Source: an optimization exercise on an open RTL-to-GDS flow (aim: small area). Production flows keep margins and buffers that such runs may drop.
RTL that was checked went through simulation tests only; none was proved equivalent to the original.
Some runs may be left out. An edit can pass the tests and still lose a function that they never use.
For runs 2 to 5, only the layout was checked, not whether the RTL still works.

### design/flow/config.mk
export PLATFORM = sky130hd
export DESIGN_NAME = total_fir
export DESIGN_NICKNAME = total_fir
export VERILOG_FILES = /design/flow/design.v
export SDC_FILE = /design/flow/constraint.sdc
export NUM_CORES = 4
export LEC_CHECK = 0
export CAP_MARGIN = 20
export CORE_MARGIN = 2
export CORE_UTILIZATION = 40
export SLEW_MARGIN = 20
### design/flow/constraint.sdc
create_clock -name core_clock -period 5.0 [get_ports {clk}]
set_input_delay 1.0000 -clock core_clock [delete_from_list [all_inputs] [get_ports {clk}]]
set_output_delay 1.0000 -clock core_clock [all_outputs]
set_load 0.01 [all_outputs]
### design/flow/design.v
module dff(out_a, in_a, clk);
	parameter bitwidth = 8;
	input signed[bitwidth - 1:0]in_a;
	input clk;
	output signed[bitwidth - 1:0]out_a;
	reg signed[bitwidth - 1:0]out_a;
	always@(posedge clk)
		out_a <= in_a;
 endmodule
module mul(out, in_c, in_a);
	input signed[7:0] in_a, in_c;
	output signed[13:0] out;
	wire signed[15:0]sum;
	assign sum = in_a * in_c;
	assign out = sum[15:2];
endmodule
module adder(sum, a, b, c, d);
	parameter bitwidth = 14;
	input signed[bitwidth - 1:0]a, b, c, d;
	output signed[bitwidth + 1:0]sum;
	assign sum = a + b + c + d;
endmodule
module total_fir(total_out, x_in, clk);
	input clk;
	input signed[7:0]x_in;
	output signed[15:0]total_out;
	wire signed[7:0]c0 = 8'b0_0010001;
	wire signed[7:0]c1 = 8'b1_1010111;
	wire signed[7:0]c2 = 8'b0_0011000;
	wire signed[7:0]c3 = 8'b1_1000110;
	wire signed[7:0]c4 = 8'b1_0001100;
	wire signed[7:0]c5 = 8'b0_1010110;
	wire signed[7:0]c6 = 8'b1_0011010;
	wire signed[7:0]c7 = 8'b0_0111010;
	wire signed[7:0]c8 = 8'b1_1110000;
	wire signed[7:0]c9 = 8'b0_1111111;
	wire signed[7:0]c10 = 8'b0_0001111;
	wire signed[7:0]c11 = 8'b1_1110111;
	wire signed[7:0]c12 = 8'b1_1101011;
	wire signed[7:0]c13 = 8'b1_0110110;
	wire signed[7:0]c14 = 8'b1_0111100;
	wire signed[7:0]c15 = 8'b1_1010000;
	wire signed[7:0]in_a;
	wire signed[7:0]d1_eigh_out, d2_eigh_out, d3_eigh_out, d4_eigh_out, d5_eigh_out, d6_eigh_out,
					d7_eigh_out, d8_eigh_out, d9_eigh_out, d10_eigh_out, d11_eigh_out, d12_eigh_out,
					d13_eigh_out, d14_eigh_out, d15_eigh_out, d16_eigh_out;
	wire signed[13:0]m1_out, m2_out, m3_out, m4_out, m5_out, m6_out, m7_out, m8_out, m9_out, m10_out,
					m11_out, m12_out, m13_out, m14_out, m15_out, m16_out; 
	wire signed[13:0]d1_fort_out, d2_fort_out, d3_fort_out,  d4_fort_out, d5_fort_out, d6_fort_out,
					d7_fort_out, d8_fort_out, d9_fort_out, d10_fort_out, d11_fort_out, d12_fort_out,
					d13_fort_out, d14_fort_out, d15_fort_out, d16_fort_out;
	wire signed[15:0]a1_out, a2_out, a3_out, a4_out;
	wire signed[15:0]d1_sixt_out, d2_sixt_out, d3_sixt_out, d4_sixt_out;
	wire signed[17:0]total_tmp, a5_out;
	assign in_a = x_in;
	dff #(8) dff_1_eigh( .out_a(d1_eigh_out), .in_a(in_a), .clk(clk) );
	mul mul_1( .out(m1_out), .in_c(c15), .in_a(d1_eigh_out) );
	dff #(14) dff_1_fort( .out_a(d1_fort_out), .in_a(m1_out), .clk(clk) );
	dff #(8) dff_2_eigh( .out_a(d2_eigh_out), .in_a(d1_eigh_out), .clk(clk) );
	mul mul_2( .out(m2_out), .in_c(c14), .in_a(d2_eigh_out) );
	dff #(14) dff_2_fort( .out_a(d2_fort_out), .in_a(m2_out), .clk(clk) );
	dff #(8) dff_3_eigh( .out_a(d3_eigh_out), .in_a(d2_eigh_out), .clk(clk) );
	mul mul_3( .out(m3_out), .in_c(c13), .in_a(d3_eigh_out) );
	dff #(14) dff_3_fort( .out_a(d3_fort_out), .in_a(m3_out), .clk(clk) );
	dff #(8) dff_4_eigh( .out_a(d4_eigh_out), .in_a(d3_eigh_out), .clk(clk) );
	mul mul_4( .out(m4_out), .in_c(c12), .in_a(d4_eigh_out) );
	dff #(14) dff_4_fort( .out_a(d4_fort_out), .in_a(m4_out), .clk(clk) );
	adder #(14) adder_1( .sum(a1_out), .a(d1_fort_out), .b(d2_fort_out), .c(d3_fort_out), .d(d4_fort_out) );
	dff #(16) dff_1_sixt( .out_a(d1_sixt_out), .in_a(a1_out), .clk(clk) );
	dff #(8) dff_5_eigh( .out_a(d5_eigh_out), .in_a(d4_eigh_out), .clk(clk) );
	mul mul_5( .out(m5_out), .in_c(c11), .in_a(d5_eigh_out) );
	dff #(14) dff_5_fort( .out_a(d5_fort_out), .in_a(m5_out), .clk(clk) );
	dff #(8) dff_6_eigh( .out_a(d6_eigh_out), .in_a(d5_eigh_out), .clk(clk) );
	mul mul_6( .out(m6_out), .in_c(c10), .in_a(d6_eigh_out) );
	dff #(14) dff_6_fort( .out_a(d6_fort_out), .in_a(m6_out), .clk(clk) );
	dff #(8) dff_7_eigh( .out_a(d7_eigh_out), .in_a(d6_eigh_out), .clk(clk) );
	mul mul_7( .out(m7_out), .in_c(c9), .in_a(d7_eigh_out) );
	dff #(14) dff_7_fort( .out_a(d7_fort_out), .in_a(m7_out), .clk(clk) );
	dff #(8) dff_8_eigh( .out_a(d8_eigh_out), .in_a(d7_eigh_out), .clk(clk) );
	mul mul_8( .out(m8_out), .in_c(c8), .in_a(d8_eigh_out) );
	dff #(14) dff_8_fort( .out_a(d8_fort_out), .in_a(m8_out), .clk(clk) );
	adder #(14) adder_2( .sum(a2_out), .a(d5_fort_out), .b(d6_fort_out), .c(d7_fort_out), .d(d8_fort_out) );
	dff #(16) dff_2_sixt( .out_a(d2_sixt_out), .in_a(a2_out), .clk(clk) );
	dff #(8) dff_9_eigh( .out_a(d9_eigh_out), .in_a(d8_eigh_out), .clk(clk) );
	mul mul_9( .out(m9_out), .in_c(c7), .in_a(d9_eigh_out) );
	dff #(14) dff_9_fort( .out_a(d9_fort_out), .in_a(m9_out), .clk(clk) );
	dff #(8) dff_10_eigh( .out_a(d10_eigh_out), .in_a(d9_eigh_out), .clk(clk) );
	mul mul_10( .out(m10_out), .in_c(c6), .in_a(d10_eigh_out) );
	dff #(14) dff_10_fort( .out_a(d10_fort_out), .in_a(m10_out), .clk(clk) );
	dff #(8) dff_11_eigh( .out_a(d11_eigh_out), .in_a(d10_eigh_out), .clk(clk) );
	mul mul_11( .out(m11_out), .in_c(c5), .in_a(d11_eigh_out) );
	dff #(14) dff_11_fort( .out_a(d11_fort_out), .in_a(m11_out), .clk(clk) );
	dff #(8) dff_12_eigh( .out_a(d12_eigh_out), .in_a(d11_eigh_out), .clk(clk) );
	mul mul_12( .out(m12_out), .in_c(c4), .in_a(d12_eigh_out) );
	dff #(14) dff_12_fort( .out_a(d12_fort_out), .in_a(m12_out), .clk(clk) );
	adder #(14) adder_3( .sum(a3_out), .a(d9_fort_out), .b(d10_fort_out), .c(d11_fort_out), .d(d12_fort_out) );
	dff #(16) dff_3_sixt( .out_a(d3_sixt_out), .in_a(a3_out), .clk(clk) );
	dff #(8) dff_13_eigh( .out_a(d13_eigh_out), .in_a(d12_eigh_out), .clk(clk) );
	mul mul_13( .out(m13_out), .in_c(c3), .in_a(d13_eigh_out) );
	dff #(14) dff_13_fort( .out_a(d13_fort_out), .in_a(m13_out), .clk(clk) );
	dff #(8) dff_14_eigh( .out_a(d14_eigh_out), .in_a(d13_eigh_out), .clk(clk) );
	mul mul_14( .out(m14_out), .in_c(c2), .in_a(d14_eigh_out) );
	dff #(14) dff_14_fort( .out_a(d14_fort_out), .in_a(m14_out), .clk(clk) );
	dff #(8) dff_15_eigh( .out_a(d15_eigh_out), .in_a(d14_eigh_out), .clk(clk) );
	mul mul_15( .out(m15_out), .in_c(c1), .in_a(d15_eigh_out) );
	dff #(14) dff_15_fort( .out_a(d15_fort_out), .in_a(m15_out), .clk(clk) );
	dff #(8) dff_16_eigh( .out_a(d16_eigh_out), .in_a(d15_eigh_out), .clk(clk) );
	mul mul_16( .out(m16_out), .in_c(c0), .in_a(d16_eigh_out) );
	dff #(14) dff_16_fort( .out_a(d16_fort_out), .in_a(m16_out), .clk(clk) );
	adder #(14) adder_4( .sum(a4_out), .a(d13_fort_out), .b(d14_fort_out), .c(d15_fort_out), .d(d16_fort_out) );
	dff #(16) dff_4_sixt( .out_a(d4_sixt_out), .in_a(a4_out), .clk(clk) );
	adder #(16) adder_5( .sum(a5_out), .a(d1_sixt_out), .b(d2_sixt_out), .c(d3_sixt_out), .d(d4_sixt_out) );
	dff #(18) dff_eighteen( .out_a(total_tmp), .in_a(a5_out), .clk(clk) );
	assign total_out = total_tmp[17:2];
endmodule
### design/flow/run.sh
#!/bin/bash
# synth_recipe.tcl (not shown) runs the flow's synth.tcl, then flattens the netlist and writes it again
# the make line also repeats each setting of config.mk as NAME=value (left out here)
make -C /OpenROAD-flow-scripts/flow DESIGN_CONFIG=/design/flow/config.mk WORK_HOME=/design/flow/orfs CLKGATE_MAP_FILE= SYNTH_SCRIPT=/design/flow/synth_recipe.tcl finish
Fig. 1: run 1, CTS result over the die
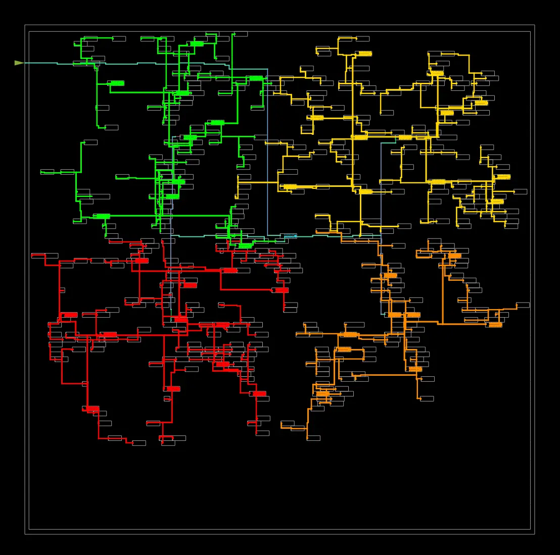
CTS Root Cell: clkbuf_16
num sequential: 403
H-tree Lvls: 2

Fig. 2: run 1, the routed nets
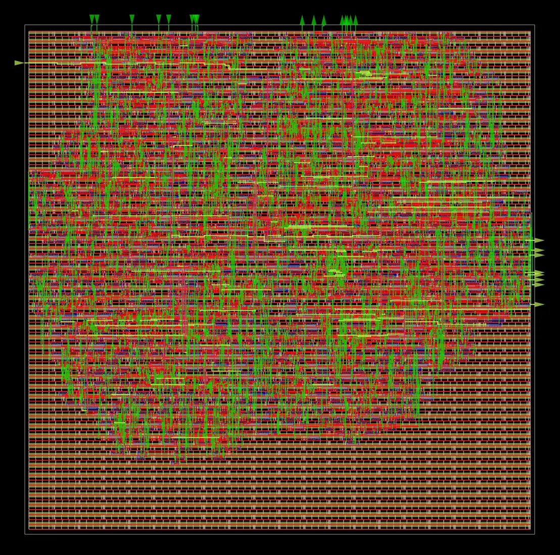
DR top layer: met4
metal2 WL: 25900 um
GRT Util Overall: 15.5%

Fig. 3: run 1, cell density map
The bar under the picture is 100 um long. 28 x 28 tiles, from white (low) to dark blue (high), 0 to 100% covered.
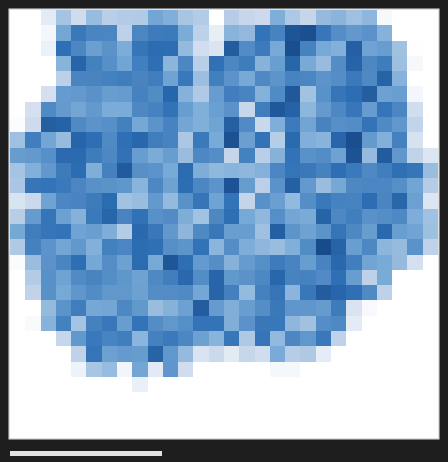
tiles over 75% full: 7.9%
nearly empty tiles: 26%
mean over tiles: 41%
Initial Utilization: 40.4%
final core occ: 44.6%

Fig. 4: run 1, ports around the boundary
The bar under the picture is 100 um long. Pins as bars across the die edge, other pins in gray.
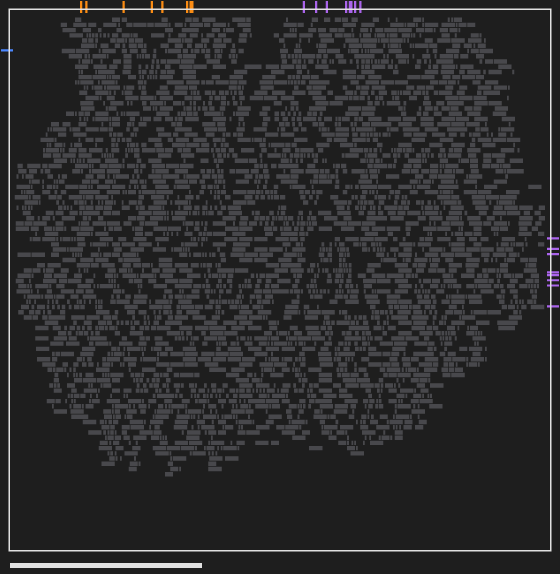
legend:
  orange:
    port: x_in
    pins: 8
    direction: input
    edge: top
  blue:
    port: clk
    pins: 1
    direction: input
    edge: left
  purple:
    port: total_out
    pins: 16
    direction: output
    edge: 8 right, 8 top
all pins by edge: 16 top, 8 right, 1 left
die span in x: 281 um
number of port buffers: 24
DIE HEIGHT: 281 um

==> flow_metrics.env, run 1 <==
export IMPL_ctsHoldBuffers=0
export IMPL_cp_depth=14
export IMPL_num_vias=19700
export IMPL_fin_crit_sh_pct=87.8
export IMPL_synth_edff_count=0
export IMPL_setup_tns_ns=0
export IMPL_clock_sinks=403
export IMPL_grt_pass1_vias=19800
export IMPL_synth_nets=3934
export IMPL_grt_max_degree=25
export IMPL_top_usage_layer="met2"
export IMPL_rsz0062_at_grt="no"
export IMPL_post_cts_resized=0
export IMPL_hold_path_class="flop to flop"
export IMPL_cts_tree="built"
export IMPL_critPathKind="flop to flop"
export IMPL_crit_chain="inv_1 > ha_1 > inv_1 > ha_1 > fa_1 > inv_1 > fa_1 > inv_1 > ha_1 > o21a_1 > a2111oi_0 > o31ai_1 > a21oi_1 > xnor2_1"
export IMPL_outcome="finished clean"
export IMPL_n_fill_cell=7264
export IMPL_critical_path_slowest_cell="a2111oi_0"
export IMPL_antenna_found_initial=0
export IMPL_ys_seq_area_share_pct=26.3
export IMPL_drive_gt1_share_pct=3.38
export IMPL_synth_ff_type="dfxtp_1"
export IMPL_async_flop_share_pct=0
export IMPL_ant_nets=0
export IMPL_post_cts_buffers=0
export IMPL_grt_util_met2_pct=24.8
export IMPL_worst_setup_path_end_kind="flop"
export IMPL_path_max_fanout=6
export IMPL_slew_headroom_pct=34.1
export IMPL_clock_fmax_ghz=0.228
export IMPL_finClkSkew_ns=0.0310
export IMPL_die_area_um2=79000
export IMPL_area_growth_pct=10.3
export IMPL_clockBufferDepth=3
export IMPL_cts_buffers_inserted=44
export IMPL_syn_inst=3070
export IMPL_clk_pin_slew_ns=0.06
export IMPL_cp_num_buf_inv=4
export IMPL_required_ns=5.49
export IMPL_hold_slack_ns=0.357
export IMPL_wirelength_um=58400
export IMPL_use_met3_pct=2.17
export IMPL_grt_first_pass_wirelength_um=98900
export IMPL_gp_congestion=0.806
export IMPL_std_cell_rows=101
export IMPL_drv_cap=0
export IMPL_cp_start_kind="flop"
export IMPL_r2r_end="dff_15_fort.out_a[12]"
export IMPL_route_detailed_drc=0
export IMPL_min_period_ns=4.39
export IMPL_worstReg2RegStart="dff_15_eigh.out_a[2]"
export IMPL_reg2reg_depth=14
export IMPL_fin_nets=3997
export IMPL_crit_path_end="dff_15_fort.out_a[12]"
export IMPL_tightest_slew_ns=0.964
export IMPL_synth_warnings=4
export IMPL_dp_hpwl_um=48500
export IMPL_fp_coreArea_um2=75900
export IMPL_insertion_delay_ns=0.58
export IMPL_viasPerCell=4.70
export IMPL_synth_cell_types=67
export IMPL_startpoint="dff_15_eigh.out_a[2]"
export IMPL_first_pass_iters=5
export IMPL_setup_viol=0
export IMPL_crit_arrival_ns=4.88
export IMPL_wl_per_cell_um=13.9
export IMPL_drt_iter0_markers=725
export IMPL_num_io_pins=25
export IMPL_rrSetupSlack_ns=0.61
export IMPL_slew_viol_final=0
export IMPL_slowest_delay_ns=0.87
[run 1: layout by cell type (no fill, tap or decap), drive strengths merged, types with 52 or more instances in the layout]
master  instances
inv           620
ha            576
dfxtp         403
fa            279
xnor2         177
a21oi         149
nor2          135
nand2         102
o21ai          91
xor2           68
a21o           60
nor3           58
clkbuf         52
[run 1: routing by layer]
layer | vias to the layer above | routed length (um)
met3 | 75 | 2090
met5 | - | 0
li1 | 10200 | -
met4 | 0 | 1110
met1 | 9273 | 29300
met2 | 196 | 25900
[run 1: state kept, by name (all words and copies together), names as in the netlist, 9 cells and up]
signal,count
dff_eighteen.out_a,16
dff_3_fort.out_a,14
dff_1_fort.out_a,9
dff_11_fort.out_a,14
dff_2_sixt.out_a,16
dff_12_fort.out_a,13
dff_2_fort.out_a,13
dff_6_fort.out_a,11
dff_14_fort.out_a,10
dff_1_sixt.out_a,16
dff_4_sixt.out_a,16
dff_16_fort.out_a,12
dff_15_fort.out_a,13
dff_7_fort.out_a,14
dff_3_sixt.out_a,16
dff_8_fort.out_a,11
dff_4_fort.out_a,12
dff_5_fort.out_a,11
dff_9_fort.out_a,12
dff_13_fort.out_a,13
dff_10_fort.out_a,13
[run 1: cell usage after synthesis, types with 28 or more instances]
cell type,count,area [um^2]
xor2_1,67,587
o21ai_0,84,420
dfxtp_1,403,8070
nor2b_1,28,175
xnor2_1,177,1550
nor2_1,135,507
nor3_1,58,290
ha_1,576,7210
inv_1,617,2320
a21o_1,60,450
nand3_1,29,145
fa_1,279,5590
a21oi_1,146,731
nand2_1,102,383
[run 1: worst reg2reg max path: stages (launching register included)]
cell	delay, ns
dfxtp_1	0.43
inv_1	0.09
ha_1	0.34
inv_1	0.06
ha_1	0.30
fa_1	0.54
inv_1	0.05
fa_1	0.52
inv_1	0.04
ha_1	0.32
o21a_1	0.20
a2111oi_0	0.87
o31ai_1	0.19
a21oi_1	0.21
xnor2_1	0.14
[run 1: how the worst min path moves through the flow]
stage / start / end / slack [ns] / cells after the start
after CTS: dff_1_eigh.out_a[1] / dff_2_eigh.out_a[1] / 0.36 / 0
after global routing: dff_1_eigh.out_a[1] / dff_2_eigh.out_a[1] / 0.37 / 0
after global placement: dff_1_eigh.out_a[1] / dff_2_eigh.out_a[1] / 0.35 / 0
after floorplan: dff_1_eigh.out_a[1] / dff_2_eigh.out_a[1] / 0.33 / 0
after detailed placement: dff_1_eigh.out_a[1] / dff_2_eigh.out_a[1] / 0.34 / 0
final: dff_1_eigh.out_a[1] / dff_2_eigh.out_a[1] / 0.36 / 0
[run 1: through the flow]
step | setup slack, ns | instance area [um^2] | instances
floorplan | 0.471 | 30700 | 3070
global placement | 0.696 | 32200 | 4117
detailed placement | 0.653 | 32200 | 4117
CTS | 0.612 | 33900 | 4196
global route | 0.245 | 33900 | 4196
finish | 0.610 | 33900 | 4197
[run 1: cell type report]
class | count | area [um^2] | share of cell area [%]
multi-input combinational | 2037 | 20300 | 59.9
sequential | 403 | 8070 | 23.8
inverter | 617 | 2320 | 6.83
tap | 1030 | 1290 | 3.80
clock buffer | 52 | 1170 | 3.46
clock inverter | 27 | 474 | 1.40
timing repair buffer | 30 | 285 | 0.842
antenna | 1 | 2.50 | 0.00738
[run 1: logic make-up after synthesis]
logic type | count (synthesis) | share of synthesized area (%)
flops | 403 | 26.3
xor+xnor | 245 | 7.01
mux | 7 | 0.232
fa+ha+maj | 855 | 41.6
compound gates | 484 | 10.2
simple gates | 446 | 6.92
buf+inv | 630 | 7.70
--- run 2 (changed files replaced; the others as in run 1) ---
==> design/flow/design.v <==
module total_fir(total_out, x_in, clk);
	input clk;
	input signed [7:0] x_in;
	output signed [15:0] total_out;
	reg [7:0] d0;
	reg [7:0] d1;
	reg [7:0] d2;
	reg [7:0] d3;
	reg [7:0] d4;
	reg [7:0] d5;
	reg [7:0] d6;
	reg [7:0] d7;
	reg [7:0] d8;
	reg [7:0] d9;
	reg [7:0] d10;
	reg [7:0] d11;
	reg [7:0] d12;
	reg [7:0] d13;
	reg [7:0] d14;
	reg [7:0] d15;
	reg [7:0] d16;
	reg [7:0] d17;
	reg r447;
	reg r448;
	reg r449;
	reg r516;
	reg r517;
	reg r574;
	reg r575;
	reg r576;
	reg r625;
	reg r658;
	reg r659;
	reg r660;
	reg r687;
	reg r702;
	reg r703;
	reg r710;
	reg r711;
	reg r714;
	reg r715;
	reg r720;
	reg r721;
	reg r722;
	reg r723;
	wire o5;
	wire o6;
	wire o7;
	wire o8;
	wire o16;
	wire w1;
	wire w2;
	wire w3;
	wire w4;
	wire w5;
	wire w6;
	wire w7;
	wire w8;
	wire w9;
	wire w10;
	wire w11;
	wire w12;
	wire w13;
	wire w14;
	wire w15;
	wire w16;
	wire w17;
	wire w18;
	wire w19;
	wire w20;
	wire w21;
	wire w22;
	wire w23;
	wire w24;
	wire w25;
	wire w26;
	wire w27;
	wire w28;
	wire w29;
	wire w30;
	wire w31;
	wire w32;
	wire w33;
	wire w34;
	wire w35;
	wire w36;
	wire w37;
	wire w38;
	wire w39;
	wire w40;
	wire w41;
	wire w42;
	wire w43;
	wire w44;
	wire w45;
	wire w46;
	wire w47;
	wire w48;
	wire w49;
	wire w50;
	wire w51;
	wire w52;
	wire w53;
	wire w54;
	wire w55;
	wire w56;
	wire w57;
	wire w58;
	wire w59;
	wire w60;
	wire w61;
	wire w62;
	wire w63;
	wire w64;
	wire w65;
	wire w66;
	wire w67;
	wire w68;
	wire w69;
	wire w70;
	wire w71;
	wire w72;
	wire w73;
	wire w74;
	wire w75;
	wire w76;
	wire w77;
	wire w78;
	wire w79;
	wire w80;
	wire w81;
	wire w82;
	wire w83;
	wire w84;
	wire w85;
	wire w86;
	wire w87;
	wire w88;
	wire w89;
	wire w90;
	wire w91;
	wire w92;
	wire w93;
	wire w94;
	wire w95;
	wire w96;
	wire w97;
	wire w98;
	wire w99;
	wire w100;
	wire w101;
	wire w102;
	wire w103;
	wire w104;
	wire w105;
	wire w106;
	wire w107;
	wire w108;
	wire w109;
	wire w110;
	wire w111;
	wire w112;
	wire w113;
	wire w114;
	wire w115;
	wire w116;
	wire w117;
	wire w118;
	wire w119;
	wire w120;
	wire w121;
	wire w122;
	wire w123;
	wire w124;
	wire w125;
	wire w126;
	wire w127;
	wire w128;
	wire w129;
	wire w130;
	wire w131;
	wire w132;
	wire w133;
	wire w134;
	wire w135;
	wire w136;
	wire w137;
	wire w138;
	wire w139;
	wire w140;
	wire w141;
	wire w142;
	wire w143;
	wire w144;
	wire w145;
	wire w146;
	wire w147;
	wire w148;
	wire w149;
	wire w150;
	wire w151;
	wire w152;
	wire w153;
	wire w154;
	wire w155;
	wire w156;
	wire w157;
	wire w158;
	wire w159;
	wire w160;
	wire w161;
	wire w162;
	wire w163;
	wire w164;
	wire w165;
	wire w166;
	wire w167;
	wire w168;
	wire w169;
	wire w170;
	wire w171;
	wire w172;
	wire w173;
	wire w174;
	wire w175;
	wire w176;
	wire w177;
	wire w178;
	wire w179;
	wire w180;
	wire w181;
	wire w182;
	wire w183;
	wire w184;
	wire w185;
	wire w186;
	wire w187;
	wire w188;
	wire w189;
	wire w190;
	wire w191;
	wire w192;
	wire w193;
	wire w194;
	wire w195;
	wire w196;
	wire w197;
	wire w198;
	wire w199;
	wire w200;
	wire w201;
	wire w202;
	wire w203;
	wire w204;
	wire w205;
	wire w206;
	wire w207;
	wire w208;
	wire w209;
	wire w210;
	wire w211;
	wire w212;
	wire w213;
	wire w214;
	wire w215;
	wire w216;
	wire w217;
	wire w218;
	wire w219;
	wire w220;
	wire w221;
	wire w222;
	wire w223;
	wire w224;
	wire w225;
	wire w226;
	wire w227;
	wire w228;
	wire w229;
	wire w230;
	wire w231;
	wire w232;
	wire w233;
	wire w234;
	wire w235;
	wire w236;
	wire w237;
	wire w238;
	wire w239;
	wire w240;
	wire w241;
	wire w242;
	wire w243;
	wire w244;
	wire w245;
	wire w246;
	wire w247;
	wire w248;
	wire w249;
	wire w250;
	wire w251;
	wire w252;
	wire w253;
	wire w254;
	wire w255;
	wire w256;
	wire w257;
	wire w258;
	wire w259;
	wire w260;
	wire w261;
	wire w262;
	wire w263;
	wire w264;
	wire w265;
	wire w266;
	wire w267;
	wire w268;
	wire w269;
	wire w270;
	wire w271;
	wire w272;
	wire w273;
	wire w274;
	wire w275;
	wire w276;
	wire w277;
	wire w278;
	wire w279;
	wire w280;
	wire w281;
	wire w282;
	wire w283;
	wire w284;
	wire w285;
	wire w286;
	wire w287;
	wire w288;
	wire w289;
	wire w290;
	wire w291;
	wire w292;
	wire w293;
	wire w294;
	wire w295;
	wire w296;
	wire w297;
	wire w298;
	wire w299;
	wire w300;
	wire w301;
	wire w302;
	wire w303;
	wire w304;
	wire w305;
	wire w306;
	wire w307;
	wire w308;
	wire w309;
	wire w310;
	wire w311;
	wire w312;
	wire w313;
	wire w314;
	wire w315;
	wire w316;
	wire w317;
	wire w318;
	wire w319;
	wire w320;
	wire w321;
	wire w322;
	wire w323;
	wire w324;
	wire w325;
	wire w326;
	wire w327;
	wire w328;
	wire w329;
	wire w330;
	wire w331;
	wire w332;
	wire w333;
	wire w334;
	wire w335;
	wire w336;
	wire w337;
	wire w338;
	wire w339;
	wire w340;
	wire w341;
	wire w342;
	wire w343;
	wire w344;
	wire w345;
	wire w346;
	wire w347;
	wire w348;
	wire w349;
	wire w350;
	wire w351;
	wire w352;
	wire w353;
	wire w354;
	wire w355;
	wire w356;
	wire w357;
	wire w358;
	wire w359;
	wire w360;
	wire w361;
	wire w362;
	wire w363;
	wire w364;
	wire w365;
	wire w366;
	wire w367;
	wire w368;
	wire w369;
	wire w370;
	wire w371;
	wire w372;
	wire w373;
	wire w374;
	wire w375;
	wire w376;
	wire w377;
	wire w378;
	wire w379;
	wire w380;
	wire w381;
	wire w382;
	wire w383;
	wire w384;
	wire w385;
	wire w386;
	wire w387;
	wire w388;
	wire w389;
	wire w390;
	wire w391;
	wire w392;
	wire w393;
	wire w394;
	wire w395;
	wire w396;
	wire w397;
	wire w398;
	wire w399;
	wire w400;
	wire w401;
	wire w402;
	wire w403;
	wire w404;
	wire w405;
	wire w406;
	wire w407;
	wire w408;
	wire w409;
	wire w410;
	wire w411;
	wire w412;
	wire w413;
	wire w414;
	wire w415;
	wire w416;
	wire w417;
	wire w418;
	wire w419;
	wire w420;
	wire w421;
	wire w422;
	wire w423;
	wire w424;
	wire w425;
	wire w426;
	wire w427;
	wire w428;
	wire w429;
	wire w430;
	wire w431;
	wire w432;
	wire w433;
	wire w434;
	wire w435;
	wire w436;
	wire w437;
	wire w438;
	wire w439;
	wire w440;
	wire w441;
	wire w442;
	wire w443;
	wire w444;
	wire w445;
	wire w446;
	wire w447;
	wire w448;
	wire w449;
	wire w450;
	wire w451;
	wire w452;
	wire w453;
	wire w454;
	wire w455;
	wire w456;
	wire w457;
	wire w458;
	wire w459;
	wire w460;
	wire w461;
	wire w462;
	wire w463;
	wire w464;
	wire w465;
	wire w466;
	wire w467;
	wire w468;
	wire w469;
	wire w470;
	wire w471;
	wire w472;
	wire w473;
	wire w474;
	wire w475;
	wire w476;
	wire w477;
	wire w478;
	wire w479;
	wire w480;
	wire w481;
	wire w482;
	wire w483;
	wire w484;
	wire w485;
	wire w486;
	wire w487;
	wire w488;
	wire w489;
	wire w490;
	wire w491;
	wire w492;
	wire w493;
	wire w494;
	wire w495;
	wire w496;
	wire w497;
	wire w498;
	wire w499;
	wire w500;
	wire w501;
	wire w502;
	wire w503;
	wire w504;
	wire w505;
	wire w506;
	wire w507;
	wire w508;
	wire w509;
	wire w510;
	wire w511;
	wire w512;
	wire w513;
	wire w514;
	wire w515;
	wire w516;
	wire w517;
	wire w518;
	wire w519;
	wire w520;
	wire w521;
	wire w522;
	wire w523;
	wire w524;
	wire w525;
	wire w526;
	wire w527;
	wire w528;
	wire w529;
	wire w530;
	wire w531;
	wire w532;
	wire w533;
	wire w534;
	wire w535;
	wire w536;
	wire w537;
	wire w538;
	wire w539;
	wire w540;
	wire w541;
	wire w542;
	wire w543;
	wire w544;
	wire w545;
	wire w546;
	wire w547;
	wire w548;
	wire w549;
	wire w550;
	wire w551;
	wire w552;
	wire w553;
	wire w554;
	wire w555;
	wire w556;
	wire w557;
	wire w558;
	wire w559;
	wire w560;
	wire w561;
	wire w562;
	wire w563;
	wire w564;
	wire w565;
	wire w566;
	wire w567;
	wire w568;
	wire w569;
	wire w570;
	wire w571;
	wire w572;
	wire w573;
	wire w574;
	wire w575;
	wire w576;
	wire w577;
	wire w578;
	wire w579;
	wire w580;
	wire w581;
	wire w582;
	wire w583;
	wire w584;
	wire w585;
	wire w586;
	wire w587;
	wire w588;
	wire w589;
	wire w590;
	wire w591;
	wire w592;
	wire w593;
	wire w594;
	wire w595;
	wire w596;
	wire w597;
	wire w598;
	wire w599;
	wire w600;
	wire w601;
	wire w602;
	wire w603;
	wire w604;
	wire w605;
	wire w606;
	wire w607;
	wire w608;
	wire w609;
	wire w610;
	wire w611;
	wire w612;
	wire w613;
	wire w614;
	wire w615;
	wire w616;
	wire w617;
	wire w618;
	wire w619;
	wire w620;
	wire w621;
	wire w622;
	wire w623;
	wire w624;
	wire w625;
	wire w626;
	wire w627;
	wire w628;
	wire w629;
	wire w630;
	wire w631;
	wire w632;
	wire w633;
	wire w634;
	wire w635;
	wire w636;
	wire w637;
	wire w638;
	wire w639;
	wire w640;
	wire w641;
	wire w642;
	wire w643;
	wire w644;
	wire w645;
	wire w646;
	wire w647;
	wire w648;
	wire w649;
	wire w650;
	wire w651;
	wire w652;
	wire w653;
	wire w654;
	wire w655;
	wire w656;
	wire w657;
	wire w658;
	wire w659;
	wire w660;
	wire w661;
	wire w662;
	wire w663;
	wire w664;
	wire w665;
	wire w666;
	wire w667;
	wire w668;
	wire w669;
	wire w670;
	wire w671;
	wire w672;
	wire w673;
	wire w674;
	wire w675;
	wire w676;
	wire w677;
	wire w678;
	wire w679;
	wire w680;
	wire w681;
	wire w682;
	wire w683;
	wire w684;
	wire w685;
	wire w686;
	wire w687;
	wire w688;
	wire w689;
	wire w690;
	wire w691;
	wire w692;
	wire w693;
	wire w694;
	wire w695;
	wire w696;
	wire w697;
	wire w698;
	wire w699;
	wire w700;
	wire w701;
	wire w702;
	wire w703;
	wire w704;
	wire w705;
	wire w706;
	wire w707;
	wire w708;
	wire w709;
	wire w710;
	wire w711;
	wire w712;
	wire w713;
	wire w714;
	wire w715;
	wire w716;
	wire w717;
	wire w718;
	wire w719;
	wire w720;
	wire w721;
	wire w722;
	wire w723;
	wire n1;
	wire n2;
	wire n3;
	wire n4;
	wire n5;
	wire n6;
	wire n7;
	wire n8;
	wire n9;
	wire n10;
	wire n11;
	wire n12;
	wire n13;
	wire n14;
	wire n15;
	wire n16;
	wire n17;
	wire n18;
	wire n19;
	wire n20;
	wire n21;
	wire n22;
	wire n23;
	wire n24;
	wire n25;
	wire n26;
	wire n27;
	wire n28;
	wire n29;
	wire n30;
	wire n31;
	wire n32;
	wire n33;
	wire n34;
	wire n35;
	wire n36;
	wire n37;
	wire n38;
	wire n39;
	wire n40;
	wire n41;
	wire n42;
	wire n43;
	wire n44;
	wire n45;
	wire n46;
	wire n47;
	wire n48;
	wire n49;
	wire n50;
	wire n51;
	wire n52;
	wire n53;
	wire n54;
	wire n55;
	wire n56;
	wire n57;
	wire n58;
	wire n59;
	wire n60;
	wire n61;
	wire n62;
	wire n63;
	wire n64;
	wire n65;
	wire n66;
	wire n67;
	wire n68;
	wire n69;
	wire n70;
	wire n71;
	wire n72;
	wire n73;
	wire n74;
	wire n75;
	wire n76;
	always @(posedge clk) begin
		d0 <= x_in;
		d1 <= d0;
		d2 <= d1;
		d3 <= d2;
		d4 <= d3;
		d5 <= d4;
		d6 <= d5;
		d7 <= d6;
		d8 <= d7;
		d9 <= d8;
		d10 <= d9;
		d11 <= d10;
		d12 <= d11;
		d13 <= d12;
		d14 <= d13;
		d15 <= d14;
		d16 <= d15;
		d17 <= d16;
		r447 <= w374;
		r448 <= w445;
		r449 <= w376;
		r516 <= w446;
		r517 <= w514;
		r574 <= w513;
		r575 <= w572;
		r576 <= w515;
		r625 <= w623;
		r658 <= w622;
		r659 <= w656;
		r660 <= w624;
		r687 <= w685;
		r702 <= w700;
		r703 <= w686;
		r710 <= w708;
		r711 <= w701;
		r714 <= w707;
		r715 <= w709;
		r720 <= w179;
		r721 <= w235;
		r722 <= w301;
		r723 <= w375;
	end
	assign o5 = d5[0] | d5[1];
	assign o6 = d6[0] | d6[1];
	assign o7 = d7[0] | d7[1];
	assign o8 = d8[0] | d8[1];
	assign o16 = d16[0] | d16[1];
	assign n1 = ~d2[7];
	assign n2 = ~d3[7];
	assign n3 = ~d4[7];
	assign n4 = ~d5[7];
	assign n5 = ~d6[7];
	assign n6 = ~d7[0];
	assign n7 = ~d7[1];
	assign n8 = ~d7[2];
	assign n9 = ~d7[3];
	assign n10 = ~d7[4];
	assign n11 = ~d7[5];
	assign n12 = ~d7[6];
	assign n13 = ~d7[7];
	assign n14 = ~d8[0];
	assign n15 = ~d8[1];
	assign n16 = ~d8[2];
	assign n17 = ~d8[3];
	assign n18 = ~d8[4];
	assign n19 = ~d8[5];
	assign n20 = ~d8[6];
	assign n21 = ~d8[7];
	assign n22 = ~d9[7];
	assign n23 = ~d10[7];
	assign n24 = ~d10[0];
	assign n25 = ~d10[1];
	assign n26 = ~d10[2];
	assign n27 = ~d10[3];
	assign n28 = ~d10[4];
	assign n29 = ~d10[5];
	assign n30 = ~d10[6];
	assign n31 = ~d11[0];
	assign n32 = ~d11[1];
	assign n33 = ~d11[2];
	assign n34 = ~d11[3];
	assign n35 = ~d11[4];
	assign n36 = ~d11[5];
	assign n37 = ~d11[6];
	assign n38 = ~d11[7];
	assign n39 = ~d12[0];
	assign n40 = ~d12[1];
	assign n41 = ~d12[2];
	assign n42 = ~d12[3];
	assign n43 = ~d12[4];
	assign n44 = ~d12[5];
	assign n45 = ~d12[6];
	assign n46 = ~d13[0];
	assign n47 = ~d13[1];
	assign n48 = ~d13[2];
	assign n49 = ~d13[3];
	assign n50 = ~d13[4];
	assign n51 = ~d13[5];
	assign n52 = ~d13[6];
	assign n53 = ~d13[7];
	assign n54 = ~d14[0];
	assign n55 = ~d14[1];
	assign n56 = ~d14[2];
	assign n57 = ~d14[3];
	assign n58 = ~d14[4];
	assign n59 = ~d14[5];
	assign n60 = ~d14[6];
	assign n61 = ~d14[7];
	assign n62 = ~d15[0];
	assign n63 = ~d15[1];
	assign n64 = ~d15[2];
	assign n65 = ~d15[3];
	assign n66 = ~d15[4];
	assign n67 = ~d15[5];
	assign n68 = ~d15[6];
	assign n69 = ~d16[7];
	assign n70 = ~d17[0];
	assign n71 = ~d17[1];
	assign n72 = ~d17[2];
	assign n73 = ~d17[3];
	assign n74 = ~d17[4];
	assign n75 = ~d17[5];
	assign n76 = ~d17[6];
	assign w77 = ~(d3[0] ^ d4[1]);
	assign w78 = d3[0] | d4[1];
	fa uw79 (.a(d4[0]), .b(d5[0]), .c(d5[2]), .s(w79), .co(w80));
	fa uw81 (.a(d6[2]), .b(d7[2]), .c(d8[2]), .s(w81), .co(w82));
	fa uw83 (.a(d16[2]), .b(n25), .c(n32), .s(w83), .co(w84));
	fa uw85 (.a(n39), .b(n40), .c(n46), .s(w85), .co(w86));
	fa uw87 (.a(n54), .b(n55), .c(n72), .s(w87), .co(w88));
	fa uw89 (.a(w77), .b(o5), .c(o6), .s(w89), .co(w90));
	fa uw91 (.a(o7), .b(o8), .c(o16), .s(w91), .co(w92));
	fa uw93 (.a(w79), .b(w81), .c(w83), .s(w93), .co(w94));
	fa uw95 (.a(w85), .b(w87), .c(w89), .s(w95), .co(w96));
	fa uw97 (.a(w91), .b(w93), .c(w95), .s(w97), .co(w98));
	fa uw99 (.a(d3[1]), .b(d4[0]), .c(d4[2]), .s(w99), .co(w100));
	fa uw101 (.a(d5[1]), .b(d5[3]), .c(d6[0]), .s(w101), .co(w102));
	fa uw103 (.a(d6[3]), .b(d7[3]), .c(d8[3]), .s(w103), .co(w104));
	fa uw105 (.a(d10[0]), .b(d16[0]), .c(d16[3]), .s(w105), .co(w106));
	fa uw107 (.a(n26), .b(n31), .c(n33), .s(w107), .co(w108));
	fa uw109 (.a(n40), .b(n41), .c(n47), .s(w109), .co(w110));
	fa uw111 (.a(n46), .b(n55), .c(n56), .s(w111), .co(w112));
	fa uw113 (.a(n62), .b(n73), .c(w78), .s(w113), .co(w114));
	fa uw115 (.a(w80), .b(w82), .c(w99), .s(w115), .co(w116));
	fa uw117 (.a(w101), .b(w103), .c(w105), .s(w117), .co(w118));
	fa uw119 (.a(w84), .b(w86), .c(w88), .s(w119), .co(w120));
	fa uw121 (.a(w107), .b(w109), .c(w111), .s(w121), .co(w122));
	fa uw123 (.a(w90), .b(w92), .c(w113), .s(w123), .co(w124));
	fa uw125 (.a(w115), .b(w117), .c(w94), .s(w125), .co(w126));
	fa uw127 (.a(w119), .b(w121), .c(w96), .s(w127), .co(w128));
	fa uw129 (.a(w123), .b(w125), .c(w98), .s(w129), .co(w130));
	ha uw131 (.a(w127), .b(w129), .s(w131), .co(w132));
	fa uw133 (.a(d2[0]), .b(d3[2]), .c(d4[1]), .s(w133), .co(w134));
	fa uw135 (.a(d4[3]), .b(d5[2]), .c(d5[0]), .s(w135), .co(w136));
	fa uw137 (.a(d5[4]), .b(d6[1]), .c(d6[4]), .s(w137), .co(w138));
	fa uw139 (.a(d7[4]), .b(d8[4]), .c(d9[0]), .s(w139), .co(w140));
	fa uw141 (.a(d10[1]), .b(d16[1]), .c(d16[4]), .s(w141), .co(w142));
	fa uw143 (.a(n6), .b(n27), .c(n32), .s(w143), .co(w144));
	fa uw145 (.a(n31), .b(n34), .c(n41), .s(w145), .co(w146));
	fa uw147 (.a(n39), .b(n42), .c(n48), .s(w147), .co(w148));
	fa uw149 (.a(n47), .b(n56), .c(n57), .s(w149), .co(w150));
	fa uw151 (.a(n63), .b(n62), .c(n70), .s(w151), .co(w152));
	fa uw153 (.a(n74), .b(w100), .c(w102), .s(w153), .co(w154));
	fa uw155 (.a(w104), .b(w106), .c(w133), .s(w155), .co(w156));
	fa uw157 (.a(w135), .b(w137), .c(w139), .s(w157), .co(w158));
	fa uw159 (.a(w141), .b(w108), .c(w110), .s(w159), .co(w160));
	fa uw161 (.a(w112), .b(w143), .c(w145), .s(w161), .co(w162));
	fa uw163 (.a(w147), .b(w149), .c(w151), .s(w163), .co(w164));
	fa uw165 (.a(w114), .b(w116), .c(w118), .s(w165), .co(w166));
	fa uw167 (.a(w153), .b(w120), .c(w155), .s(w167), .co(w168));
	fa uw169 (.a(w157), .b(w122), .c(w159), .s(w169), .co(w170));
	fa uw171 (.a(w161), .b(w163), .c(w124), .s(w171), .co(w172));
	fa uw173 (.a(w165), .b(w126), .c(w167), .s(w173), .co(w174));
	fa uw175 (.a(w169), .b(w128), .c(w171), .s(w175), .co(w176));
	fa uw177 (.a(w173), .b(w130), .c(w175), .s(w177), .co(w178));
	ha uw179 (.a(w132), .b(w177), .s(w179), .co(w180));
	fa uw181 (.a(d2[1]), .b(d2[0]), .c(d3[3]), .s(w181), .co(w182));
	fa uw183 (.a(d4[2]), .b(d4[4]), .c(d5[3]), .s(w183), .co(w184));
	fa uw185 (.a(d5[1]), .b(d5[5]), .c(d6[2]), .s(w185), .co(w186));
	fa uw187 (.a(d6[5]), .b(d7[5]), .c(d8[5]), .s(w187), .co(w188));
	fa uw189 (.a(d9[1]), .b(d10[2]), .c(d16[2]), .s(w189), .co(w190));
	fa uw191 (.a(d16[0]), .b(d16[5]), .c(n7), .s(w191), .co(w192));
	fa uw193 (.a(n28), .b(n33), .c(n32), .s(w193), .co(w194));
	fa uw195 (.a(n35), .b(n42), .c(n40), .s(w195), .co(w196));
	fa uw197 (.a(n43), .b(n49), .c(n48), .s(w197), .co(w198));
	fa uw199 (.a(n57), .b(n58), .c(n64), .s(w199), .co(w200));
	fa uw201 (.a(n63), .b(n71), .c(n75), .s(w201), .co(w202));
	fa uw203 (.a(w134), .b(w136), .c(w138), .s(w203), .co(w204));
	fa uw205 (.a(w140), .b(w142), .c(w181), .s(w205), .co(w206));
	fa uw207 (.a(w183), .b(w185), .c(w187), .s(w207), .co(w208));
	fa uw209 (.a(w189), .b(w144), .c(w146), .s(w209), .co(w210));
	fa uw211 (.a(w148), .b(w150), .c(w152), .s(w211), .co(w212));
	fa uw213 (.a(w191), .b(w193), .c(w195), .s(w213), .co(w214));
	fa uw215 (.a(w197), .b(w199), .c(w201), .s(w215), .co(w216));
	fa uw217 (.a(w154), .b(w156), .c(w158), .s(w217), .co(w218));
	fa uw219 (.a(w203), .b(w160), .c(w205), .s(w219), .co(w220));
	fa uw221 (.a(w207), .b(w162), .c(w164), .s(w221), .co(w222));
	fa uw223 (.a(w209), .b(w211), .c(w213), .s(w223), .co(w224));
	fa uw225 (.a(w215), .b(w166), .c(w168), .s(w225), .co(w226));
	fa uw227 (.a(w217), .b(w170), .c(w219), .s(w227), .co(w228));
	fa uw229 (.a(w221), .b(w223), .c(w172), .s(w229), .co(w230));
	fa uw231 (.a(w225), .b(w174), .c(w227), .s(w231), .co(w232));
	fa uw233 (.a(w229), .b(w176), .c(w231), .s(w233), .co(w234));
	fa uw235 (.a(w178), .b(w180), .c(w233), .s(w235), .co(w236));
	fa uw237 (.a(d2[2]), .b(d2[1]), .c(d3[4]), .s(w237), .co(w238));
	fa uw239 (.a(d3[0]), .b(d4[3]), .c(d4[0]), .s(w239), .co(w240));
	fa uw241 (.a(d4[5]), .b(d5[4]), .c(d5[2]), .s(w241), .co(w242));
	fa uw243 (.a(d5[6]), .b(d6[3]), .c(d6[6]), .s(w243), .co(w244));
	fa uw245 (.a(d7[6]), .b(d8[6]), .c(d9[2]), .s(w245), .co(w246));
	fa uw247 (.a(d10[3]), .b(d14[0]), .c(d16[3]), .s(w247), .co(w248));
	fa uw249 (.a(d16[1]), .b(d16[6]), .c(n8), .s(w249), .co(w250));
	fa uw251 (.a(n24), .b(n29), .c(n34), .s(w251), .co(w252));
	fa uw253 (.a(n33), .b(n36), .c(n43), .s(w253), .co(w254));
	fa uw255 (.a(n41), .b(n39), .c(n44), .s(w255), .co(w256));
	fa uw257 (.a(n50), .b(n49), .c(n58), .s(w257), .co(w258));
	fa uw259 (.a(n59), .b(n65), .c(n64), .s(w259), .co(w260));
	fa uw261 (.a(n72), .b(n76), .c(w182), .s(w261), .co(w262));
	fa uw263 (.a(w184), .b(w186), .c(w188), .s(w263), .co(w264));
	fa uw265 (.a(w190), .b(w237), .c(w239), .s(w265), .co(w266));
	fa uw267 (.a(w241), .b(w243), .c(w245), .s(w267), .co(w268));
	fa uw269 (.a(w247), .b(w192), .c(w194), .s(w269), .co(w270));
	fa uw271 (.a(w196), .b(w198), .c(w200), .s(w271), .co(w272));
	fa uw273 (.a(w202), .b(w249), .c(w251), .s(w273), .co(w274));
	fa uw275 (.a(w253), .b(w255), .c(w257), .s(w275), .co(w276));
	fa uw277 (.a(w259), .b(w204), .c(w206), .s(w277), .co(w278));
	fa uw279 (.a(w208), .b(w261), .c(w263), .s(w279), .co(w280));
	fa uw281 (.a(w210), .b(w212), .c(w265), .s(w281), .co(w282));
	fa uw283 (.a(w267), .b(w214), .c(w216), .s(w283), .co(w284));
	fa uw285 (.a(w269), .b(w271), .c(w273), .s(w285), .co(w286));
	fa uw287 (.a(w275), .b(w218), .c(w220), .s(w287), .co(w288));
	fa uw289 (.a(w277), .b(w279), .c(w222), .s(w289), .co(w290));
	fa uw291 (.a(w281), .b(w224), .c(w283), .s(w291), .co(w292));
	fa uw293 (.a(w285), .b(w226), .c(w287), .s(w293), .co(w294));
	fa uw295 (.a(w228), .b(w289), .c(w291), .s(w295), .co(w296));
	fa uw297 (.a(w230), .b(w293), .c(w232), .s(w297), .co(w298));
	fa uw299 (.a(w295), .b(w234), .c(w297), .s(w299), .co(w300));
	ha uw301 (.a(w236), .b(w299), .s(w301), .co(w302));
	assign w303 = ~(d2[3] ^ d2[2]);
	assign w304 = d2[3] | d2[2];
	fa uw305 (.a(d3[5]), .b(d3[1]), .c(d4[4]), .s(w305), .co(w306));
	fa uw307 (.a(d4[1]), .b(d4[6]), .c(d5[5]), .s(w307), .co(w308));
	fa uw309 (.a(d5[3]), .b(d6[4]), .c(d9[3]), .s(w309), .co(w310));
	fa uw311 (.a(d10[4]), .b(d11[0]), .c(d13[0]), .s(w311), .co(w312));
	fa uw313 (.a(d14[1]), .b(d16[4]), .c(d16[2]), .s(w313), .co(w314));
	fa uw315 (.a(d17[7]), .b(n4), .c(n5), .s(w315), .co(w316));
	fa uw317 (.a(n9), .b(n13), .c(n14), .s(w317), .co(w318));
	fa uw319 (.a(n21), .b(n25), .c(n30), .s(w319), .co(w320));
	fa uw321 (.a(n35), .b(n34), .c(n37), .s(w321), .co(w322));
	fa uw323 (.a(n44), .b(n42), .c(n40), .s(w323), .co(w324));
	fa uw325 (.a(n45), .b(n51), .c(n50), .s(w325), .co(w326));
	fa uw327 (.a(n59), .b(n60), .c(n66), .s(w327), .co(w328));
	fa uw329 (.a(n65), .b(n69), .c(n73), .s(w329), .co(w330));
	fa uw331 (.a(w303), .b(w238), .c(w240), .s(w331), .co(w332));
	fa uw333 (.a(w242), .b(w244), .c(w246), .s(w333), .co(w334));
	fa uw335 (.a(w248), .b(w305), .c(w307), .s(w335), .co(w336));
	fa uw337 (.a(w309), .b(w311), .c(w313), .s(w337), .co(w338));
	fa uw339 (.a(w250), .b(w252), .c(w254), .s(w339), .co(w340));
	fa uw341 (.a(w256), .b(w258), .c(w260), .s(w341), .co(w342));
	fa uw343 (.a(w315), .b(w317), .c(w319), .s(w343), .co(w344));
	fa uw345 (.a(w321), .b(w323), .c(w325), .s(w345), .co(w346));
	fa uw347 (.a(w327), .b(w329), .c(w262), .s(w347), .co(w348));
	fa uw349 (.a(w264), .b(w266), .c(w268), .s(w349), .co(w350));
	fa uw351 (.a(w331), .b(w333), .c(w270), .s(w351), .co(w352));
	fa uw353 (.a(w272), .b(w335), .c(w337), .s(w353), .co(w354));
	fa uw355 (.a(w274), .b(w276), .c(w339), .s(w355), .co(w356));
	fa uw357 (.a(w341), .b(w343), .c(w345), .s(w357), .co(w358));
	fa uw359 (.a(w278), .b(w280), .c(w347), .s(w359), .co(w360));
	fa uw361 (.a(w282), .b(w349), .c(w284), .s(w361), .co(w362));
	fa uw363 (.a(w351), .b(w353), .c(w286), .s(w363), .co(w364));
	fa uw365 (.a(w355), .b(w357), .c(w288), .s(w365), .co(w366));
	fa uw367 (.a(w359), .b(w290), .c(w292), .s(w367), .co(w368));
	fa uw369 (.a(w361), .b(w363), .c(w294), .s(w369), .co(w370));
	fa uw371 (.a(w365), .b(w296), .c(w367), .s(w371), .co(w372));
	fa uw373 (.a(w369), .b(w298), .c(w371), .s(w373), .co(w374));
	fa uw375 (.a(w300), .b(w373), .c(w302), .s(w375), .co(w376));
	assign w377 = ~(d2[4] ^ d2[3]);
	assign w378 = d2[4] | d2[3];
	fa uw379 (.a(d3[6]), .b(d3[2]), .c(d4[5]), .s(w379), .co(w380));
	fa uw381 (.a(d4[2]), .b(d5[6]), .c(d5[4]), .s(w381), .co(w382));
	fa uw383 (.a(d6[5]), .b(d9[4]), .c(d10[5]), .s(w383), .co(w384));
	fa uw385 (.a(d10[7]), .b(d11[1]), .c(d11[7]), .s(w385), .co(w386));
	fa uw387 (.a(d12[7]), .b(d13[1]), .c(d14[2]), .s(w387), .co(w388));
	fa uw389 (.a(d14[7]), .b(d16[5]), .c(d16[3]), .s(w389), .co(w390));
	fa uw391 (.a(n3), .b(n10), .c(n15), .s(w391), .co(w392));
	fa uw393 (.a(n26), .b(n36), .c(n35), .s(w393), .co(w394));
	fa uw395 (.a(n45), .b(n43), .c(n41), .s(w395), .co(w396));
	fa uw397 (.a(n52), .b(n51), .c(n60), .s(w397), .co(w398));
	fa uw399 (.a(n67), .b(n66), .c(n74), .s(w399), .co(w400));
	fa uw401 (.a(w304), .b(w377), .c(w306), .s(w401), .co(w402));
	fa uw403 (.a(w308), .b(w310), .c(w312), .s(w403), .co(w404));
	fa uw405 (.a(w314), .b(w379), .c(w381), .s(w405), .co(w406));
	fa uw407 (.a(w383), .b(w385), .c(w387), .s(w407), .co(w408));
	fa uw409 (.a(w389), .b(w316), .c(w318), .s(w409), .co(w410));
	fa uw411 (.a(w320), .b(w322), .c(w324), .s(w411), .co(w412));
	fa uw413 (.a(w326), .b(w328), .c(w330), .s(w413), .co(w414));
	fa uw415 (.a(w391), .b(w393), .c(w395), .s(w415), .co(w416));
	fa uw417 (.a(w397), .b(w399), .c(w332), .s(w417), .co(w418));
	fa uw419 (.a(w334), .b(w336), .c(w338), .s(w419), .co(w420));
	fa uw421 (.a(w401), .b(w403), .c(w340), .s(w421), .co(w422));
	fa uw423 (.a(w342), .b(w405), .c(w407), .s(w423), .co(w424));
	fa uw425 (.a(w344), .b(w346), .c(w409), .s(w425), .co(w426));
	fa uw427 (.a(w411), .b(w413), .c(w415), .s(w427), .co(w428));
	fa uw429 (.a(w348), .b(w350), .c(w417), .s(w429), .co(w430));
	fa uw431 (.a(w352), .b(w354), .c(w419), .s(w431), .co(w432));
	fa uw433 (.a(w356), .b(w421), .c(w423), .s(w433), .co(w434));
	fa uw435 (.a(w358), .b(w425), .c(w427), .s(w435), .co(w436));
	fa uw437 (.a(w360), .b(w429), .c(w362), .s(w437), .co(w438));
	fa uw439 (.a(w431), .b(w364), .c(w433), .s(w439), .co(w440));
	fa uw441 (.a(w435), .b(w366), .c(w368), .s(w441), .co(w442));
	fa uw443 (.a(w437), .b(w439), .c(w370), .s(w443), .co(w444));
	fa uw445 (.a(w372), .b(w441), .c(w443), .s(w445), .co(w446));
	fa uw450 (.a(r447), .b(r448), .c(r449), .s(w450), .co(w451));
	assign w452 = ~(d2[5] ^ d2[4]);
	assign w453 = d2[5] | d2[4];
	fa uw454 (.a(d3[3]), .b(d4[6]), .c(d4[3]), .s(w454), .co(w455));
	fa uw456 (.a(d5[5]), .b(d6[6]), .c(d9[5]), .s(w456), .co(w457));
	fa uw458 (.a(d10[6]), .b(d11[2]), .c(d12[7]), .s(w458), .co(w459));
	fa uw460 (.a(d13[7]), .b(d13[2]), .c(d14[7]), .s(w460), .co(w461));
	fa uw462 (.a(d14[3]), .b(d16[6]), .c(d16[4]), .s(w462), .co(w463));
	fa uw464 (.a(n2), .b(n4), .c(n11), .s(w464), .co(w465));
	fa uw466 (.a(n16), .b(n27), .c(n37), .s(w466), .co(w467));
	fa uw468 (.a(n36), .b(n44), .c(n42), .s(w468), .co(w469));
	fa uw470 (.a(n52), .b(n68), .c(n67), .s(w470), .co(w471));
	fa uw472 (.a(n75), .b(w378), .c(w452), .s(w472), .co(w473));
	fa uw474 (.a(w380), .b(w382), .c(w384), .s(w474), .co(w475));
	fa uw476 (.a(w386), .b(w388), .c(w390), .s(w476), .co(w477));
	fa uw478 (.a(w454), .b(w456), .c(w458), .s(w478), .co(w479));
	fa uw480 (.a(w460), .b(w462), .c(w392), .s(w480), .co(w481));
	fa uw482 (.a(w394), .b(w396), .c(w398), .s(w482), .co(w483));
	fa uw484 (.a(w400), .b(w464), .c(w466), .s(w484), .co(w485));
	fa uw486 (.a(w468), .b(w470), .c(w472), .s(w486), .co(w487));
	fa uw488 (.a(w402), .b(w404), .c(w406), .s(w488), .co(w489));
	fa uw490 (.a(w408), .b(w474), .c(w476), .s(w490), .co(w491));
	fa uw492 (.a(w410), .b(w412), .c(w414), .s(w492), .co(w493));
	fa uw494 (.a(w478), .b(w416), .c(w480), .s(w494), .co(w495));
	fa uw496 (.a(w482), .b(w484), .c(w486), .s(w496), .co(w497));
	fa uw498 (.a(w418), .b(w420), .c(w422), .s(w498), .co(w499));
	fa uw500 (.a(w424), .b(w488), .c(w490), .s(w500), .co(w501));
	fa uw502 (.a(w426), .b(w492), .c(w428), .s(w502), .co(w503));
	fa uw504 (.a(w494), .b(w496), .c(w430), .s(w504), .co(w505));
	fa uw506 (.a(w432), .b(w498), .c(w500), .s(w506), .co(w507));
	fa uw508 (.a(w434), .b(w436), .c(w502), .s(w508), .co(w509));
	fa uw510 (.a(w504), .b(w438), .c(w506), .s(w510), .co(w511));
	fa uw512 (.a(w440), .b(w508), .c(w442), .s(w512), .co(w513));
	fa uw514 (.a(w510), .b(w444), .c(w512), .s(w514), .co(w515));
	fa uw518 (.a(r516), .b(r517), .c(w451), .s(w518), .co(w519));
	fa uw520 (.a(d2[6]), .b(d2[5]), .c(d3[4]), .s(w520), .co(w521));
	fa uw522 (.a(d4[4]), .b(d5[6]), .c(d9[6]), .s(w522), .co(w523));
	fa uw524 (.a(d11[7]), .b(d11[3]), .c(d13[7]), .s(w524), .co(w525));
	fa uw526 (.a(d13[3]), .b(d14[4]), .c(d15[7]), .s(w526), .co(w527));
	fa uw528 (.a(d16[5]), .b(n3), .c(n5), .s(w528), .co(w529));
	fa uw530 (.a(n12), .b(n17), .c(n23), .s(w530), .co(w531));
	fa uw532 (.a(n28), .b(n37), .c(n45), .s(w532), .co(w533));
	fa uw534 (.a(n43), .b(n68), .c(n69), .s(w534), .co(w535));
	fa uw536 (.a(n76), .b(w453), .c(w455), .s(w536), .co(w537));
	fa uw538 (.a(w457), .b(w459), .c(w461), .s(w538), .co(w539));
	fa uw540 (.a(w463), .b(w520), .c(w522), .s(w540), .co(w541));
	fa uw542 (.a(w524), .b(w526), .c(w465), .s(w542), .co(w543));
	fa uw544 (.a(w467), .b(w469), .c(w471), .s(w544), .co(w545));
	fa uw546 (.a(w528), .b(w530), .c(w532), .s(w546), .co(w547));
	fa uw548 (.a(w534), .b(w473), .c(w475), .s(w548), .co(w549));
	fa uw550 (.a(w477), .b(w479), .c(w536), .s(w550), .co(w551));
	fa uw552 (.a(w538), .b(w481), .c(w483), .s(w552), .co(w553));
	fa uw554 (.a(w540), .b(w485), .c(w542), .s(w554), .co(w555));
	fa uw556 (.a(w544), .b(w546), .c(w487), .s(w556), .co(w557));
	fa uw558 (.a(w489), .b(w491), .c(w548), .s(w558), .co(w559));
	fa uw560 (.a(w493), .b(w550), .c(w495), .s(w560), .co(w561));
	fa uw562 (.a(w552), .b(w554), .c(w497), .s(w562), .co(w563));
	fa uw564 (.a(w556), .b(w499), .c(w501), .s(w564), .co(w565));
	fa uw566 (.a(w558), .b(w503), .c(w560), .s(w566), .co(w567));
	fa uw568 (.a(w562), .b(w505), .c(w507), .s(w568), .co(w569));
	fa uw570 (.a(w564), .b(w509), .c(w566), .s(w570), .co(w571));
	fa uw572 (.a(w511), .b(w568), .c(w570), .s(w572), .co(w573));
	fa uw577 (.a(r574), .b(r575), .c(r576), .s(w577), .co(w578));
	ha uw579 (.a(w577), .b(w519), .s(w579), .co(w580));
	fa uw581 (.a(d2[6]), .b(d3[5]), .c(d4[5]), .s(w581), .co(w582));
	fa uw583 (.a(d7[7]), .b(d11[7]), .c(d11[4]), .s(w583), .co(w584));
	fa uw585 (.a(d12[7]), .b(d13[4]), .c(d14[5]), .s(w585), .co(w586));
	fa uw587 (.a(d15[7]), .b(d16[6]), .c(d17[7]), .s(w587), .co(w588));
	fa uw589 (.a(n1), .b(n4), .c(n18), .s(w589), .co(w590));
	fa uw591 (.a(n22), .b(n29), .c(n44), .s(w591), .co(w592));
	fa uw593 (.a(w521), .b(w523), .c(w525), .s(w593), .co(w594));
	fa uw595 (.a(w527), .b(w581), .c(w583), .s(w595), .co(w596));
	fa uw597 (.a(w585), .b(w587), .c(w529), .s(w597), .co(w598));
	fa uw599 (.a(w531), .b(w533), .c(w535), .s(w599), .co(w600));
	fa uw601 (.a(w589), .b(w591), .c(w537), .s(w601), .co(w602));
	fa uw603 (.a(w539), .b(w541), .c(w593), .s(w603), .co(w604));
	fa uw605 (.a(w543), .b(w545), .c(w595), .s(w605), .co(w606));
	fa uw607 (.a(w547), .b(w597), .c(w599), .s(w607), .co(w608));
	fa uw609 (.a(w549), .b(w551), .c(w601), .s(w609), .co(w610));
	fa uw611 (.a(w553), .b(w603), .c(w555), .s(w611), .co(w612));
	fa uw613 (.a(w605), .b(w607), .c(w557), .s(w613), .co(w614));
	fa uw615 (.a(w559), .b(w609), .c(w561), .s(w615), .co(w616));
	fa uw617 (.a(w611), .b(w613), .c(w563), .s(w617), .co(w618));
	fa uw619 (.a(w565), .b(w567), .c(w615), .s(w619), .co(w620));
	fa uw621 (.a(w617), .b(w569), .c(w571), .s(w621), .co(w622));
	fa uw623 (.a(w619), .b(w573), .c(w621), .s(w623), .co(w624));
	fa uw626 (.a(r625), .b(w578), .c(w580), .s(w626), .co(w627));
	assign w628 = ~(d3[6] ^ d4[6]);
	assign w629 = d3[6] | d4[6];
	fa uw630 (.a(d11[5]), .b(d13[5]), .c(d14[6]), .s(w630), .co(w631));
	fa uw632 (.a(n1), .b(n19), .c(n30), .s(w632), .co(w633));
	fa uw634 (.a(n45), .b(n69), .c(w628), .s(w634), .co(w635));
	fa uw636 (.a(w582), .b(w584), .c(w586), .s(w636), .co(w637));
	fa uw638 (.a(w588), .b(w630), .c(w590), .s(w638), .co(w639));
	fa uw640 (.a(w592), .b(w632), .c(w634), .s(w640), .co(w641));
	fa uw642 (.a(w594), .b(w596), .c(w636), .s(w642), .co(w643));
	fa uw644 (.a(w598), .b(w600), .c(w638), .s(w644), .co(w645));
	fa uw646 (.a(w640), .b(w602), .c(w604), .s(w646), .co(w647));
	fa uw648 (.a(w606), .b(w642), .c(w608), .s(w648), .co(w649));
	fa uw650 (.a(w644), .b(w610), .c(w646), .s(w650), .co(w651));
	fa uw652 (.a(w612), .b(w648), .c(w614), .s(w652), .co(w653));
	fa uw654 (.a(w616), .b(w650), .c(w652), .s(w654), .co(w655));
	fa uw656 (.a(w618), .b(w620), .c(w654), .s(w656), .co(w657));
	fa uw661 (.a(r658), .b(r659), .c(r660), .s(w661), .co(w662));
	ha uw663 (.a(w661), .b(w627), .s(w663), .co(w664));
	fa uw665 (.a(d10[7]), .b(d11[6]), .c(d12[7]), .s(w665), .co(w666));
	fa uw667 (.a(d13[6]), .b(n2), .c(n3), .s(w667), .co(w668));
	fa uw669 (.a(n20), .b(n61), .c(w629), .s(w669), .co(w670));
	fa uw671 (.a(w631), .b(w665), .c(w633), .s(w671), .co(w672));
	fa uw673 (.a(w667), .b(w635), .c(w669), .s(w673), .co(w674));
	fa uw675 (.a(w637), .b(w639), .c(w671), .s(w675), .co(w676));
	fa uw677 (.a(w641), .b(w673), .c(w643), .s(w677), .co(w678));
	fa uw679 (.a(w645), .b(w675), .c(w647), .s(w679), .co(w680));
	fa uw681 (.a(w677), .b(w649), .c(w651), .s(w681), .co(w682));
	fa uw683 (.a(w679), .b(w653), .c(w681), .s(w683), .co(w684));
	fa uw685 (.a(w655), .b(w683), .c(w657), .s(w685), .co(w686));
	fa uw688 (.a(r687), .b(w662), .c(w664), .s(w688), .co(w689));
	fa uw690 (.a(d8[7]), .b(n38), .c(n53), .s(w690), .co(w691));
	fa uw692 (.a(w666), .b(w668), .c(w690), .s(w692), .co(w693));
	fa uw694 (.a(w670), .b(w672), .c(w692), .s(w694), .co(w695));
	fa uw696 (.a(w674), .b(w676), .c(w694), .s(w696), .co(w697));
	fa uw698 (.a(w678), .b(w696), .c(w680), .s(w698), .co(w699));
	fa uw700 (.a(w682), .b(w698), .c(w684), .s(w700), .co(w701));
	fa uw704 (.a(r702), .b(r703), .c(w689), .s(w704), .co(w705));
	fa uw706 (.a(w691), .b(w693), .c(w695), .s(w706), .co(w707));
	fa uw708 (.a(w697), .b(w706), .c(w699), .s(w708), .co(w709));
	fa uw712 (.a(r710), .b(r711), .c(w705), .s(w712), .co(w713));
	fa uw716 (.a(r714), .b(r715), .c(w713), .s(w716), .co(w717));
	assign w718 = w717 ^ 1'b1;
	assign total_out[0] = ~r720;
	assign total_out[1] = ~r721;
	assign total_out[2] = ~r722;
	assign total_out[3] = ~r723;
	assign total_out[4] = ~w450;
	assign total_out[5] = ~w518;
	assign total_out[6] = ~w579;
	assign total_out[7] = ~w626;
	assign total_out[8] = ~w663;
	assign total_out[9] = ~w688;
	assign total_out[10] = ~w704;
	assign total_out[11] = ~w712;
	assign total_out[12] = ~w716;
	assign total_out[13] = ~w718;
	assign total_out[14] = ~w718;
	assign total_out[15] = ~w718;
endmodule
module fa(input a, input b, input c, output s, output co);
	assign s = a ^ b ^ c;
	assign co = (a & b) | (a & c) | (b & c);
endmodule
module ha(input a, input b, output s, output co);
	assign s = a ^ b;
	assign co = a & b;
endmodule
==> design/flow/config.mk <==
export PLATFORM = sky130hd
export DESIGN_NAME = total_fir
export DESIGN_NICKNAME = total_fir
export VERILOG_FILES = /design/flow/design.v
export SDC_FILE = /design/flow/constraint.sdc
export NUM_CORES = 4
export LEC_CHECK = 0
export CAP_MARGIN = 20
export CORE_MARGIN = 2
export CORE_UTILIZATION = 40
export SLEW_MARGIN = 20
export SYNTH_HIERARCHICAL = 1
export SYNTH_MINIMUM_KEEP_SIZE = 0
Fig. 5: run 2, ports around the boundary
The bar under the picture is 50 um long. Pins as bars across the die edge, other pins in gray.
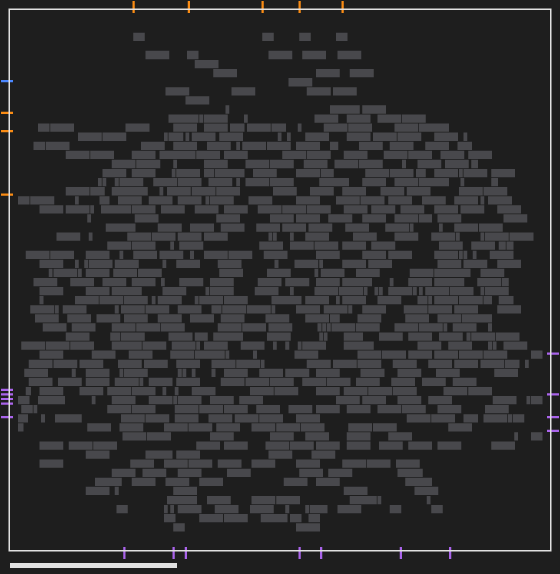
legend:
  purple:
    port: total_out
    pins: 16
    direction: output
    edge: 7 bottom, 5 left, 4 right
  blue:
    port: clk
    pins: 1
    direction: input
    edge: left
  orange:
    port: x_in
    pins: 8
    direction: input
    edge: 5 top, 3 left
all pins by edge: 9 left, 7 bottom, 5 top, 4 right
die span in x: 162 um
DIE HEIGHT: 162 um

Fig. 6: run 2, cells by drive strength
The bar under the picture is 50 um long.
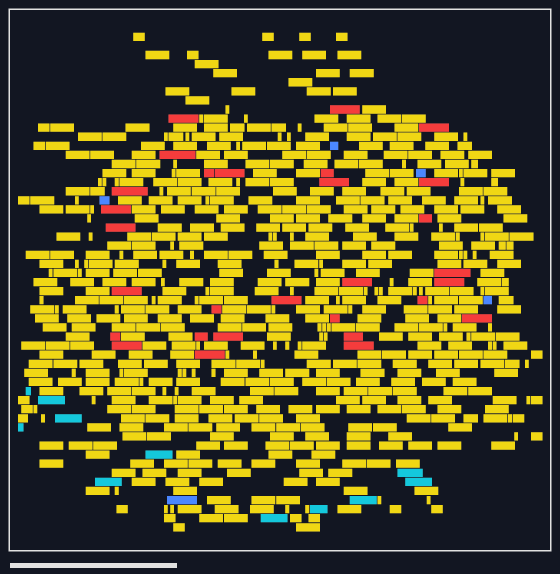
legend:
  yellow:
    size: _0 and _1 cells
    cells: 602
  blue:
    size: _3 and _4 cells
    cells: 5
  cyan:
    size: _2 cells
    cells: 11
  red:
    size: _6 and larger
    cells: 29
final instance area: 11200 um^2
worst setup margin: 0.0568 ns
Area Growth Syn to Fin: 12.9%
Non-Clock Buffer Count: 25

==> flow_metrics.env, run 2 <==
export IMPL_outcome="finished clean"
export IMPL_hold_end="d1[3]"
export IMPL_hold_start="d0[3]"
export IMPL_fp_coreArea_um2=24400
export IMPL_synth_nets=913
export IMPL_ctsHoldBuffers=0
export IMPL_synth_edff_count=0
export IMPL_ant_nets=0
export IMPL_route_detailed_drc=0
export IMPL_path_max_fanout=1
export IMPL_multi_input_area_um2=6210
export IMPL_synth_most_common_cell="fa_1"
export IMPL_rsz0062_at_grt="yes"
export IMPL_drive_gt1_share_pct=6.96
export IMPL_ys_seq_area_share_pct=33.6
export IMPL_yosysTopAreaCell="fa_1"
export IMPL_top_usage_layer="met2"
export IMPL_port_buffers=24
export IMPL_gp_congestion=0.935
export IMPL_cts_tree="built"
export IMPL_cp_start_kind="flop"
export IMPL_viasPerCell=4.51
export IMPL_finClkSkew_ns=0.00834
export IMPL_clock_fmax_ghz=0.202
export IMPL_insertion_delay_ns=0.44
export IMPL_setup_viol=0
export IMPL_seq_area_um2=3340
export IMPL_fin_crit_sh_pct=98.9
export IMPL_syn_inst=593
export IMPL_htreeDepth=4
export IMPL_tightest_slew_ns=0.412
export IMPL_async_flop_share_pct=0
export IMPL_first_pass_iters=4
export IMPL_post_cts_buffers=0
export IMPL_clock_sinks=167
export IMPL_dp_hpwl_um=18800
export IMPL_wl_per_cell_um=21.5
export IMPL_slew_headroom_pct=72.5
export IMPL_rrSetupSlack_ns=0.36
export IMPL_use_met3_pct=4.16
export IMPL_crit_chain="fa_2 > fa_2 > ha_2 > fa_2 > ha_4 > fa_2 > fa_2 > fa_2 > fa_2 > inv_1 > buf_2"
export IMPL_critical_path_slowest_cell="fa_2"
export IMPL_slowest_delay_ns=0.52
export IMPL_wirelength_um=20900
export IMPL_crit_arrival_ns=3.94
export IMPL_reg2reg_depth=10
export IMPL_grt_first_pass_wirelength_um=32900
export IMPL_drt_iter0_markers=249
export IMPL_n_fill_cell=2152
export IMPL_worstReg2RegStart="d10[2]"
export IMPL_grt_util_met2_pct=30.0
export IMPL_synth_ff_type="dfxtp_1"
export IMPL_fin_nets=954
export IMPL_die_area_um2=26200
export IMPL_hold_slack_ns=0.327
export IMPL_synth_top_area_share_pct=60.6
export IMPL_r2r_end="r723"
export IMPL_synth_commonest_cells="fa_1 (301), dfxtp_1 (167), inv_1 (107)"
export IMPL_num_io_pins=25
export IMPL_synth_area_top_cells="fa_1 (61%), dfxtp_1 (34%), inv_1 (4.0%)"
export IMPL_holdPathStages=0
export IMPL_root_buffer="clkbuf_16"
run 2: cell count changes after synthesis, sizes merged, moves of 91 or more:
cell | before | now
a21oi | 149 | 0
dfxtp | 403 | 167
ha | 576 | 10
inv | 617 | 107
nand2 | 102 | 0
nor2 | 135 | 0
o21ai | 91 | 0
xnor2 | 177 | 0
run 2: final cells by class:
| class | instances | share of cell area (%) |
|---|---|---|
| multi-input cells | 316 | 55.3 |
| flip-flops and latches | 167 | 29.8 |
| clock buffers | 17 | 3.79 |
| well taps | 324 | 3.61 |
| inverters | 107 | 3.57 |
| repair buffers | 25 | 2.10 |
| clock inverters | 15 | 1.86 |
run 2: critical path: cells and delay by family, from the launching register on:
kind / cells / cell delay (ns)
adders and majority gates: 9 / 3.00
buffers and inverters: 2 / 0.17
DFF: 1 / 0.33
run 2: worst max-delay path by stage:
stage,depth (start not counted),slack (ns),from,end
after floorplan,10,0.49,r447,total_out[13]
after global placement,11,-0.19,r447,total_out[12]
after detailed placement,11,-0.21,r447,total_out[12]
after CTS,11,-0.08,r447,total_out[12]
after global routing,11,-0.07,r447,total_out[12]
final,11,0.06,r447,total_out[12]
run 2: metrics by stage:
stage | instances | area, um^2 | worst slack, ns | utilization, %
3_5_place_dp | 939 | 10600 | -0.211 | 43.4
6_report | 971 | 11200 | 0.0568 | 46.1
2_1_floorplan | 593 | 9950 | 0.494 | -
3_3_place_gp | 939 | 10600 | -0.195 | 43.4
4_1_cts | 971 | 11200 | -0.0778 | 46.1
5_1_grt | 971 | 11200 | -0.0652 | 46.1
run 2: logic make-up after synthesis:
| kind of cell | Yosys count | synth area share (%) |
|---|---|---|
| simple gates | 5 | 0.314 |
| buf+inv | 110 | 4.26 |
| flops | 167 | 33.6 |
| fa+ha+maj | 311 | 61.8 |
run 2: Yosys stat by module, one instance, submodules excluded:
module     area (um^2)  flip-flops and latches
fa                20.0                       0
ha                12.5                       0
total_fir         3860                     167
run 2: per-layer routing:
layer | part of all wire, % | vias up
met5 | 0 | -
met4 | 3.5 | 0
met3 | 3.9 | 38
met2 | 52 | 89
met1 | 40 | 2470
li1 | - | 1787
run 2: what timing repair did:
item                       4_1_cts  5_1_grt
resized for setup               18        5
setup endpoints to repair        5        4
pin swaps                        1        1
## Run 3: large edit since run 2, in outline
design/flow/design.v: 1315 -> 1249 lines; modules unchanged: 2
  total_fir: edited, 1307 -> 1241 lines
--- a/design/flow/config.mk
+++ b/design/flow/config.mk
@@ -9,4 +9,7 @@
 export CORE_MARGIN = 2
 export CORE_UTILIZATION = 40
+export CTS_BUF_LIST = sky130_fd_sc_hd__clkbuf_8
+export CTS_CLUSTER_DIAMETER = 200
+export CTS_CLUSTER_SIZE = 50
 export SLEW_MARGIN = 20
 export SYNTH_HIERARCHICAL = 1
Fig. 7: run 3, CTS result over the die
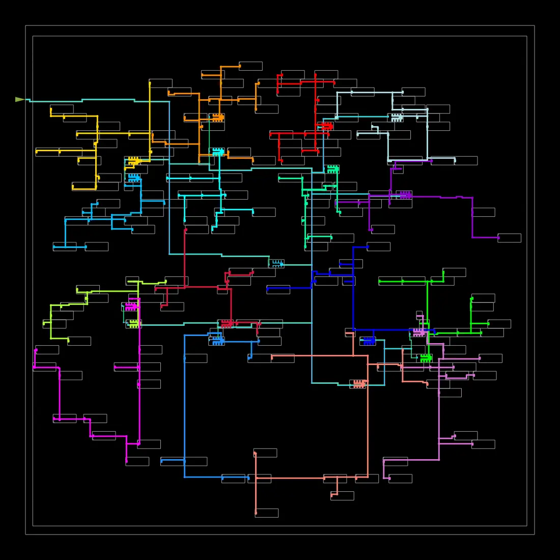
num sequential: 167
H-tree Lvls: 4
TritonCTS Sinks: 167
CTS Root Cell: clkbuf_8

==> flow_metrics.env, run 3 <==
export IMPL_reg2reg_depth=9
export IMPL_route_detailed_drc=0
export IMPL_clock_fmax_ghz=0.201
export IMPL_clockBufferDepth=2
export IMPL_setup_tns_ns=0
export IMPL_grt_pass1_vias=5547
export IMPL_synth_nets=895
export IMPL_hold_slack_ns=0.327
export IMPL_grt_max_degree=17
export IMPL_r2r_end="r701"
export IMPL_wirelength_um=21600
export IMPL_ant_nets=0
export IMPL_dp_hpwl_um=19500
export IMPL_syn_avg_cell_area_um2=17.2
export IMPL_ctsHoldBuffers=0
export IMPL_critPathKind="flop to primary output"
export IMPL_async_flop_share_pct=0
export IMPL_syn_cell_area_um2=9870
export IMPL_synth_warnings=7
export IMPL_first_pass_iters=4
export IMPL_hold_path_class="flop to flop"
export IMPL_ys_seq_area_share_pct=33.9
export IMPL_critical_path_slowest_cell="fa_2"
export IMPL_syn_inst=575
export IMPL_rrSetupSlack_ns=0.33
export IMPL_path_max_fanout=1
export IMPL_post_cts_buffers=0
export IMPL_use_met1_pct=24.2
export IMPL_setup_viol=0
export IMPL_synth_most_common_cell="fa_1"
export IMPL_fin_nets=937
export IMPL_port_buffers=24
export IMPL_fin_crit_sh_pct=99.5
export IMPL_holdPathStages=0
export IMPL_std_cell_rows=57
export IMPL_start_util_pct=40.7
export IMPL_finClkSkew_ns=0.0209
export IMPL_num_vias=4309
export IMPL_outcome="finished clean"
export IMPL_clk_pin_slew_ns=0.10
export IMPL_layout_common_cells="fa_1 (294), dfxtp_1 (166), inv_1 (89)"
export IMPL_die_area_um2=26000
export IMPL_gp_congestion=0.916
export IMPL_antenna_found_initial=0
export IMPL_synth_ff_type="dfxtp_1"
export IMPL_fin_util_pct=45.2
export IMPL_crit_chain="fa_2 > fa_2 > ha_4 > fa_2 > ha_4 > fa_2 > fa_2 > fa_2 > fa_2 > inv_1 > buf_2"
export IMPL_worst_setup_path_end_kind="primary output"
export IMPL_drv_cap=0
export IMPL_required_ns=4.00
export IMPL_hold_end="e2[0]"
export IMPL_n_fill_cell=2155
export IMPL_cts_tree="built"
export IMPL_num_io_pins=25
export IMPL_slew_viol_final=0
export IMPL_hold_start="e1[0]"
export IMPL_viasPerCell=4.52
export IMPL_yosysTopAreaCell="fa_1"
export IMPL_rsz0062_at_grt="yes"
export IMPL_area_growth_pct=10.9
export IMPL_cts_buffers_inserted=17
export IMPL_synth_edff_count=0
export IMPL_grt_first_pass_wirelength_um=33900
export IMPL_die_y_um=161
export IMPL_synth_commonest_cells="fa_1 (301), dfxtp_1 (167), inv_1 (89)"
export IMPL_tightest_slew_ns=0.428
export IMPL_drt_iter0_markers=191
export IMPL_drive_gt1_share_pct=7.62
export IMPL_cp_common_cell="fa_2"
export IMPL_worstReg2RegStart="e12[1]"
export IMPL_dieWidth_um=161
export IMPL_synth_top_area_share_pct=61.0
export IMPL_synth_cell_types=7
export IMPL_grt_overflow=0
export IMPL_synth_area_top_cells="fa_1 (61%), dfxtp_1 (34%), inv_1 (3.4%)"
export IMPL_slew_headroom_pct=71.4
export IMPL_use_met3_pct=4.29
export IMPL_top_usage_layer="met2"
export IMPL_mostFrequentLayoutCell="fa_1"
export IMPL_fp_coreArea_um2=24200
export IMPL_grt_util_met2_pct=30.5
export IMPL_num_antenna_cells=0
export IMPL_crit_arrival_ns=3.98
export IMPL_insertion_delay_ns=0.48
export IMPL_slowest_delay_ns=0.52
export IMPL_min_period_ns=4.98
export IMPL_cp_start_kind="flop"
Fig. 8: run 3, the routed nets
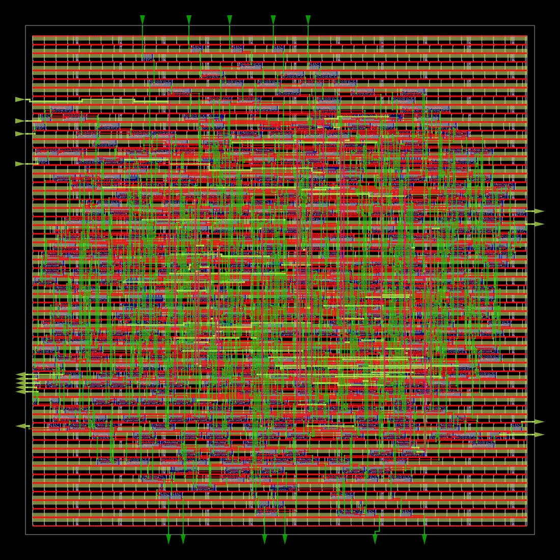
WL per Instance: 22.7 um
Metal-1 WL: 8640 um
met3 wire length: 1040 um
GRT Util Overall: 18.8%

-- run 3: stage by stage --
| stage | std cells | instance area (um^2) | worst slack (ns) |
|---|---|---|---|
| detailed placement | 922 | 10500 | -0.244 |
| CTS | 954 | 11000 | -0.127 |
| finish | 954 | 11000 | 0.0240 |
| global placement | 922 | 10500 | -0.188 |
| global route | 954 | 11000 | -0.116 |
| floorplan | 575 | 9870 | 0.494 |
-- run 3: layer usage --
metal | up-vias | share of wire [%]
met5 | - | 0
met2 | 124 | 51
li1 | 1756 | -
met4 | 0 | 4.7
met3 | 47 | 4.8
met1 | 2382 | 40
-- run 3: worst max path at each step --
stage | from | endpoint | slack (ns) | cells past startpoint
6_report | r425 | total_out[12] | 0.02 | 11
5_1_grt | r425 | total_out[12] | -0.12 | 11
4_1_cts | r425 | total_out[12] | -0.13 | 11
3_5_place_dp | r425 | total_out[12] | -0.24 | 11
3_3_place_gp | r425 | total_out[12] | -0.19 | 11
2_1_floorplan | r425 | total_out[13] | 0.49 | 10
-- run 3: cell type report --
class / instances / area [um^2] / area share (%)
Clock buffer: 19 / 262 / 2.39
Clock inverter: 13 / 159 / 1.45
Inverter: 89 / 334 / 3.05
Multi-Input combinational cell: 316 / 6220 / 56.7
Sequential cell: 167 / 3340 / 30.5
Tap cell: 324 / 405 / 3.70
Timing Repair Buffer: 26 / 234 / 2.14
-- run 3: repair_timing --
action	in CTS	in global routing
setup endpoints to repair	5	4
pin swaps	1	1
resized for setup	18	9
-- run 3: logic make-up after synthesis --
family | after synthesis | synth area share [%]
fa+ha+maj | 311 | 62.3
buf+inv | 92 | 3.61
flops | 167 | 33.9
simple gates | 5 | 0.241
-- run 3: Yosys stat by module, one instance, submodules excluded --
module / copies in the design / cells / flops+latches / area [um^2]
total_fir: 1 / 269 / 167 / 3790
fa: 301 / 1 / 0 / 20.0
ha: 5 / 1 / 0 / 12.5
-- run 3: worst max-delay path, delay by kind of cell (launching register included) --
kind	cells	cell delay [ns]
adder cells (fa/ha/maj)	9	2.99
buffers and inverters	2	0.16
flip-flops	1	0.34
==> inputs of run 4 (changes only) <==
==> design/flow/flow/run.sh (new file) <==
#!/bin/bash
# The standard layout (standard.sh), with ORFS variables set for two steps:
# clock tree synthesis without dummy balancing loads, and port buffers of the smallest buffer.
export CTS_ARGS="-sink_clustering_enable -repair_clock_nets -dont_use_dummy_load -buf_list sky130_fd_sc_hd__clkbuf_16 -sink_clustering_size 40 -sink_clustering_max_diameter 300"
export BUFFER_PORTS_ARGS="-buffer_cell sky130_fd_sc_hd__buf_1"
bash standard.sh > standard.log 2>&1
==> design/flow/standard.sh (new file) <==
#!/bin/bash
# synth_recipe.tcl (not shown) runs the flow's synth.tcl, then flattens the netlist and writes it again
# the make line also repeats each setting of config.mk as NAME=value (left out here)
make -C /OpenROAD-flow-scripts/flow DESIGN_CONFIG=/design/flow/config.mk WORK_HOME=/design/flow/orfs CLKGATE_MAP_FILE= SYNTH_SCRIPT=/design/flow/synth_recipe.tcl "${@:-finish}"
--- a/design/flow/config.mk
+++ b/design/flow/config.mk
@@ -10,5 +10,2 @@
 export CORE_UTILIZATION = 40
-export CTS_BUF_LIST = sky130_fd_sc_hd__clkbuf_8
-export CTS_CLUSTER_DIAMETER = 200
-export CTS_CLUSTER_SIZE = 50
 export SLEW_MARGIN = 20
removed: design/flow/run.sh
Fig. 9: run 4, M1 wires
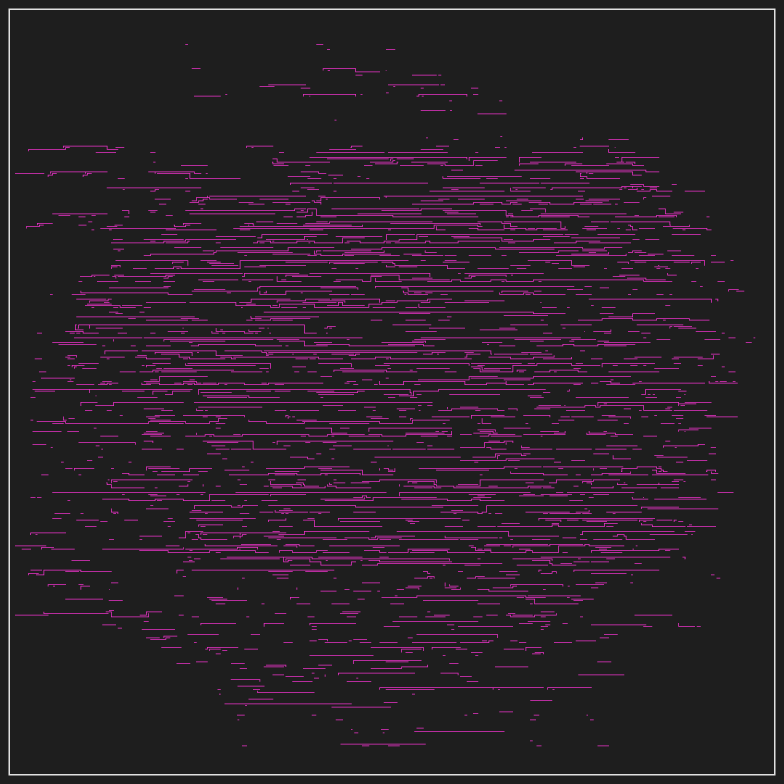
longest straight run: 56.8 um
share of all routed wire: 40%
nets with wire on the layer: 838
main direction: horizontal
DRT Wirelength: 21800 um
M1 GR Usage: 25.4%
via count: 4295

==> flow_metrics.env, run 4 <==
export IMPL_antenna_found_initial=0
export IMPL_hold_path_class="flop to flop"
export IMPL_r2r_end="r701"
export IMPL_setup_tns_ns=0
export IMPL_cp_common_cell="fa_2"
export IMPL_final_hold_viol_count=0
export IMPL_slew_headroom_pct=70.4
export IMPL_setup_viol=0
export IMPL_syn_avg_cell_area_um2=17.2
export IMPL_route_detailed_drc=0
export IMPL_synth_commonest_cells="fa_1 (301), dfxtp_1 (167), inv_1 (89)"
export IMPL_multi_input_area_um2=6200
export IMPL_finClkSkew_ns=0.0205
export IMPL_tightest_slew_ns=0.443
export IMPL_first_pass_iters=5
export IMPL_gp_congestion=0.911
export IMPL_synth_area_top_cells="fa_1 (61%), dfxtp_1 (34%), inv_1 (3.4%)"
export IMPL_synth_edff_count=0
export IMPL_rsz0062_at_grt="yes"
export IMPL_clock_sinks=167
export IMPL_clockBufferDepth=2
export IMPL_syn_inst=575
export IMPL_reg2reg_depth=9
export IMPL_drt_iter0_markers=287
export IMPL_holdPathStages=0
export IMPL_drv_cap=0
export IMPL_synth_ff_type="dfxtp_1"
export IMPL_ant_nets=0
export IMPL_cp_start_kind="flop"
export IMPL_wl_per_cell_um=23.2
export IMPL_viasPerCell=4.58
export IMPL_critPathKind="flop to primary output"
export IMPL_fp_coreArea_um2=24200
export IMPL_syn_cell_area_um2=9870
export IMPL_ctsHoldBuffers=0
export IMPL_grt_pass1_vias=5609
export IMPL_hold_end="e2[1]"
export IMPL_clock_fmax_ghz=0.206
export IMPL_port_buffers=24
export IMPL_seq_area_um2=3340
export IMPL_die_area_um2=26000
export IMPL_path_max_fanout=1
export IMPL_synth_cell_types=7
export IMPL_drive_gt1_share_pct=4.40
export IMPL_crit_chain="fa_2 > fa_2 > ha_4 > fa_2 > ha_2 > fa_2 > fa_2 > fa_2 > fa_1 > inv_1 > buf_2"
export IMPL_synth_most_common_cell="fa_1"
export IMPL_fin_nets=936
export IMPL_min_period_ns=4.86
export IMPL_start_util_pct=40.7
export IMPL_worstReg2RegStart="e12[1]"
export IMPL_num_io_pins=25
export IMPL_fin_crit_sh_pct=97.2
export IMPL_hold_slack_ns=0.326
export IMPL_crit_arrival_ns=3.86
export IMPL_slew_viol_final=0
export IMPL_clk_pin_slew_ns=0.06
export IMPL_layout_common_cells="fa_1 (295), dfxtp_1 (167), inv_1 (89)"
export IMPL_mostFrequentLayoutCell="fa_1"
export IMPL_async_flop_share_pct=0
export IMPL_htreeDepth=4
export IMPL_required_ns=4.00
export IMPL_dieWidth_um=161
export IMPL_grt_first_pass_wirelength_um=34500
export IMPL_area_growth_pct=9.49
export IMPL_cts_tree="built"
export IMPL_grt_usage_pct=18.9
export IMPL_post_cts_buffers=0
export IMPL_yosys_register_bits=167
export IMPL_grt_max_degree=19
export IMPL_num_antenna_cells=0
export IMPL_die_y_um=161
export IMPL_std_cell_rows=57
export IMPL_critical_path_slowest_cell="fa_1"
export IMPL_worst_setup_path_end_kind="primary output"
export IMPL_n_fill_cell=2157
export IMPL_slowest_delay_ns=0.49
export IMPL_synth_warnings=7
export IMPL_synth_nets=895
export IMPL_grt_overflow=0
export IMPL_hold_start="e1[1]"
export IMPL_synth_top_area_share_pct=61.0
export IMPL_dp_hpwl_um=19400
export IMPL_ys_seq_area_share_pct=33.9
export IMPL_outcome="finished clean"
export IMPL_yosysTopAreaCell="fa_1"
export IMPL_insertion_delay_ns=0.42
export IMPL_rrSetupSlack_ns=0.39
Fig. 10: run 4, CTS result over the die
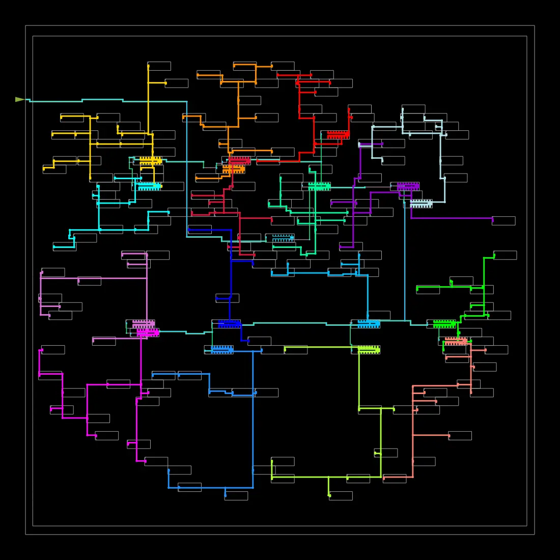
CTS buffer count: 17
CTS Root Cell: clkbuf_16

## run 4: how the worst max path moves through the flow
stage / cells past startpoint / slack, ns / to / start
5_1_grt: 11 / -0.02 / total_out[12] / r425
4_1_cts: 11 / 0.06 / total_out[12] / r425
6_report: 11 / 0.14 / total_out[12] / r425
3_3_place_gp: 11 / 0.18 / total_out[12] / r425
3_5_place_dp: 11 / 0.17 / total_out[12] / r425
2_1_floorplan: 10 / 0.49 / total_out[13] / r425
## run 4: per-module statistics from Yosys, one instance, submodules excluded
| module | cell area (um^2) | flip-flops and latches | times used | cells inside |
|---|---|---|---|---|
| total_fir | 3790 | 167 | 1 | 269 |
| ha | 12.5 | 0 | 5 | 1 |
| fa | 20.0 | 0 | 301 | 1 |
## run 4: what timing repair did
action                                  4_1_cts  5_1_grt
gates resized for setup                       8        2
gates cloned                                  0        0
pin swaps                                     0        0
endpoints found under the setup margin        4        1
## run 4: through the flow
step | utilization [%] | cells | worst slack [ns] | area [um^2]
6_report | 44.6 | 938 | 0.140 | 10800
5_1_grt | 44.6 | 938 | -0.0176 | 10800
4_1_cts | 44.5 | 938 | 0.0564 | 10800
3_5_place_dp | 42.7 | 921 | 0.167 | 10400
3_3_place_gp | 42.7 | 921 | 0.180 | 10400
2_1_floorplan | - | 575 | 0.494 | 9870
## run 4: routing by layer
layer	routed length [um]	part of all wire (%)	vias up	track usage, %
met5	0	0	-	0
met4	1030	4.7	0	8.69
met3	1010	4.6	38	3.80
met2	11000	51	113	30.0
met1	8730	40	2410	25.4
li1	-	-	1734	-
## run 4: layout make-up
type                    instances  share of cell area [%]
multi-input cells             316                    57.4
repair buffers                 25                   0.914
flip-flops and latches        167                    30.9
well taps                     324                    3.75
clock buffers                  17                    3.93
inverters                      89                    3.09
## run 4: cells by family (layout without fill, tap and decap cells)
kind of cell             after synthesis  after routing  synth area share, %
flip-flops                           167            167                 33.9
buffers and inverters                 92            131                 3.61
adder cells (fa/ha/maj)              311            311                 62.3
AND/OR/NAND/NOR                        5              5                0.241
## run 4: critical path: cells and delay by family (launching register included)
family / cells / cell delay [ns]
buffers and inverters: 2 / 0.17
adders and majority gates: 9 / 2.95
DFF: 1 / 0.32
==> inputs of run 5 (changes only) <==
==> design/flow/flow/run.sh (replaced) <==
#!/bin/bash
# The standard layout (standard.sh), with ORFS variables set for two steps:
# clock tree synthesis without dummy balancing loads, and port buffers of the smallest buffer.
export CTS_ARGS="-sink_clustering_enable -repair_clock_nets -dont_use_dummy_load -buf_list sky130_fd_sc_hd__clkbuf_8 -sink_clustering_size 25 -sink_clustering_max_diameter 150"
export BUFFER_PORTS_ARGS="-buffer_cell sky130_fd_sc_hd__buf_1"
bash standard.sh > standard.log 2>&1
--- a/design/flow/config.mk
+++ b/design/flow/config.mk
@@ -9,3 +9,3 @@
 export CORE_MARGIN = 2
-export CORE_UTILIZATION = 40
+export CORE_UTILIZATION = 65
 export SLEW_MARGIN = 20
Fig. 11: run 5, ports around the boundary
The bar under the picture is 50 um long. Pins as bars across the die edge, other pins in gray.
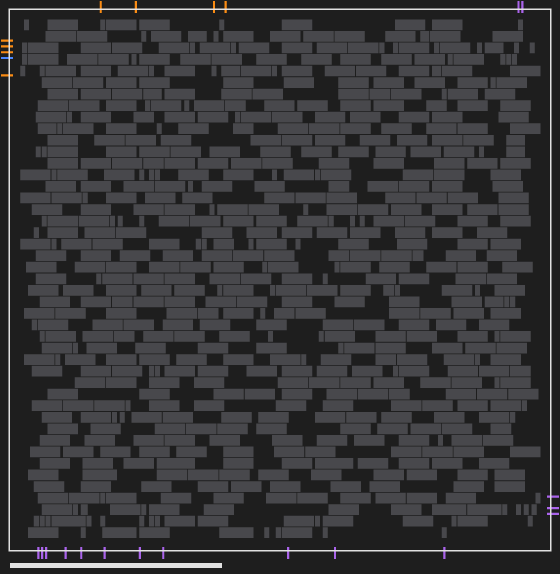
legend:
  purple:
    port: total_out
    pins: 16
    direction: output
    edge: 11 bottom, 3 right, 2 top
  blue:
    port: clk
    pins: 1
    direction: input
    edge: left
  orange:
    port: x_in
    pins: 8
    direction: input
    edge: 4 top, 4 left
die span in x: 127 um
DIE HEIGHT: 127 um

Fig. 12: run 5, CTS result over the die
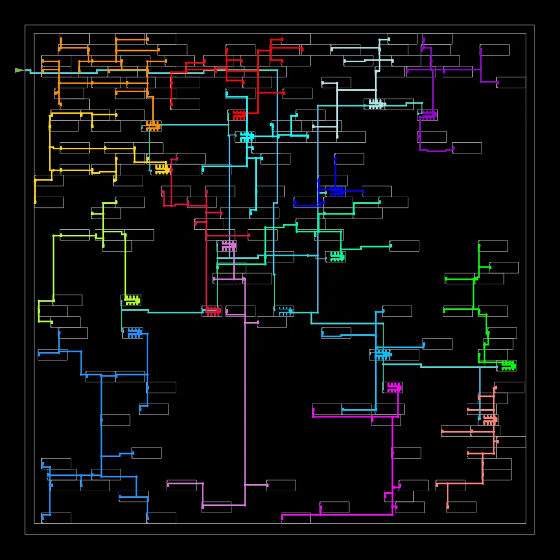
CTS Root Cell: clkbuf_8

==> flow_metrics.env, run 5 <==
export IMPL_seq_area_um2=3340
export IMPL_drive_gt1_share_pct=4.55
export IMPL_grt_first_pass_wirelength_um=33000
export IMPL_clock_sinks=167
export IMPL_syn_inst=575
export IMPL_clock_fmax_ghz=0.204
export IMPL_slowest_delay_ns=0.48
export IMPL_cts_tree="built"
export IMPL_synth_most_common_cell="fa_1"
export IMPL_viasPerCell=5.42
export IMPL_syn_cell_area_um2=9870
export IMPL_cp_common_cell="fa_2"
export IMPL_antenna_found_initial=0
export IMPL_async_flop_share_pct=0
export IMPL_tightest_slew_ns=0.417
export IMPL_ant_nets=0
export IMPL_synth_commonest_cells="fa_1 (301), dfxtp_1 (167), inv_1 (89)"
export IMPL_r2r_end="r701"
export IMPL_slew_viol_final=0
export IMPL_n_fill_cell=1014
export IMPL_hold_end="e17[7]"
export IMPL_required_ns=4.00
export IMPL_insertion_delay_ns=0.46
export IMPL_clk_pin_slew_ns=0.10
export IMPL_route_detailed_drc=0
export IMPL_fin_util_pct=69.6
export IMPL_crit_chain="fa_2 > fa_2 > ha_4 > fa_2 > ha_4 > fa_2 > fa_2 > fa_2 > fa_1 > inv_1 > buf_2"
export IMPL_num_antenna_cells=0
export IMPL_crit_family="adder cells"
export IMPL_syn_avg_cell_area_um2=17.2
export IMPL_final_hold_viol_count=0
export IMPL_synth_nets=895
export IMPL_outcome="finished clean"
export IMPL_worstReg2RegStart="e12[1]"
export IMPL_multi_input_area_um2=6210
export IMPL_worst_setup_path_end_kind="primary output"
## run 5: changes by cell type in the layout (fill, tap and decap cells not counted)
cell,before,now
ha_2,1,0
clkbuf_8,0,17
clkbuf_16,17,0
buf_4,1,2
ha_4,1,2
## run 5: Yosys stat by module, one instance, submodules excluded
module     copies in the design  area [um^2]  cells
ha                            5         12.5      1
fa                          301         20.0      1
total_fir                     1         3790    269
## run 5: how the worst max path moves through the flow
stage                    endpoint  start  slack (ns)  cells past startpoint
floorplan           total_out[13]   r425        0.49                     10
global placement    total_out[12]   r425        0.26                     11
detailed placement  total_out[12]   r425        0.18                     11
CTS                 total_out[12]   r425        0.03                     11
global route        total_out[12]   r425      -0.004                     11
finish              total_out[12]   r425        0.10                     11
## run 5: worst register-to-register path: stages, from the launching register on
cell and delay (ns):
dfxtp_1 0.56, fa_1 0.51, fa_1 0.45, fa_1 0.51, fa_1 0.40, fa_1 0.47, fa_1 0.53, fa_1 0.43
ha_1 0.24, fa_1 0.43
## run 5: repair_timing
item,4_1_cts,5_1_grt
hold endpoints to repair,0,0
pin swaps,1,1
setup endpoints to repair,4,1
gates resized for setup,10,1
## run 5: final cells by class
cell class,count,share of cell area [%]
Multi-Input combinational cell,316,59.4
Sequential cell,167,31.9
Inverter,89,3.19
Tap cell,188,2.25
Clock buffer,17,2.24
Timing Repair Buffer,26,1.02
## run 5: kinds of logic (layout without fill, tap and decap cells)
| kind of cell | after synthesis | count (layout) | synth area share (%) |
|---|---|---|---|
| adder cells (fa/ha/maj) | 311 | 311 | 62.3 |
| flip-flops | 167 | 167 | 33.9 |
| buffers and inverters | 92 | 132 | 3.61 |
| AND/OR/NAND/NOR | 5 | 5 | 0.241 |
## run 5: per-layer routing
metal	wire length [um]	track usage, %	up-vias
met1	7650	39.6	2421
met2	11500	51.5	146
met4	1010	13.2	0
met5	0	0	-
met3	1020	4.98	51
li1	-	-	1736
--- run 6: outline of the changes from run 5 ---
design/flow/design.v: 1249 -> 1249 lines; modules unchanged: 2
  total_fir: edited, 1241 -> 1241 lines
==> design/flow/flow/run.sh (replaced) <==
#!/bin/bash
# The standard layout (standard.sh, the ORFS flow), with ORFS's own variables set for two steps:
#  - clock tree synthesis without dummy balancing loads, built from clkbuf_8 cells;
#  - port buffering with the smallest buffer cell (every input and output still gets a buffer).
# The full ORFS output goes to standard.log in this folder (per-step logs under orfs/logs).
export CTS_ARGS="-sink_clustering_enable -repair_clock_nets -dont_use_dummy_load -buf_list sky130_fd_sc_hd__clkbuf_8"
export BUFFER_PORTS_ARGS="-buffer_cell sky130_fd_sc_hd__buf_1"
bash standard.sh > standard.log 2>&1
--- a/design/flow/config.mk
+++ b/design/flow/config.mk
@@ -8,5 +8,5 @@
 export CAP_MARGIN = 20
 export CORE_MARGIN = 2
-export CORE_UTILIZATION = 65
+export CORE_UTILIZATION = 40
 export SLEW_MARGIN = 20
 export SYNTH_HIERARCHICAL = 1
==> flow_metrics.env, run 6 <==
export IMPL_synth_nets=907
export IMPL_grt_pass1_vias=5371
export IMPL_first_pass_iters=4
export IMPL_area_growth_pct=6.46
export IMPL_required_ns=4.00
export IMPL_synth_cell_types=8
export IMPL_hold_slack_ns=0.322
export IMPL_htreeDepth=4
export IMPL_num_antenna_cells=0
export IMPL_hold_path_class="flop to flop"
export IMPL_synth_area_top_cells="fa_1 (60%), dfxtp_1 (34%), inv_1 (3.4%)"
export IMPL_yosys_register_bits=167
export IMPL_syn_avg_cell_area_um2=16.9
export IMPL_finClkSkew_ns=0.0489
export IMPL_slew_viol_final=0
export IMPL_setup_viol=1
export IMPL_grt_max_degree=19
export IMPL_route_detailed_drc=0
export IMPL_port_buffers=24
export IMPL_n_fill_cell=2174
export IMPL_grt_overflow=0
export IMPL_syn_cell_area_um2=9950
export IMPL_tightest_slew_ns=0.427
export IMPL_clk_pin_slew_ns=0.08
export IMPL_final_hold_viol_count=0
export IMPL_async_flop_share_pct=0
export IMPL_dp_slack_ns=0.0735
export IMPL_critPathKind="flop to primary output"
export IMPL_clock_sinks=167
export IMPL_fin_crit_sh_pct=101
export IMPL_worst_setup_path_end_kind="primary output"
export IMPL_synth_warnings=7
export IMPL_fin_nets=934
export IMPL_hold_start="e16[6]"
export IMPL_rsz0062_at_grt="yes"
export IMPL_gp_congestion=0.878
export IMPL_path_max_fanout=1
export IMPL_viasPerCell=4.56
export IMPL_ys_seq_area_share_pct=33.6
export IMPL_synth_ff_type="dfxtp_1"
export IMPL_cts_tree="built"
export IMPL_layout_common_cells="fa_1 (295), dfxtp_1 (166), inv_1 (88)"
export IMPL_start_util_pct=40.8
export IMPL_syn_inst=589
export IMPL_die_area_um2=26200
export IMPL_min_period_ns=5.03
export IMPL_cts_buffers_inserted=17
export IMPL_std_cell_rows=57
export IMPL_antenna_found_initial=0
export IMPL_dp_hpwl_um=19400
export IMPL_setup_ws_ns=-0.0303
export IMPL_synth_most_common_cell="fa_1"
export IMPL_worstReg2RegStart="e12[2]"
export IMPL_yosysTopAreaCell="fa_1"
export IMPL_so_violations="negative setup slack"
export IMPL_outcome="complete, but fails checks"
export IMPL_clock_fmax_ghz=0.199
export IMPL_ant_nets=0
export IMPL_mostFrequentLayoutCell="fa_1"
export IMPL_fp_coreArea_um2=24400
export IMPL_synth_commonest_cells="fa_1 (300), dfxtp_1 (167), inv_1 (89)"
export IMPL_grt_first_pass_wirelength_um=34000
export IMPL_synth_top_area_share_pct=60.3
export IMPL_drive_gt1_share_pct=4.89
export IMPL_root_buffer="clkbuf_8"
export IMPL_drt_iter0_markers=241
export IMPL_startpoint="r492"
export IMPL_drv_cap=0
export IMPL_num_io_pins=25
export IMPL_synth_edff_count=0
export IMPL_num_vias=4280
export IMPL_insertion_delay_ns=0.48
export IMPL_cp_start_kind="flop"
export IMPL_post_cts_buffers=0
export IMPL_clockBufferDepth=2
export IMPL_slew_headroom_pct=71.5
export IMPL_crit_arrival_ns=4.03
## run 6: changes by cell type after synthesis, sizes merged
cell,before,now
and2,0,1
nor2,0,6
nand2,3,0
a22oi,0,1
or2,2,0
fa,301,300
buf,3,16
ha,10,9
## run 6: per-module statistics from Yosys (local to each module, per instance)
module / flip-flops and latches / cells inside / copies in the design / cell area [um^2]
total_fir: 167 / 285 / 1 / 3900
ha: 0 / 1 / 4 / 12.5
fa: 0 / 1 / 300 / 20.0
## run 6: layer usage
| layer | GRT usage [%] | vias to the layer above | wire (um) |
|---|---|---|---|
| met2 | 32.2 | 105 | 11600 |
| met5 | 0 | - | 0 |
| met1 | 24.5 | 2419 | 9000 |
| met4 | 6.11 | 0 | 452 |
| met3 | 3.78 | 23 | 843 |
| li1 | - | 1733 | - |
## run 6: area by class of cell
type	instances	area [um^2]	share of cell area, %
Clock buffer	17	234	2.21
Inverter	89	334	3.15
Multi-Input combinational cell	317	6180	58.3
Sequential cell	167	3340	31.6
Tap cell	324	405	3.83
Timing Repair Buffer	24	95.1	0.897
## run 6: final timing paths
check / endpoint / slack [ns] / cells past startpoint
worst max register to register: r604 / 0.45 / 8
worst max-delay path: total_out[12] / -0.03 / 10
worst min-delay path: e17[6] / 0.32 / 0
worst min register to register: e17[6] / 0.32 / 0
## run 6: what timing repair did
item                                    4_1_cts  5_1_grt
gates resized for setup                      13        1
hold buffers                                  0        0
hold endpoints to repair                      0        0
pin swaps                                     3        4
endpoints found under the setup margin        5        4
## run 6: logic make-up (layout without fill, tap and decap cells)
logic type	after synthesis	count (layout)	share of synthesized area [%]
compound gates	1	1	0.0755
fa+ha+maj	309	309	61.5
flops	167	167	33.6
buf+inv	105	130	4.56
simple gates	7	7	0.289
## run 6: per-stage QoR
step | instance area, um^2 | util, % | instances | TNS (ns)
5_1_grt | 10600 | 43.4 | 938 | -0.596
2_1_floorplan | 9950 | - | 589 | 0
6_report | 10600 | 43.4 | 938 | -0.0303
4_1_cts | 10600 | 43.4 | 938 | -0.553
3_3_place_gp | 10300 | 42.3 | 921 | 0
3_5_place_dp | 10300 | 42.3 | 921 | 0
## run 6: critical path, stage by stage (launching register included)
cell and delay [ns]:
dfxtp_2 0.32, fa_1 0.47, ha_2 0.20, fa_2 0.38
fa_2 0.38, ha_4 0.17, fa_2 0.34, fa_2 0.37
fa_2 0.34, fa_1 0.49, buf_2 0.13
Fig. 13: run 6, ports around the boundary
The bar under the picture is 50 um long. Pins as bars across the die edge, other pins in gray.
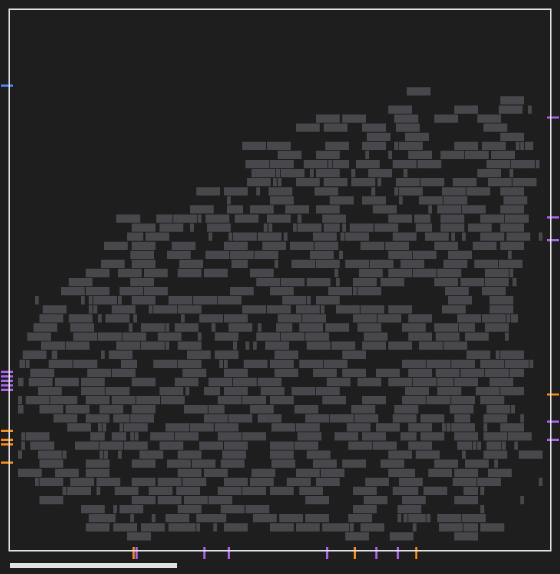
legend:
  blue:
    port: clk
    pins: 1
    direction: input
    edge: left
  purple:
    port: total_out
    pins: 16
    direction: output
    edge: 6 bottom, 5 right, 5 left
  orange:
    port: x_in
    pins: 8
    direction: input
    edge: 4 left, 3 bottom, 1 right
all pins by edge: 10 left, 9 bottom, 6 right
DIE HEIGHT: 162 um
die span in x: 162 um

Fig. 14: run 6, the routed nets
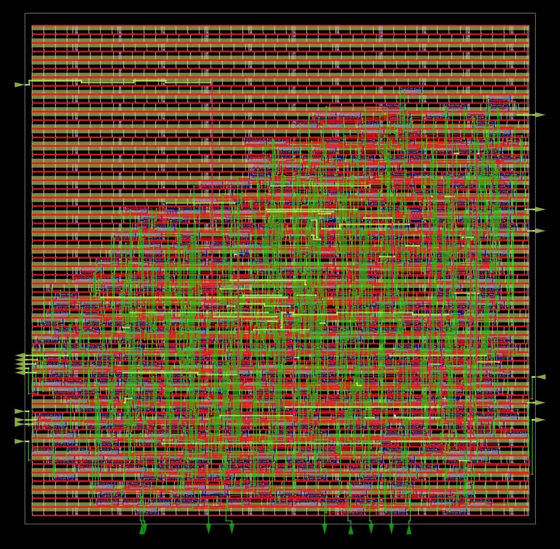
Metal-1 WL: 9000 um
GRT Util Overall: 18.9%
WL per Instance: 23.3 um
DRT Wirelength: 21900 um
metal2 WL: 11600 um

Fig. 15: run 6, M1 wires
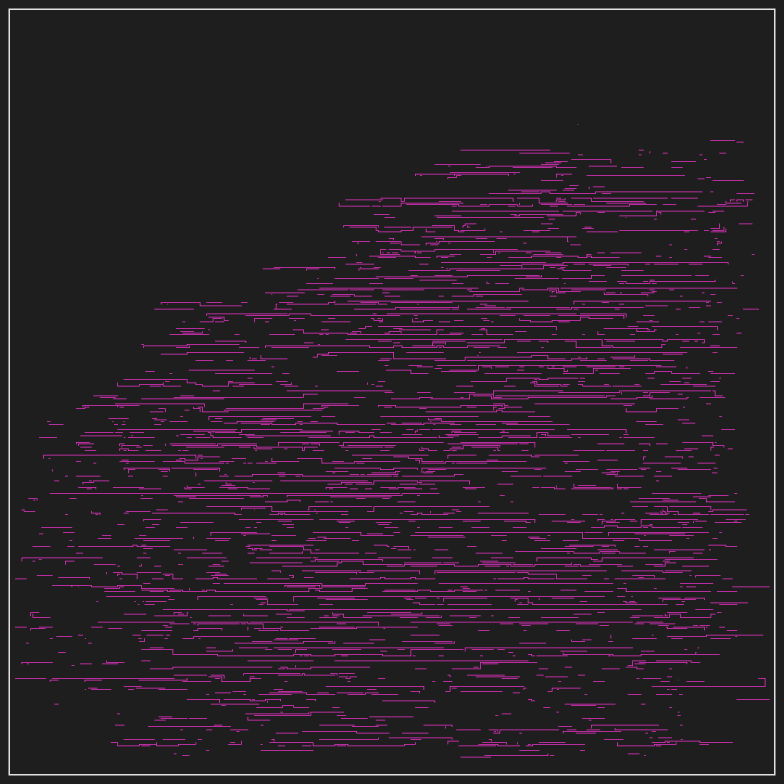

--- run 7: outline of the changes from run 6 ---
design/flow/design.v: 1249 -> 1262 lines; modules unchanged: 2
  total_fir: edited, 1241 -> 1250 lines
  cs: new, 4 lines
==> module cs as of run 7 <==
module cs(input g, input p, input c, output s, output co);
	assign s = p ^ c;
	assign co = g | (p & c);
endmodule
--- a/design/flow/config.mk
+++ b/design/flow/config.mk
@@ -8,5 +8,5 @@
 export CAP_MARGIN = 20
 export CORE_MARGIN = 2
-export CORE_UTILIZATION = 40
+export CORE_UTILIZATION = 60
 export SLEW_MARGIN = 20
 export SYNTH_HIERARCHICAL = 1
Fig. 16: run 7, M1 wires
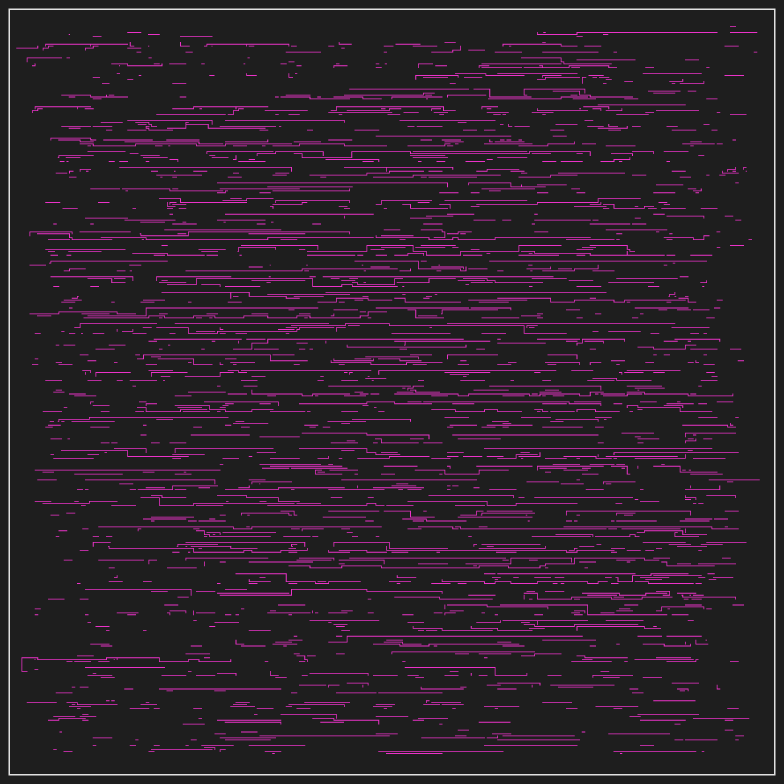
nets with wire on the layer: 864
wire length on this layer: 7870 um
main direction: horizontal
DRT Wirelength: 21200 um
M1 GR Usage: 34.4%
via count: 4310

==> flow_metrics.env, run 7 <==
export IMPL_outcome="complete, but fails checks"
export IMPL_so_violations="negative setup slack"
export IMPL_route_detailed_drc=0
export IMPL_synth_nets=918
export IMPL_startpoint="r491"
export IMPL_cts_buffers_inserted=17
export IMPL_cp_start_kind="flop"
export IMPL_path_max_fanout=3
export IMPL_ctsHoldBuffers=0
export IMPL_critPathKind="flop to primary output"
export IMPL_drt_iter0_markers=219
export IMPL_yosys_register_bits=166
export IMPL_synth_commonest_cells="fa_1 (296), dfxtp_1 (166), inv_1 (89)"
export IMPL_required_ns=4.00
export IMPL_worst_setup_path_end_kind="primary output"
export IMPL_mostFrequentLayoutCell="fa_1"
export IMPL_num_io_pins=25
export IMPL_crit_arrival_ns=4.02
export IMPL_synth_edff_count=0
export IMPL_viasPerCell=5.12
export IMPL_grt_pass1_vias=5611
export IMPL_reg2reg_depth=8
export IMPL_synth_ff_type="dfxtp_1"
export IMPL_num_antenna_cells=0
export IMPL_fin_crit_sh_pct=100
export IMPL_root_buffer="clkbuf_8"
export IMPL_std_cell_rows=47
export IMPL_rsz0062_at_grt="yes"
export IMPL_grt_max_degree=20
export IMPL_dpl_cell_area_um2=10200
export IMPL_hold_start="e0[0]"
export IMPL_dieWidth_um=133
export IMPL_n_fill_cell=1219
export IMPL_setup_ws_ns=-0.0193
export IMPL_r2r_end="r554"
export IMPL_start_util_pct=60.8
export IMPL_gp_congestion=0.906
export IMPL_slew_headroom_pct=73.4
export IMPL_drv_cap=0
export IMPL_slowest_delay_ns=0.47
export IMPL_crit_path_end="total_out[15]"
export IMPL_ant_nets=0
export IMPL_final_hold_viol_count=0
export IMPL_die_area_um2=17700
export IMPL_syn_cell_area_um2=9980
export IMPL_fin_nets=946
export IMPL_final_cell_area_um2=10500
export IMPL_layout_common_cells="fa_1 (294), dfxtp_1 (164), inv_1 (88)"
export IMPL_antenna_found_initial=0
export IMPL_htreeDepth=4
export IMPL_crit_chain="fa_1 > ha_2 > fa_2 > fa_2 > ha_4 > ha_4 > or2_1 > ha_2 > or2_1 > ha_2 > or2_1 > ha_2 > or2_1 > inv_2 > buf_2"
export IMPL_first_pass_iters=5
export IMPL_synth_most_common_cell="fa_1"
export IMPL_synth_area_top_cells="fa_1 (59%), dfxtp_1 (33%), inv_1 (3.3%)"
export IMPL_yosysTopAreaCell="fa_1"
export IMPL_grt_overflow=0
export IMPL_syn_avg_cell_area_um2=16.7
export IMPL_seq_area_um2=3330
export IMPL_hold_path_class="flop to flop"
export IMPL_async_flop_share_pct=0
export IMPL_synth_cell_types=9
export IMPL_port_buffers=24
export IMPL_synth_top_area_share_pct=59.4
export IMPL_grt_first_pass_wirelength_um=33500
export IMPL_multi_input_area_um2=6240
export IMPL_clock_fmax_ghz=0.199
export IMPL_syn_inst=596
export IMPL_die_y_um=133
export IMPL_min_period_ns=5.02
export IMPL_critical_path_slowest_cell="fa_1"
export IMPL_clockBufferDepth=2
export IMPL_cts_tree="built"
export IMPL_worstReg2RegStart="e4[6]"
export IMPL_synth_warnings=7
export IMPL_drive_gt1_share_pct=5.31
export IMPL_rrSetupSlack_ns=0.40
export IMPL_fp_coreArea_um2=16400
export IMPL_finClkSkew_ns=0.0452
export IMPL_clock_sinks=166
export IMPL_clk_pin_slew_ns=0.08
export IMPL_setup_viol=3
export IMPL_dp_hpwl_um=19200
export IMPL_hold_slack_ns=0.331
export IMPL_slew_viol_final=0
export IMPL_ys_seq_area_share_pct=33.3
export IMPL_area_growth_pct=5.42
export IMPL_insertion_delay_ns=0.46
export IMPL_tightest_slew_ns=0.398
Fig. 17: run 7, the routed nets
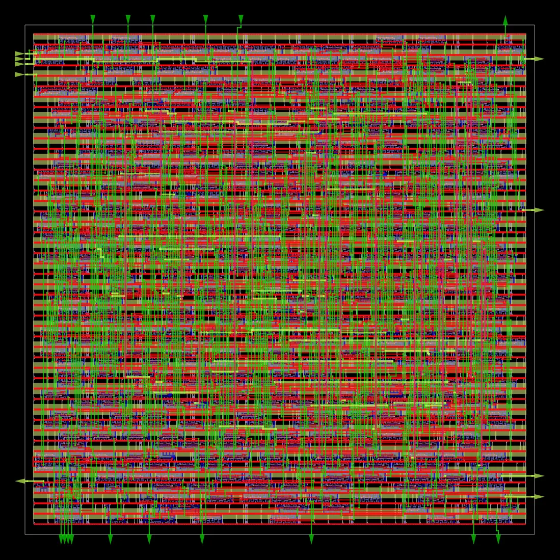
GRT Util Overall: 27.9%
Metal-1 WL: 7870 um
WL per Instance: 25.1 um
met3 wire length: 658 um
metal2 WL: 11500 um

==> run 7: cell types whose count changed after synthesis <==
cell     delta
dfxtp_1     -1
fa_1        -4
or2_1       +4
ha_1        +8
==> run 7: how the worst min path moves through the flow <==
stage	slack (ns)	to	cells past startpoint
after global routing	0.34	e1[0]	0
after detailed placement	0.31	e1[2]	0
final	0.33	e1[0]	0
after global placement	0.31	e1[4]	0
after floorplan	0.31	e1[0]	0
after CTS	0.33	e1[0]	0
==> run 7: cell type report <==
type	instances	share of cell area, %
multi-input cells	325	59.3
flip-flops and latches	166	31.6
inverters	89	3.18
well taps	220	2.62
clock buffers	17	2.22
repair buffers	25	1.03
==> run 7: worst max-delay path: cells and delay by family, from the launching register on <==
family | cells | cell delay, ns
buf+inv | 2 | 0.18
fa+ha+maj | 9 | 2.21
flops | 1 | 0.33
simple gates | 4 | 0.85
==> run 7: cell families after synthesis <==
| kind of cell | synth area share, % |
|---|---|
| AND/OR/NAND/NOR | 0.539 |
| adder cells (fa/ha/maj) | 61.5 |
| flip-flops | 33.3 |
| buffers and inverters | 4.55 |
| AO/OA/AOI/OAI | 0.0753 |
==> run 7: repair_timing <==
action	4_1_cts	5_1_grt
resized for setup	16	2
setup endpoints to repair	4	4
buffers inserted	0	0
gates cloned	0	0
pin swaps	13	4
==> run 7: metal layers <==
metal / wire length, um / share of wire [%] / vias up / track usage, %
met5: 0 / 0 / - / 0
li1: - / - / 1774 / -
met4: 1090 / 5.2 / 0 / 14.3
met3: 658 / 3.1 / 42 / 4.75
met2: 11500 / 55 / 105 / 47.9
met1: 7870 / 37 / 2389 / 34.4
==> run 7: per-module statistics from Yosys, one instance, submodules excluded <==
module | times used | flops+latches | area [um^2] | cells
cs | 4 | 0 | 18.8 | 2
total_fir | 1 | 166 | 3880 | 284
fa | 296 | 0 | 20.0 | 1
ha | 8 | 0 | 12.5 | 1
==> run 7: through the flow <==
stage                     setup WS [ns]  cells  setup TNS, ns  util, %
final                           -0.0193    842        -0.0525     64.1
after detailed placement         0.0666    825              0     62.4
after global placement            0.133    825              0     62.4
after floorplan                   0.356    596              0        -
after CTS                        -0.148    842         -0.441     64.1
after global routing             -0.205    842         -0.649     64.1

## Gallery

M1 wires.
(a)
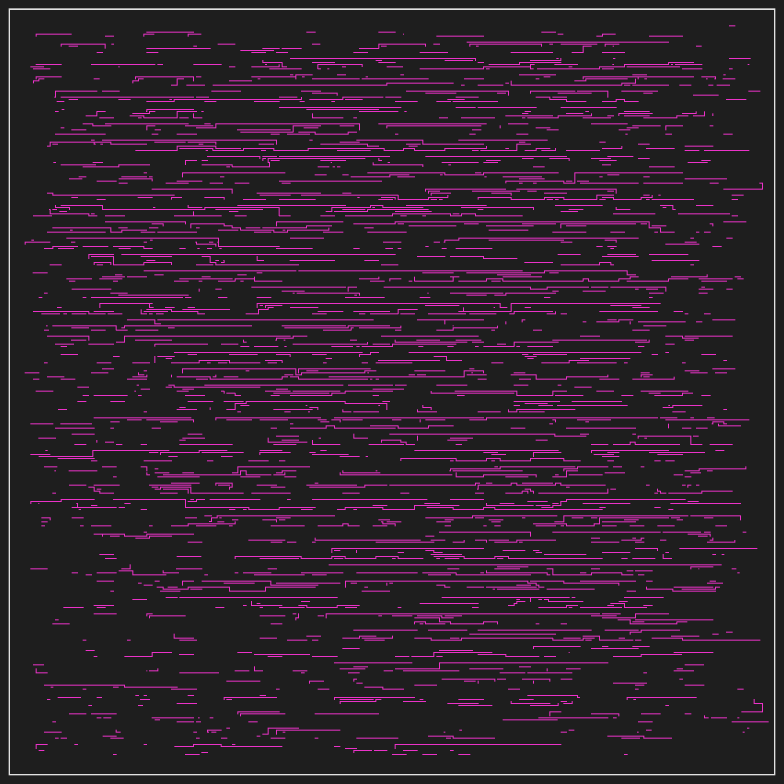
(b)
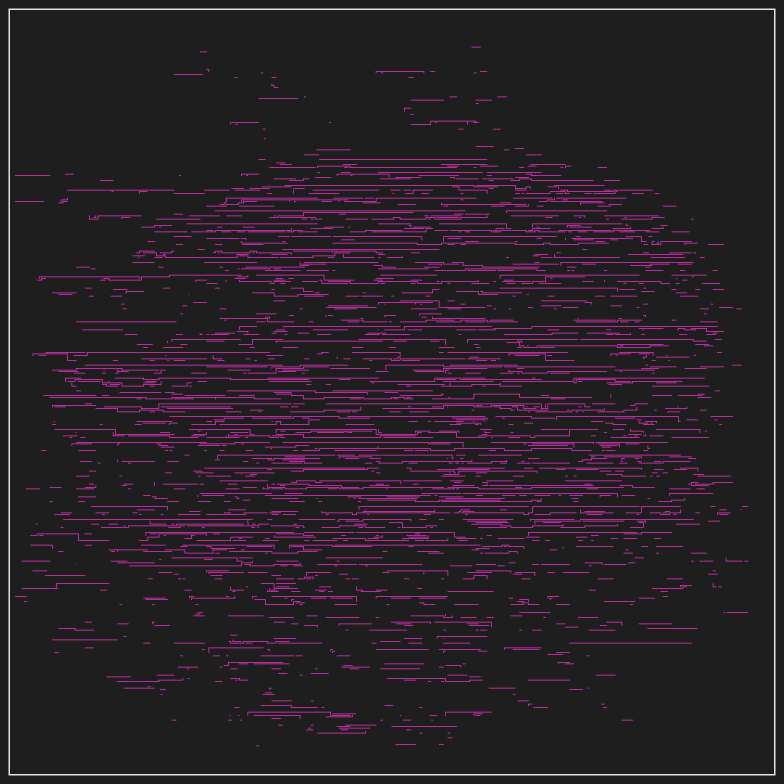
(c)
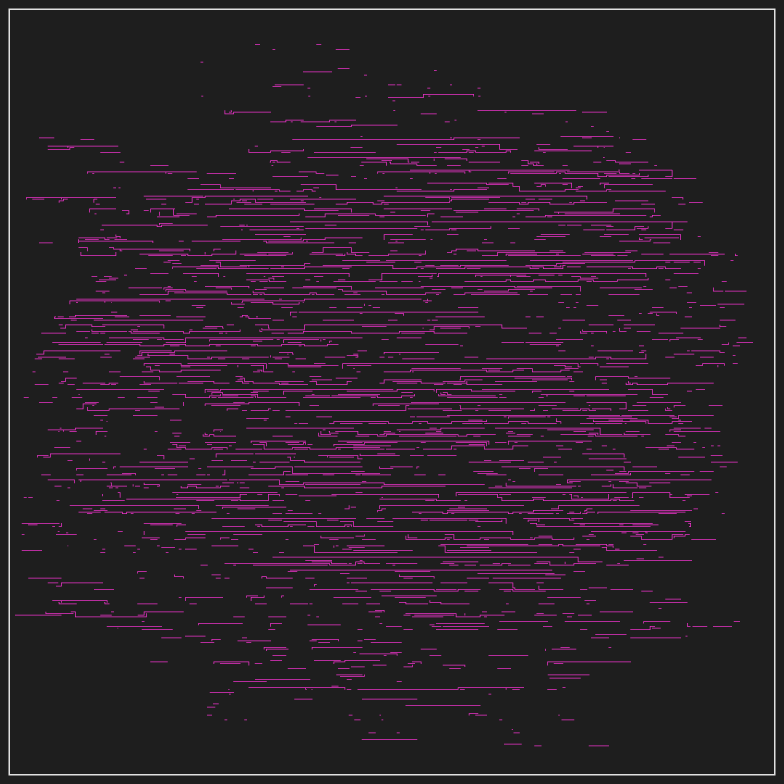
(d)
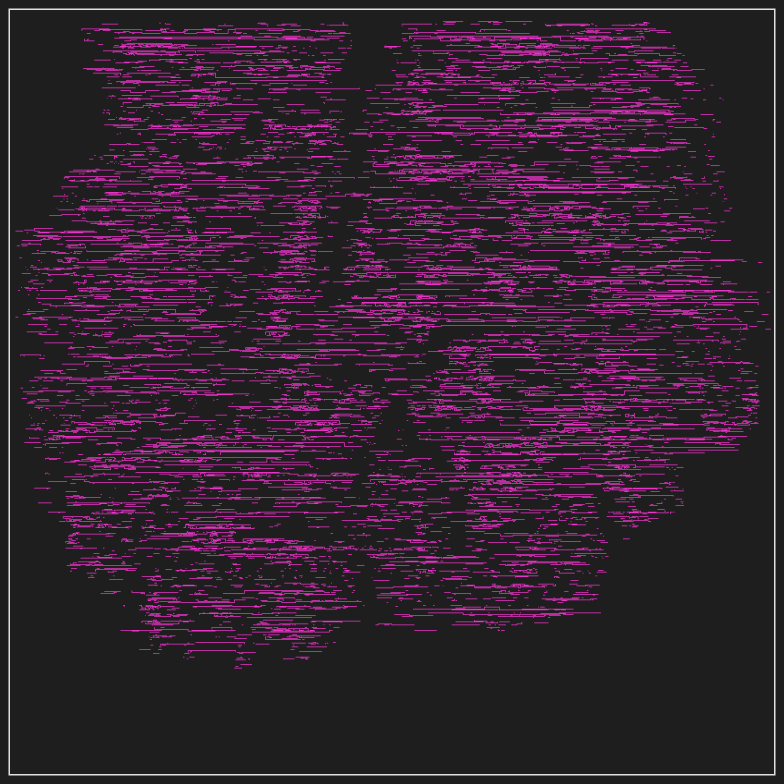
| from | picture |
|---|---|
| run 5 | (a) |
| run 1 | (d) |
| run 3 | (c) |
| run 2 | (b) |

Key to (b):
main direction: horizontal
longest straight run: 52.9 um
share of all routed wire: 40%


==> screenshots <==
Cell density map.
image #1
The bar under the picture is 50 um long. 16 x 16 tiles, from white (low) to dark blue (high), 0 to 100% covered.
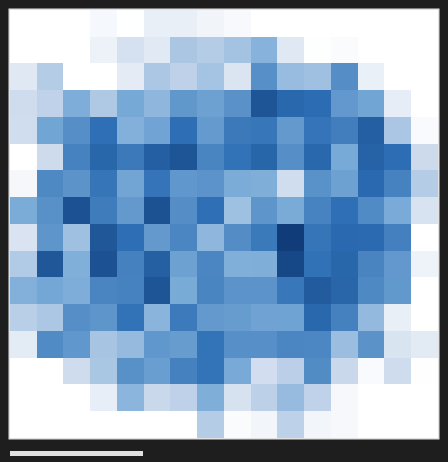
image #2
The bar under the picture is 50 um long. 13 x 13 tiles, from white (low) to dark blue (high), 0 to 100% covered.
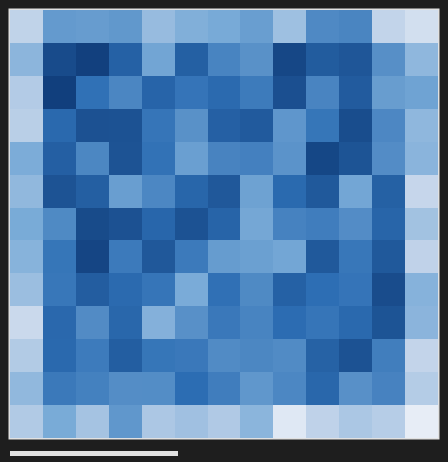
image #3
The bar under the picture is 50 um long. 13 x 13 tiles, from white (low) to dark blue (high), 0 to 100% covered.
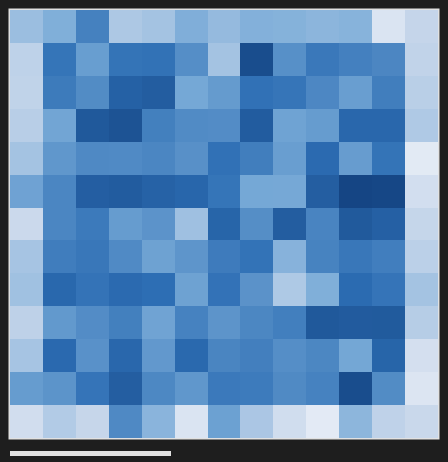
image #4
The bar under the picture is 50 um long. 16 x 16 tiles, from white (low) to dark blue (high), 0 to 100% covered.
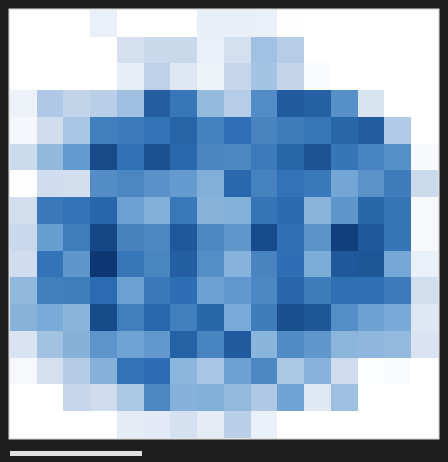
image #5
The bar under the picture is 50 um long. 16 x 16 tiles, from white (low) to dark blue (high), 0 to 100% covered.
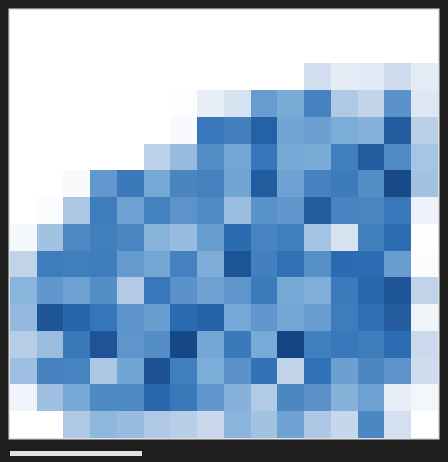
Run 2 is image #4.
Run 7 is image #3.
Run 3 is image #1.
Run 5 is image #2.
Run 6 is image #5.

Key to image #4:
tiles over 75% full: 14%
densest ninth of the die: center
nearly empty tiles: 20%
mean over tiles: 41%

[port drivers added, routing unchanged]
The results above use ideal ports. As a check the final layouts listed here were re-extracted and re-timed, cells and wires unchanged.
Step 1, drivers: a clkbuf_16 drives clk and a buf_2 each remaining input, both assumed.
Step 2 times the ports against the registers' clock, not the clock port: input delays grow and output delays shrink by t, the midpoint of the rising clock arrivals with the driver on.
Three values: no drivers, after step 1, after step 2; two values: the first two.
run | t (ns) | slack for setup (ns) | hold WS [ns] | worst slew at a driven data input, ns
run 1 | 0.631 | 0.610 / 0.610 / 0.610 | 0.357 / 0.357 / 0.357 | 0.04
run 2 | 0.481 | 0.057 / 0.013 / 0.363 | 0.327 / 0.327 / 0.327 | 0.03
run 3 | 0.514 | 0.024 / -0.015 / 0.334 | 0.327 / 0.327 / 0.327 | 0.03
run 4 | 0.457 | 0.140 / 0.098 / 0.392 | 0.326 / 0.326 / 0.326 | 0.03
run 5 | 0.482 | 0.104 / 0.066 / 0.353 | 0.322 / 0.322 / 0.322 | 0.03
run 6 | 0.495 | -0.030 / -0.073 / 0.423 | 0.322 / 0.322 / 0.322 | 0.04
run 7 | 0.484 | -0.019 / -0.060 / 0.397 | 0.331 / 0.331 / 0.331 | 0.03
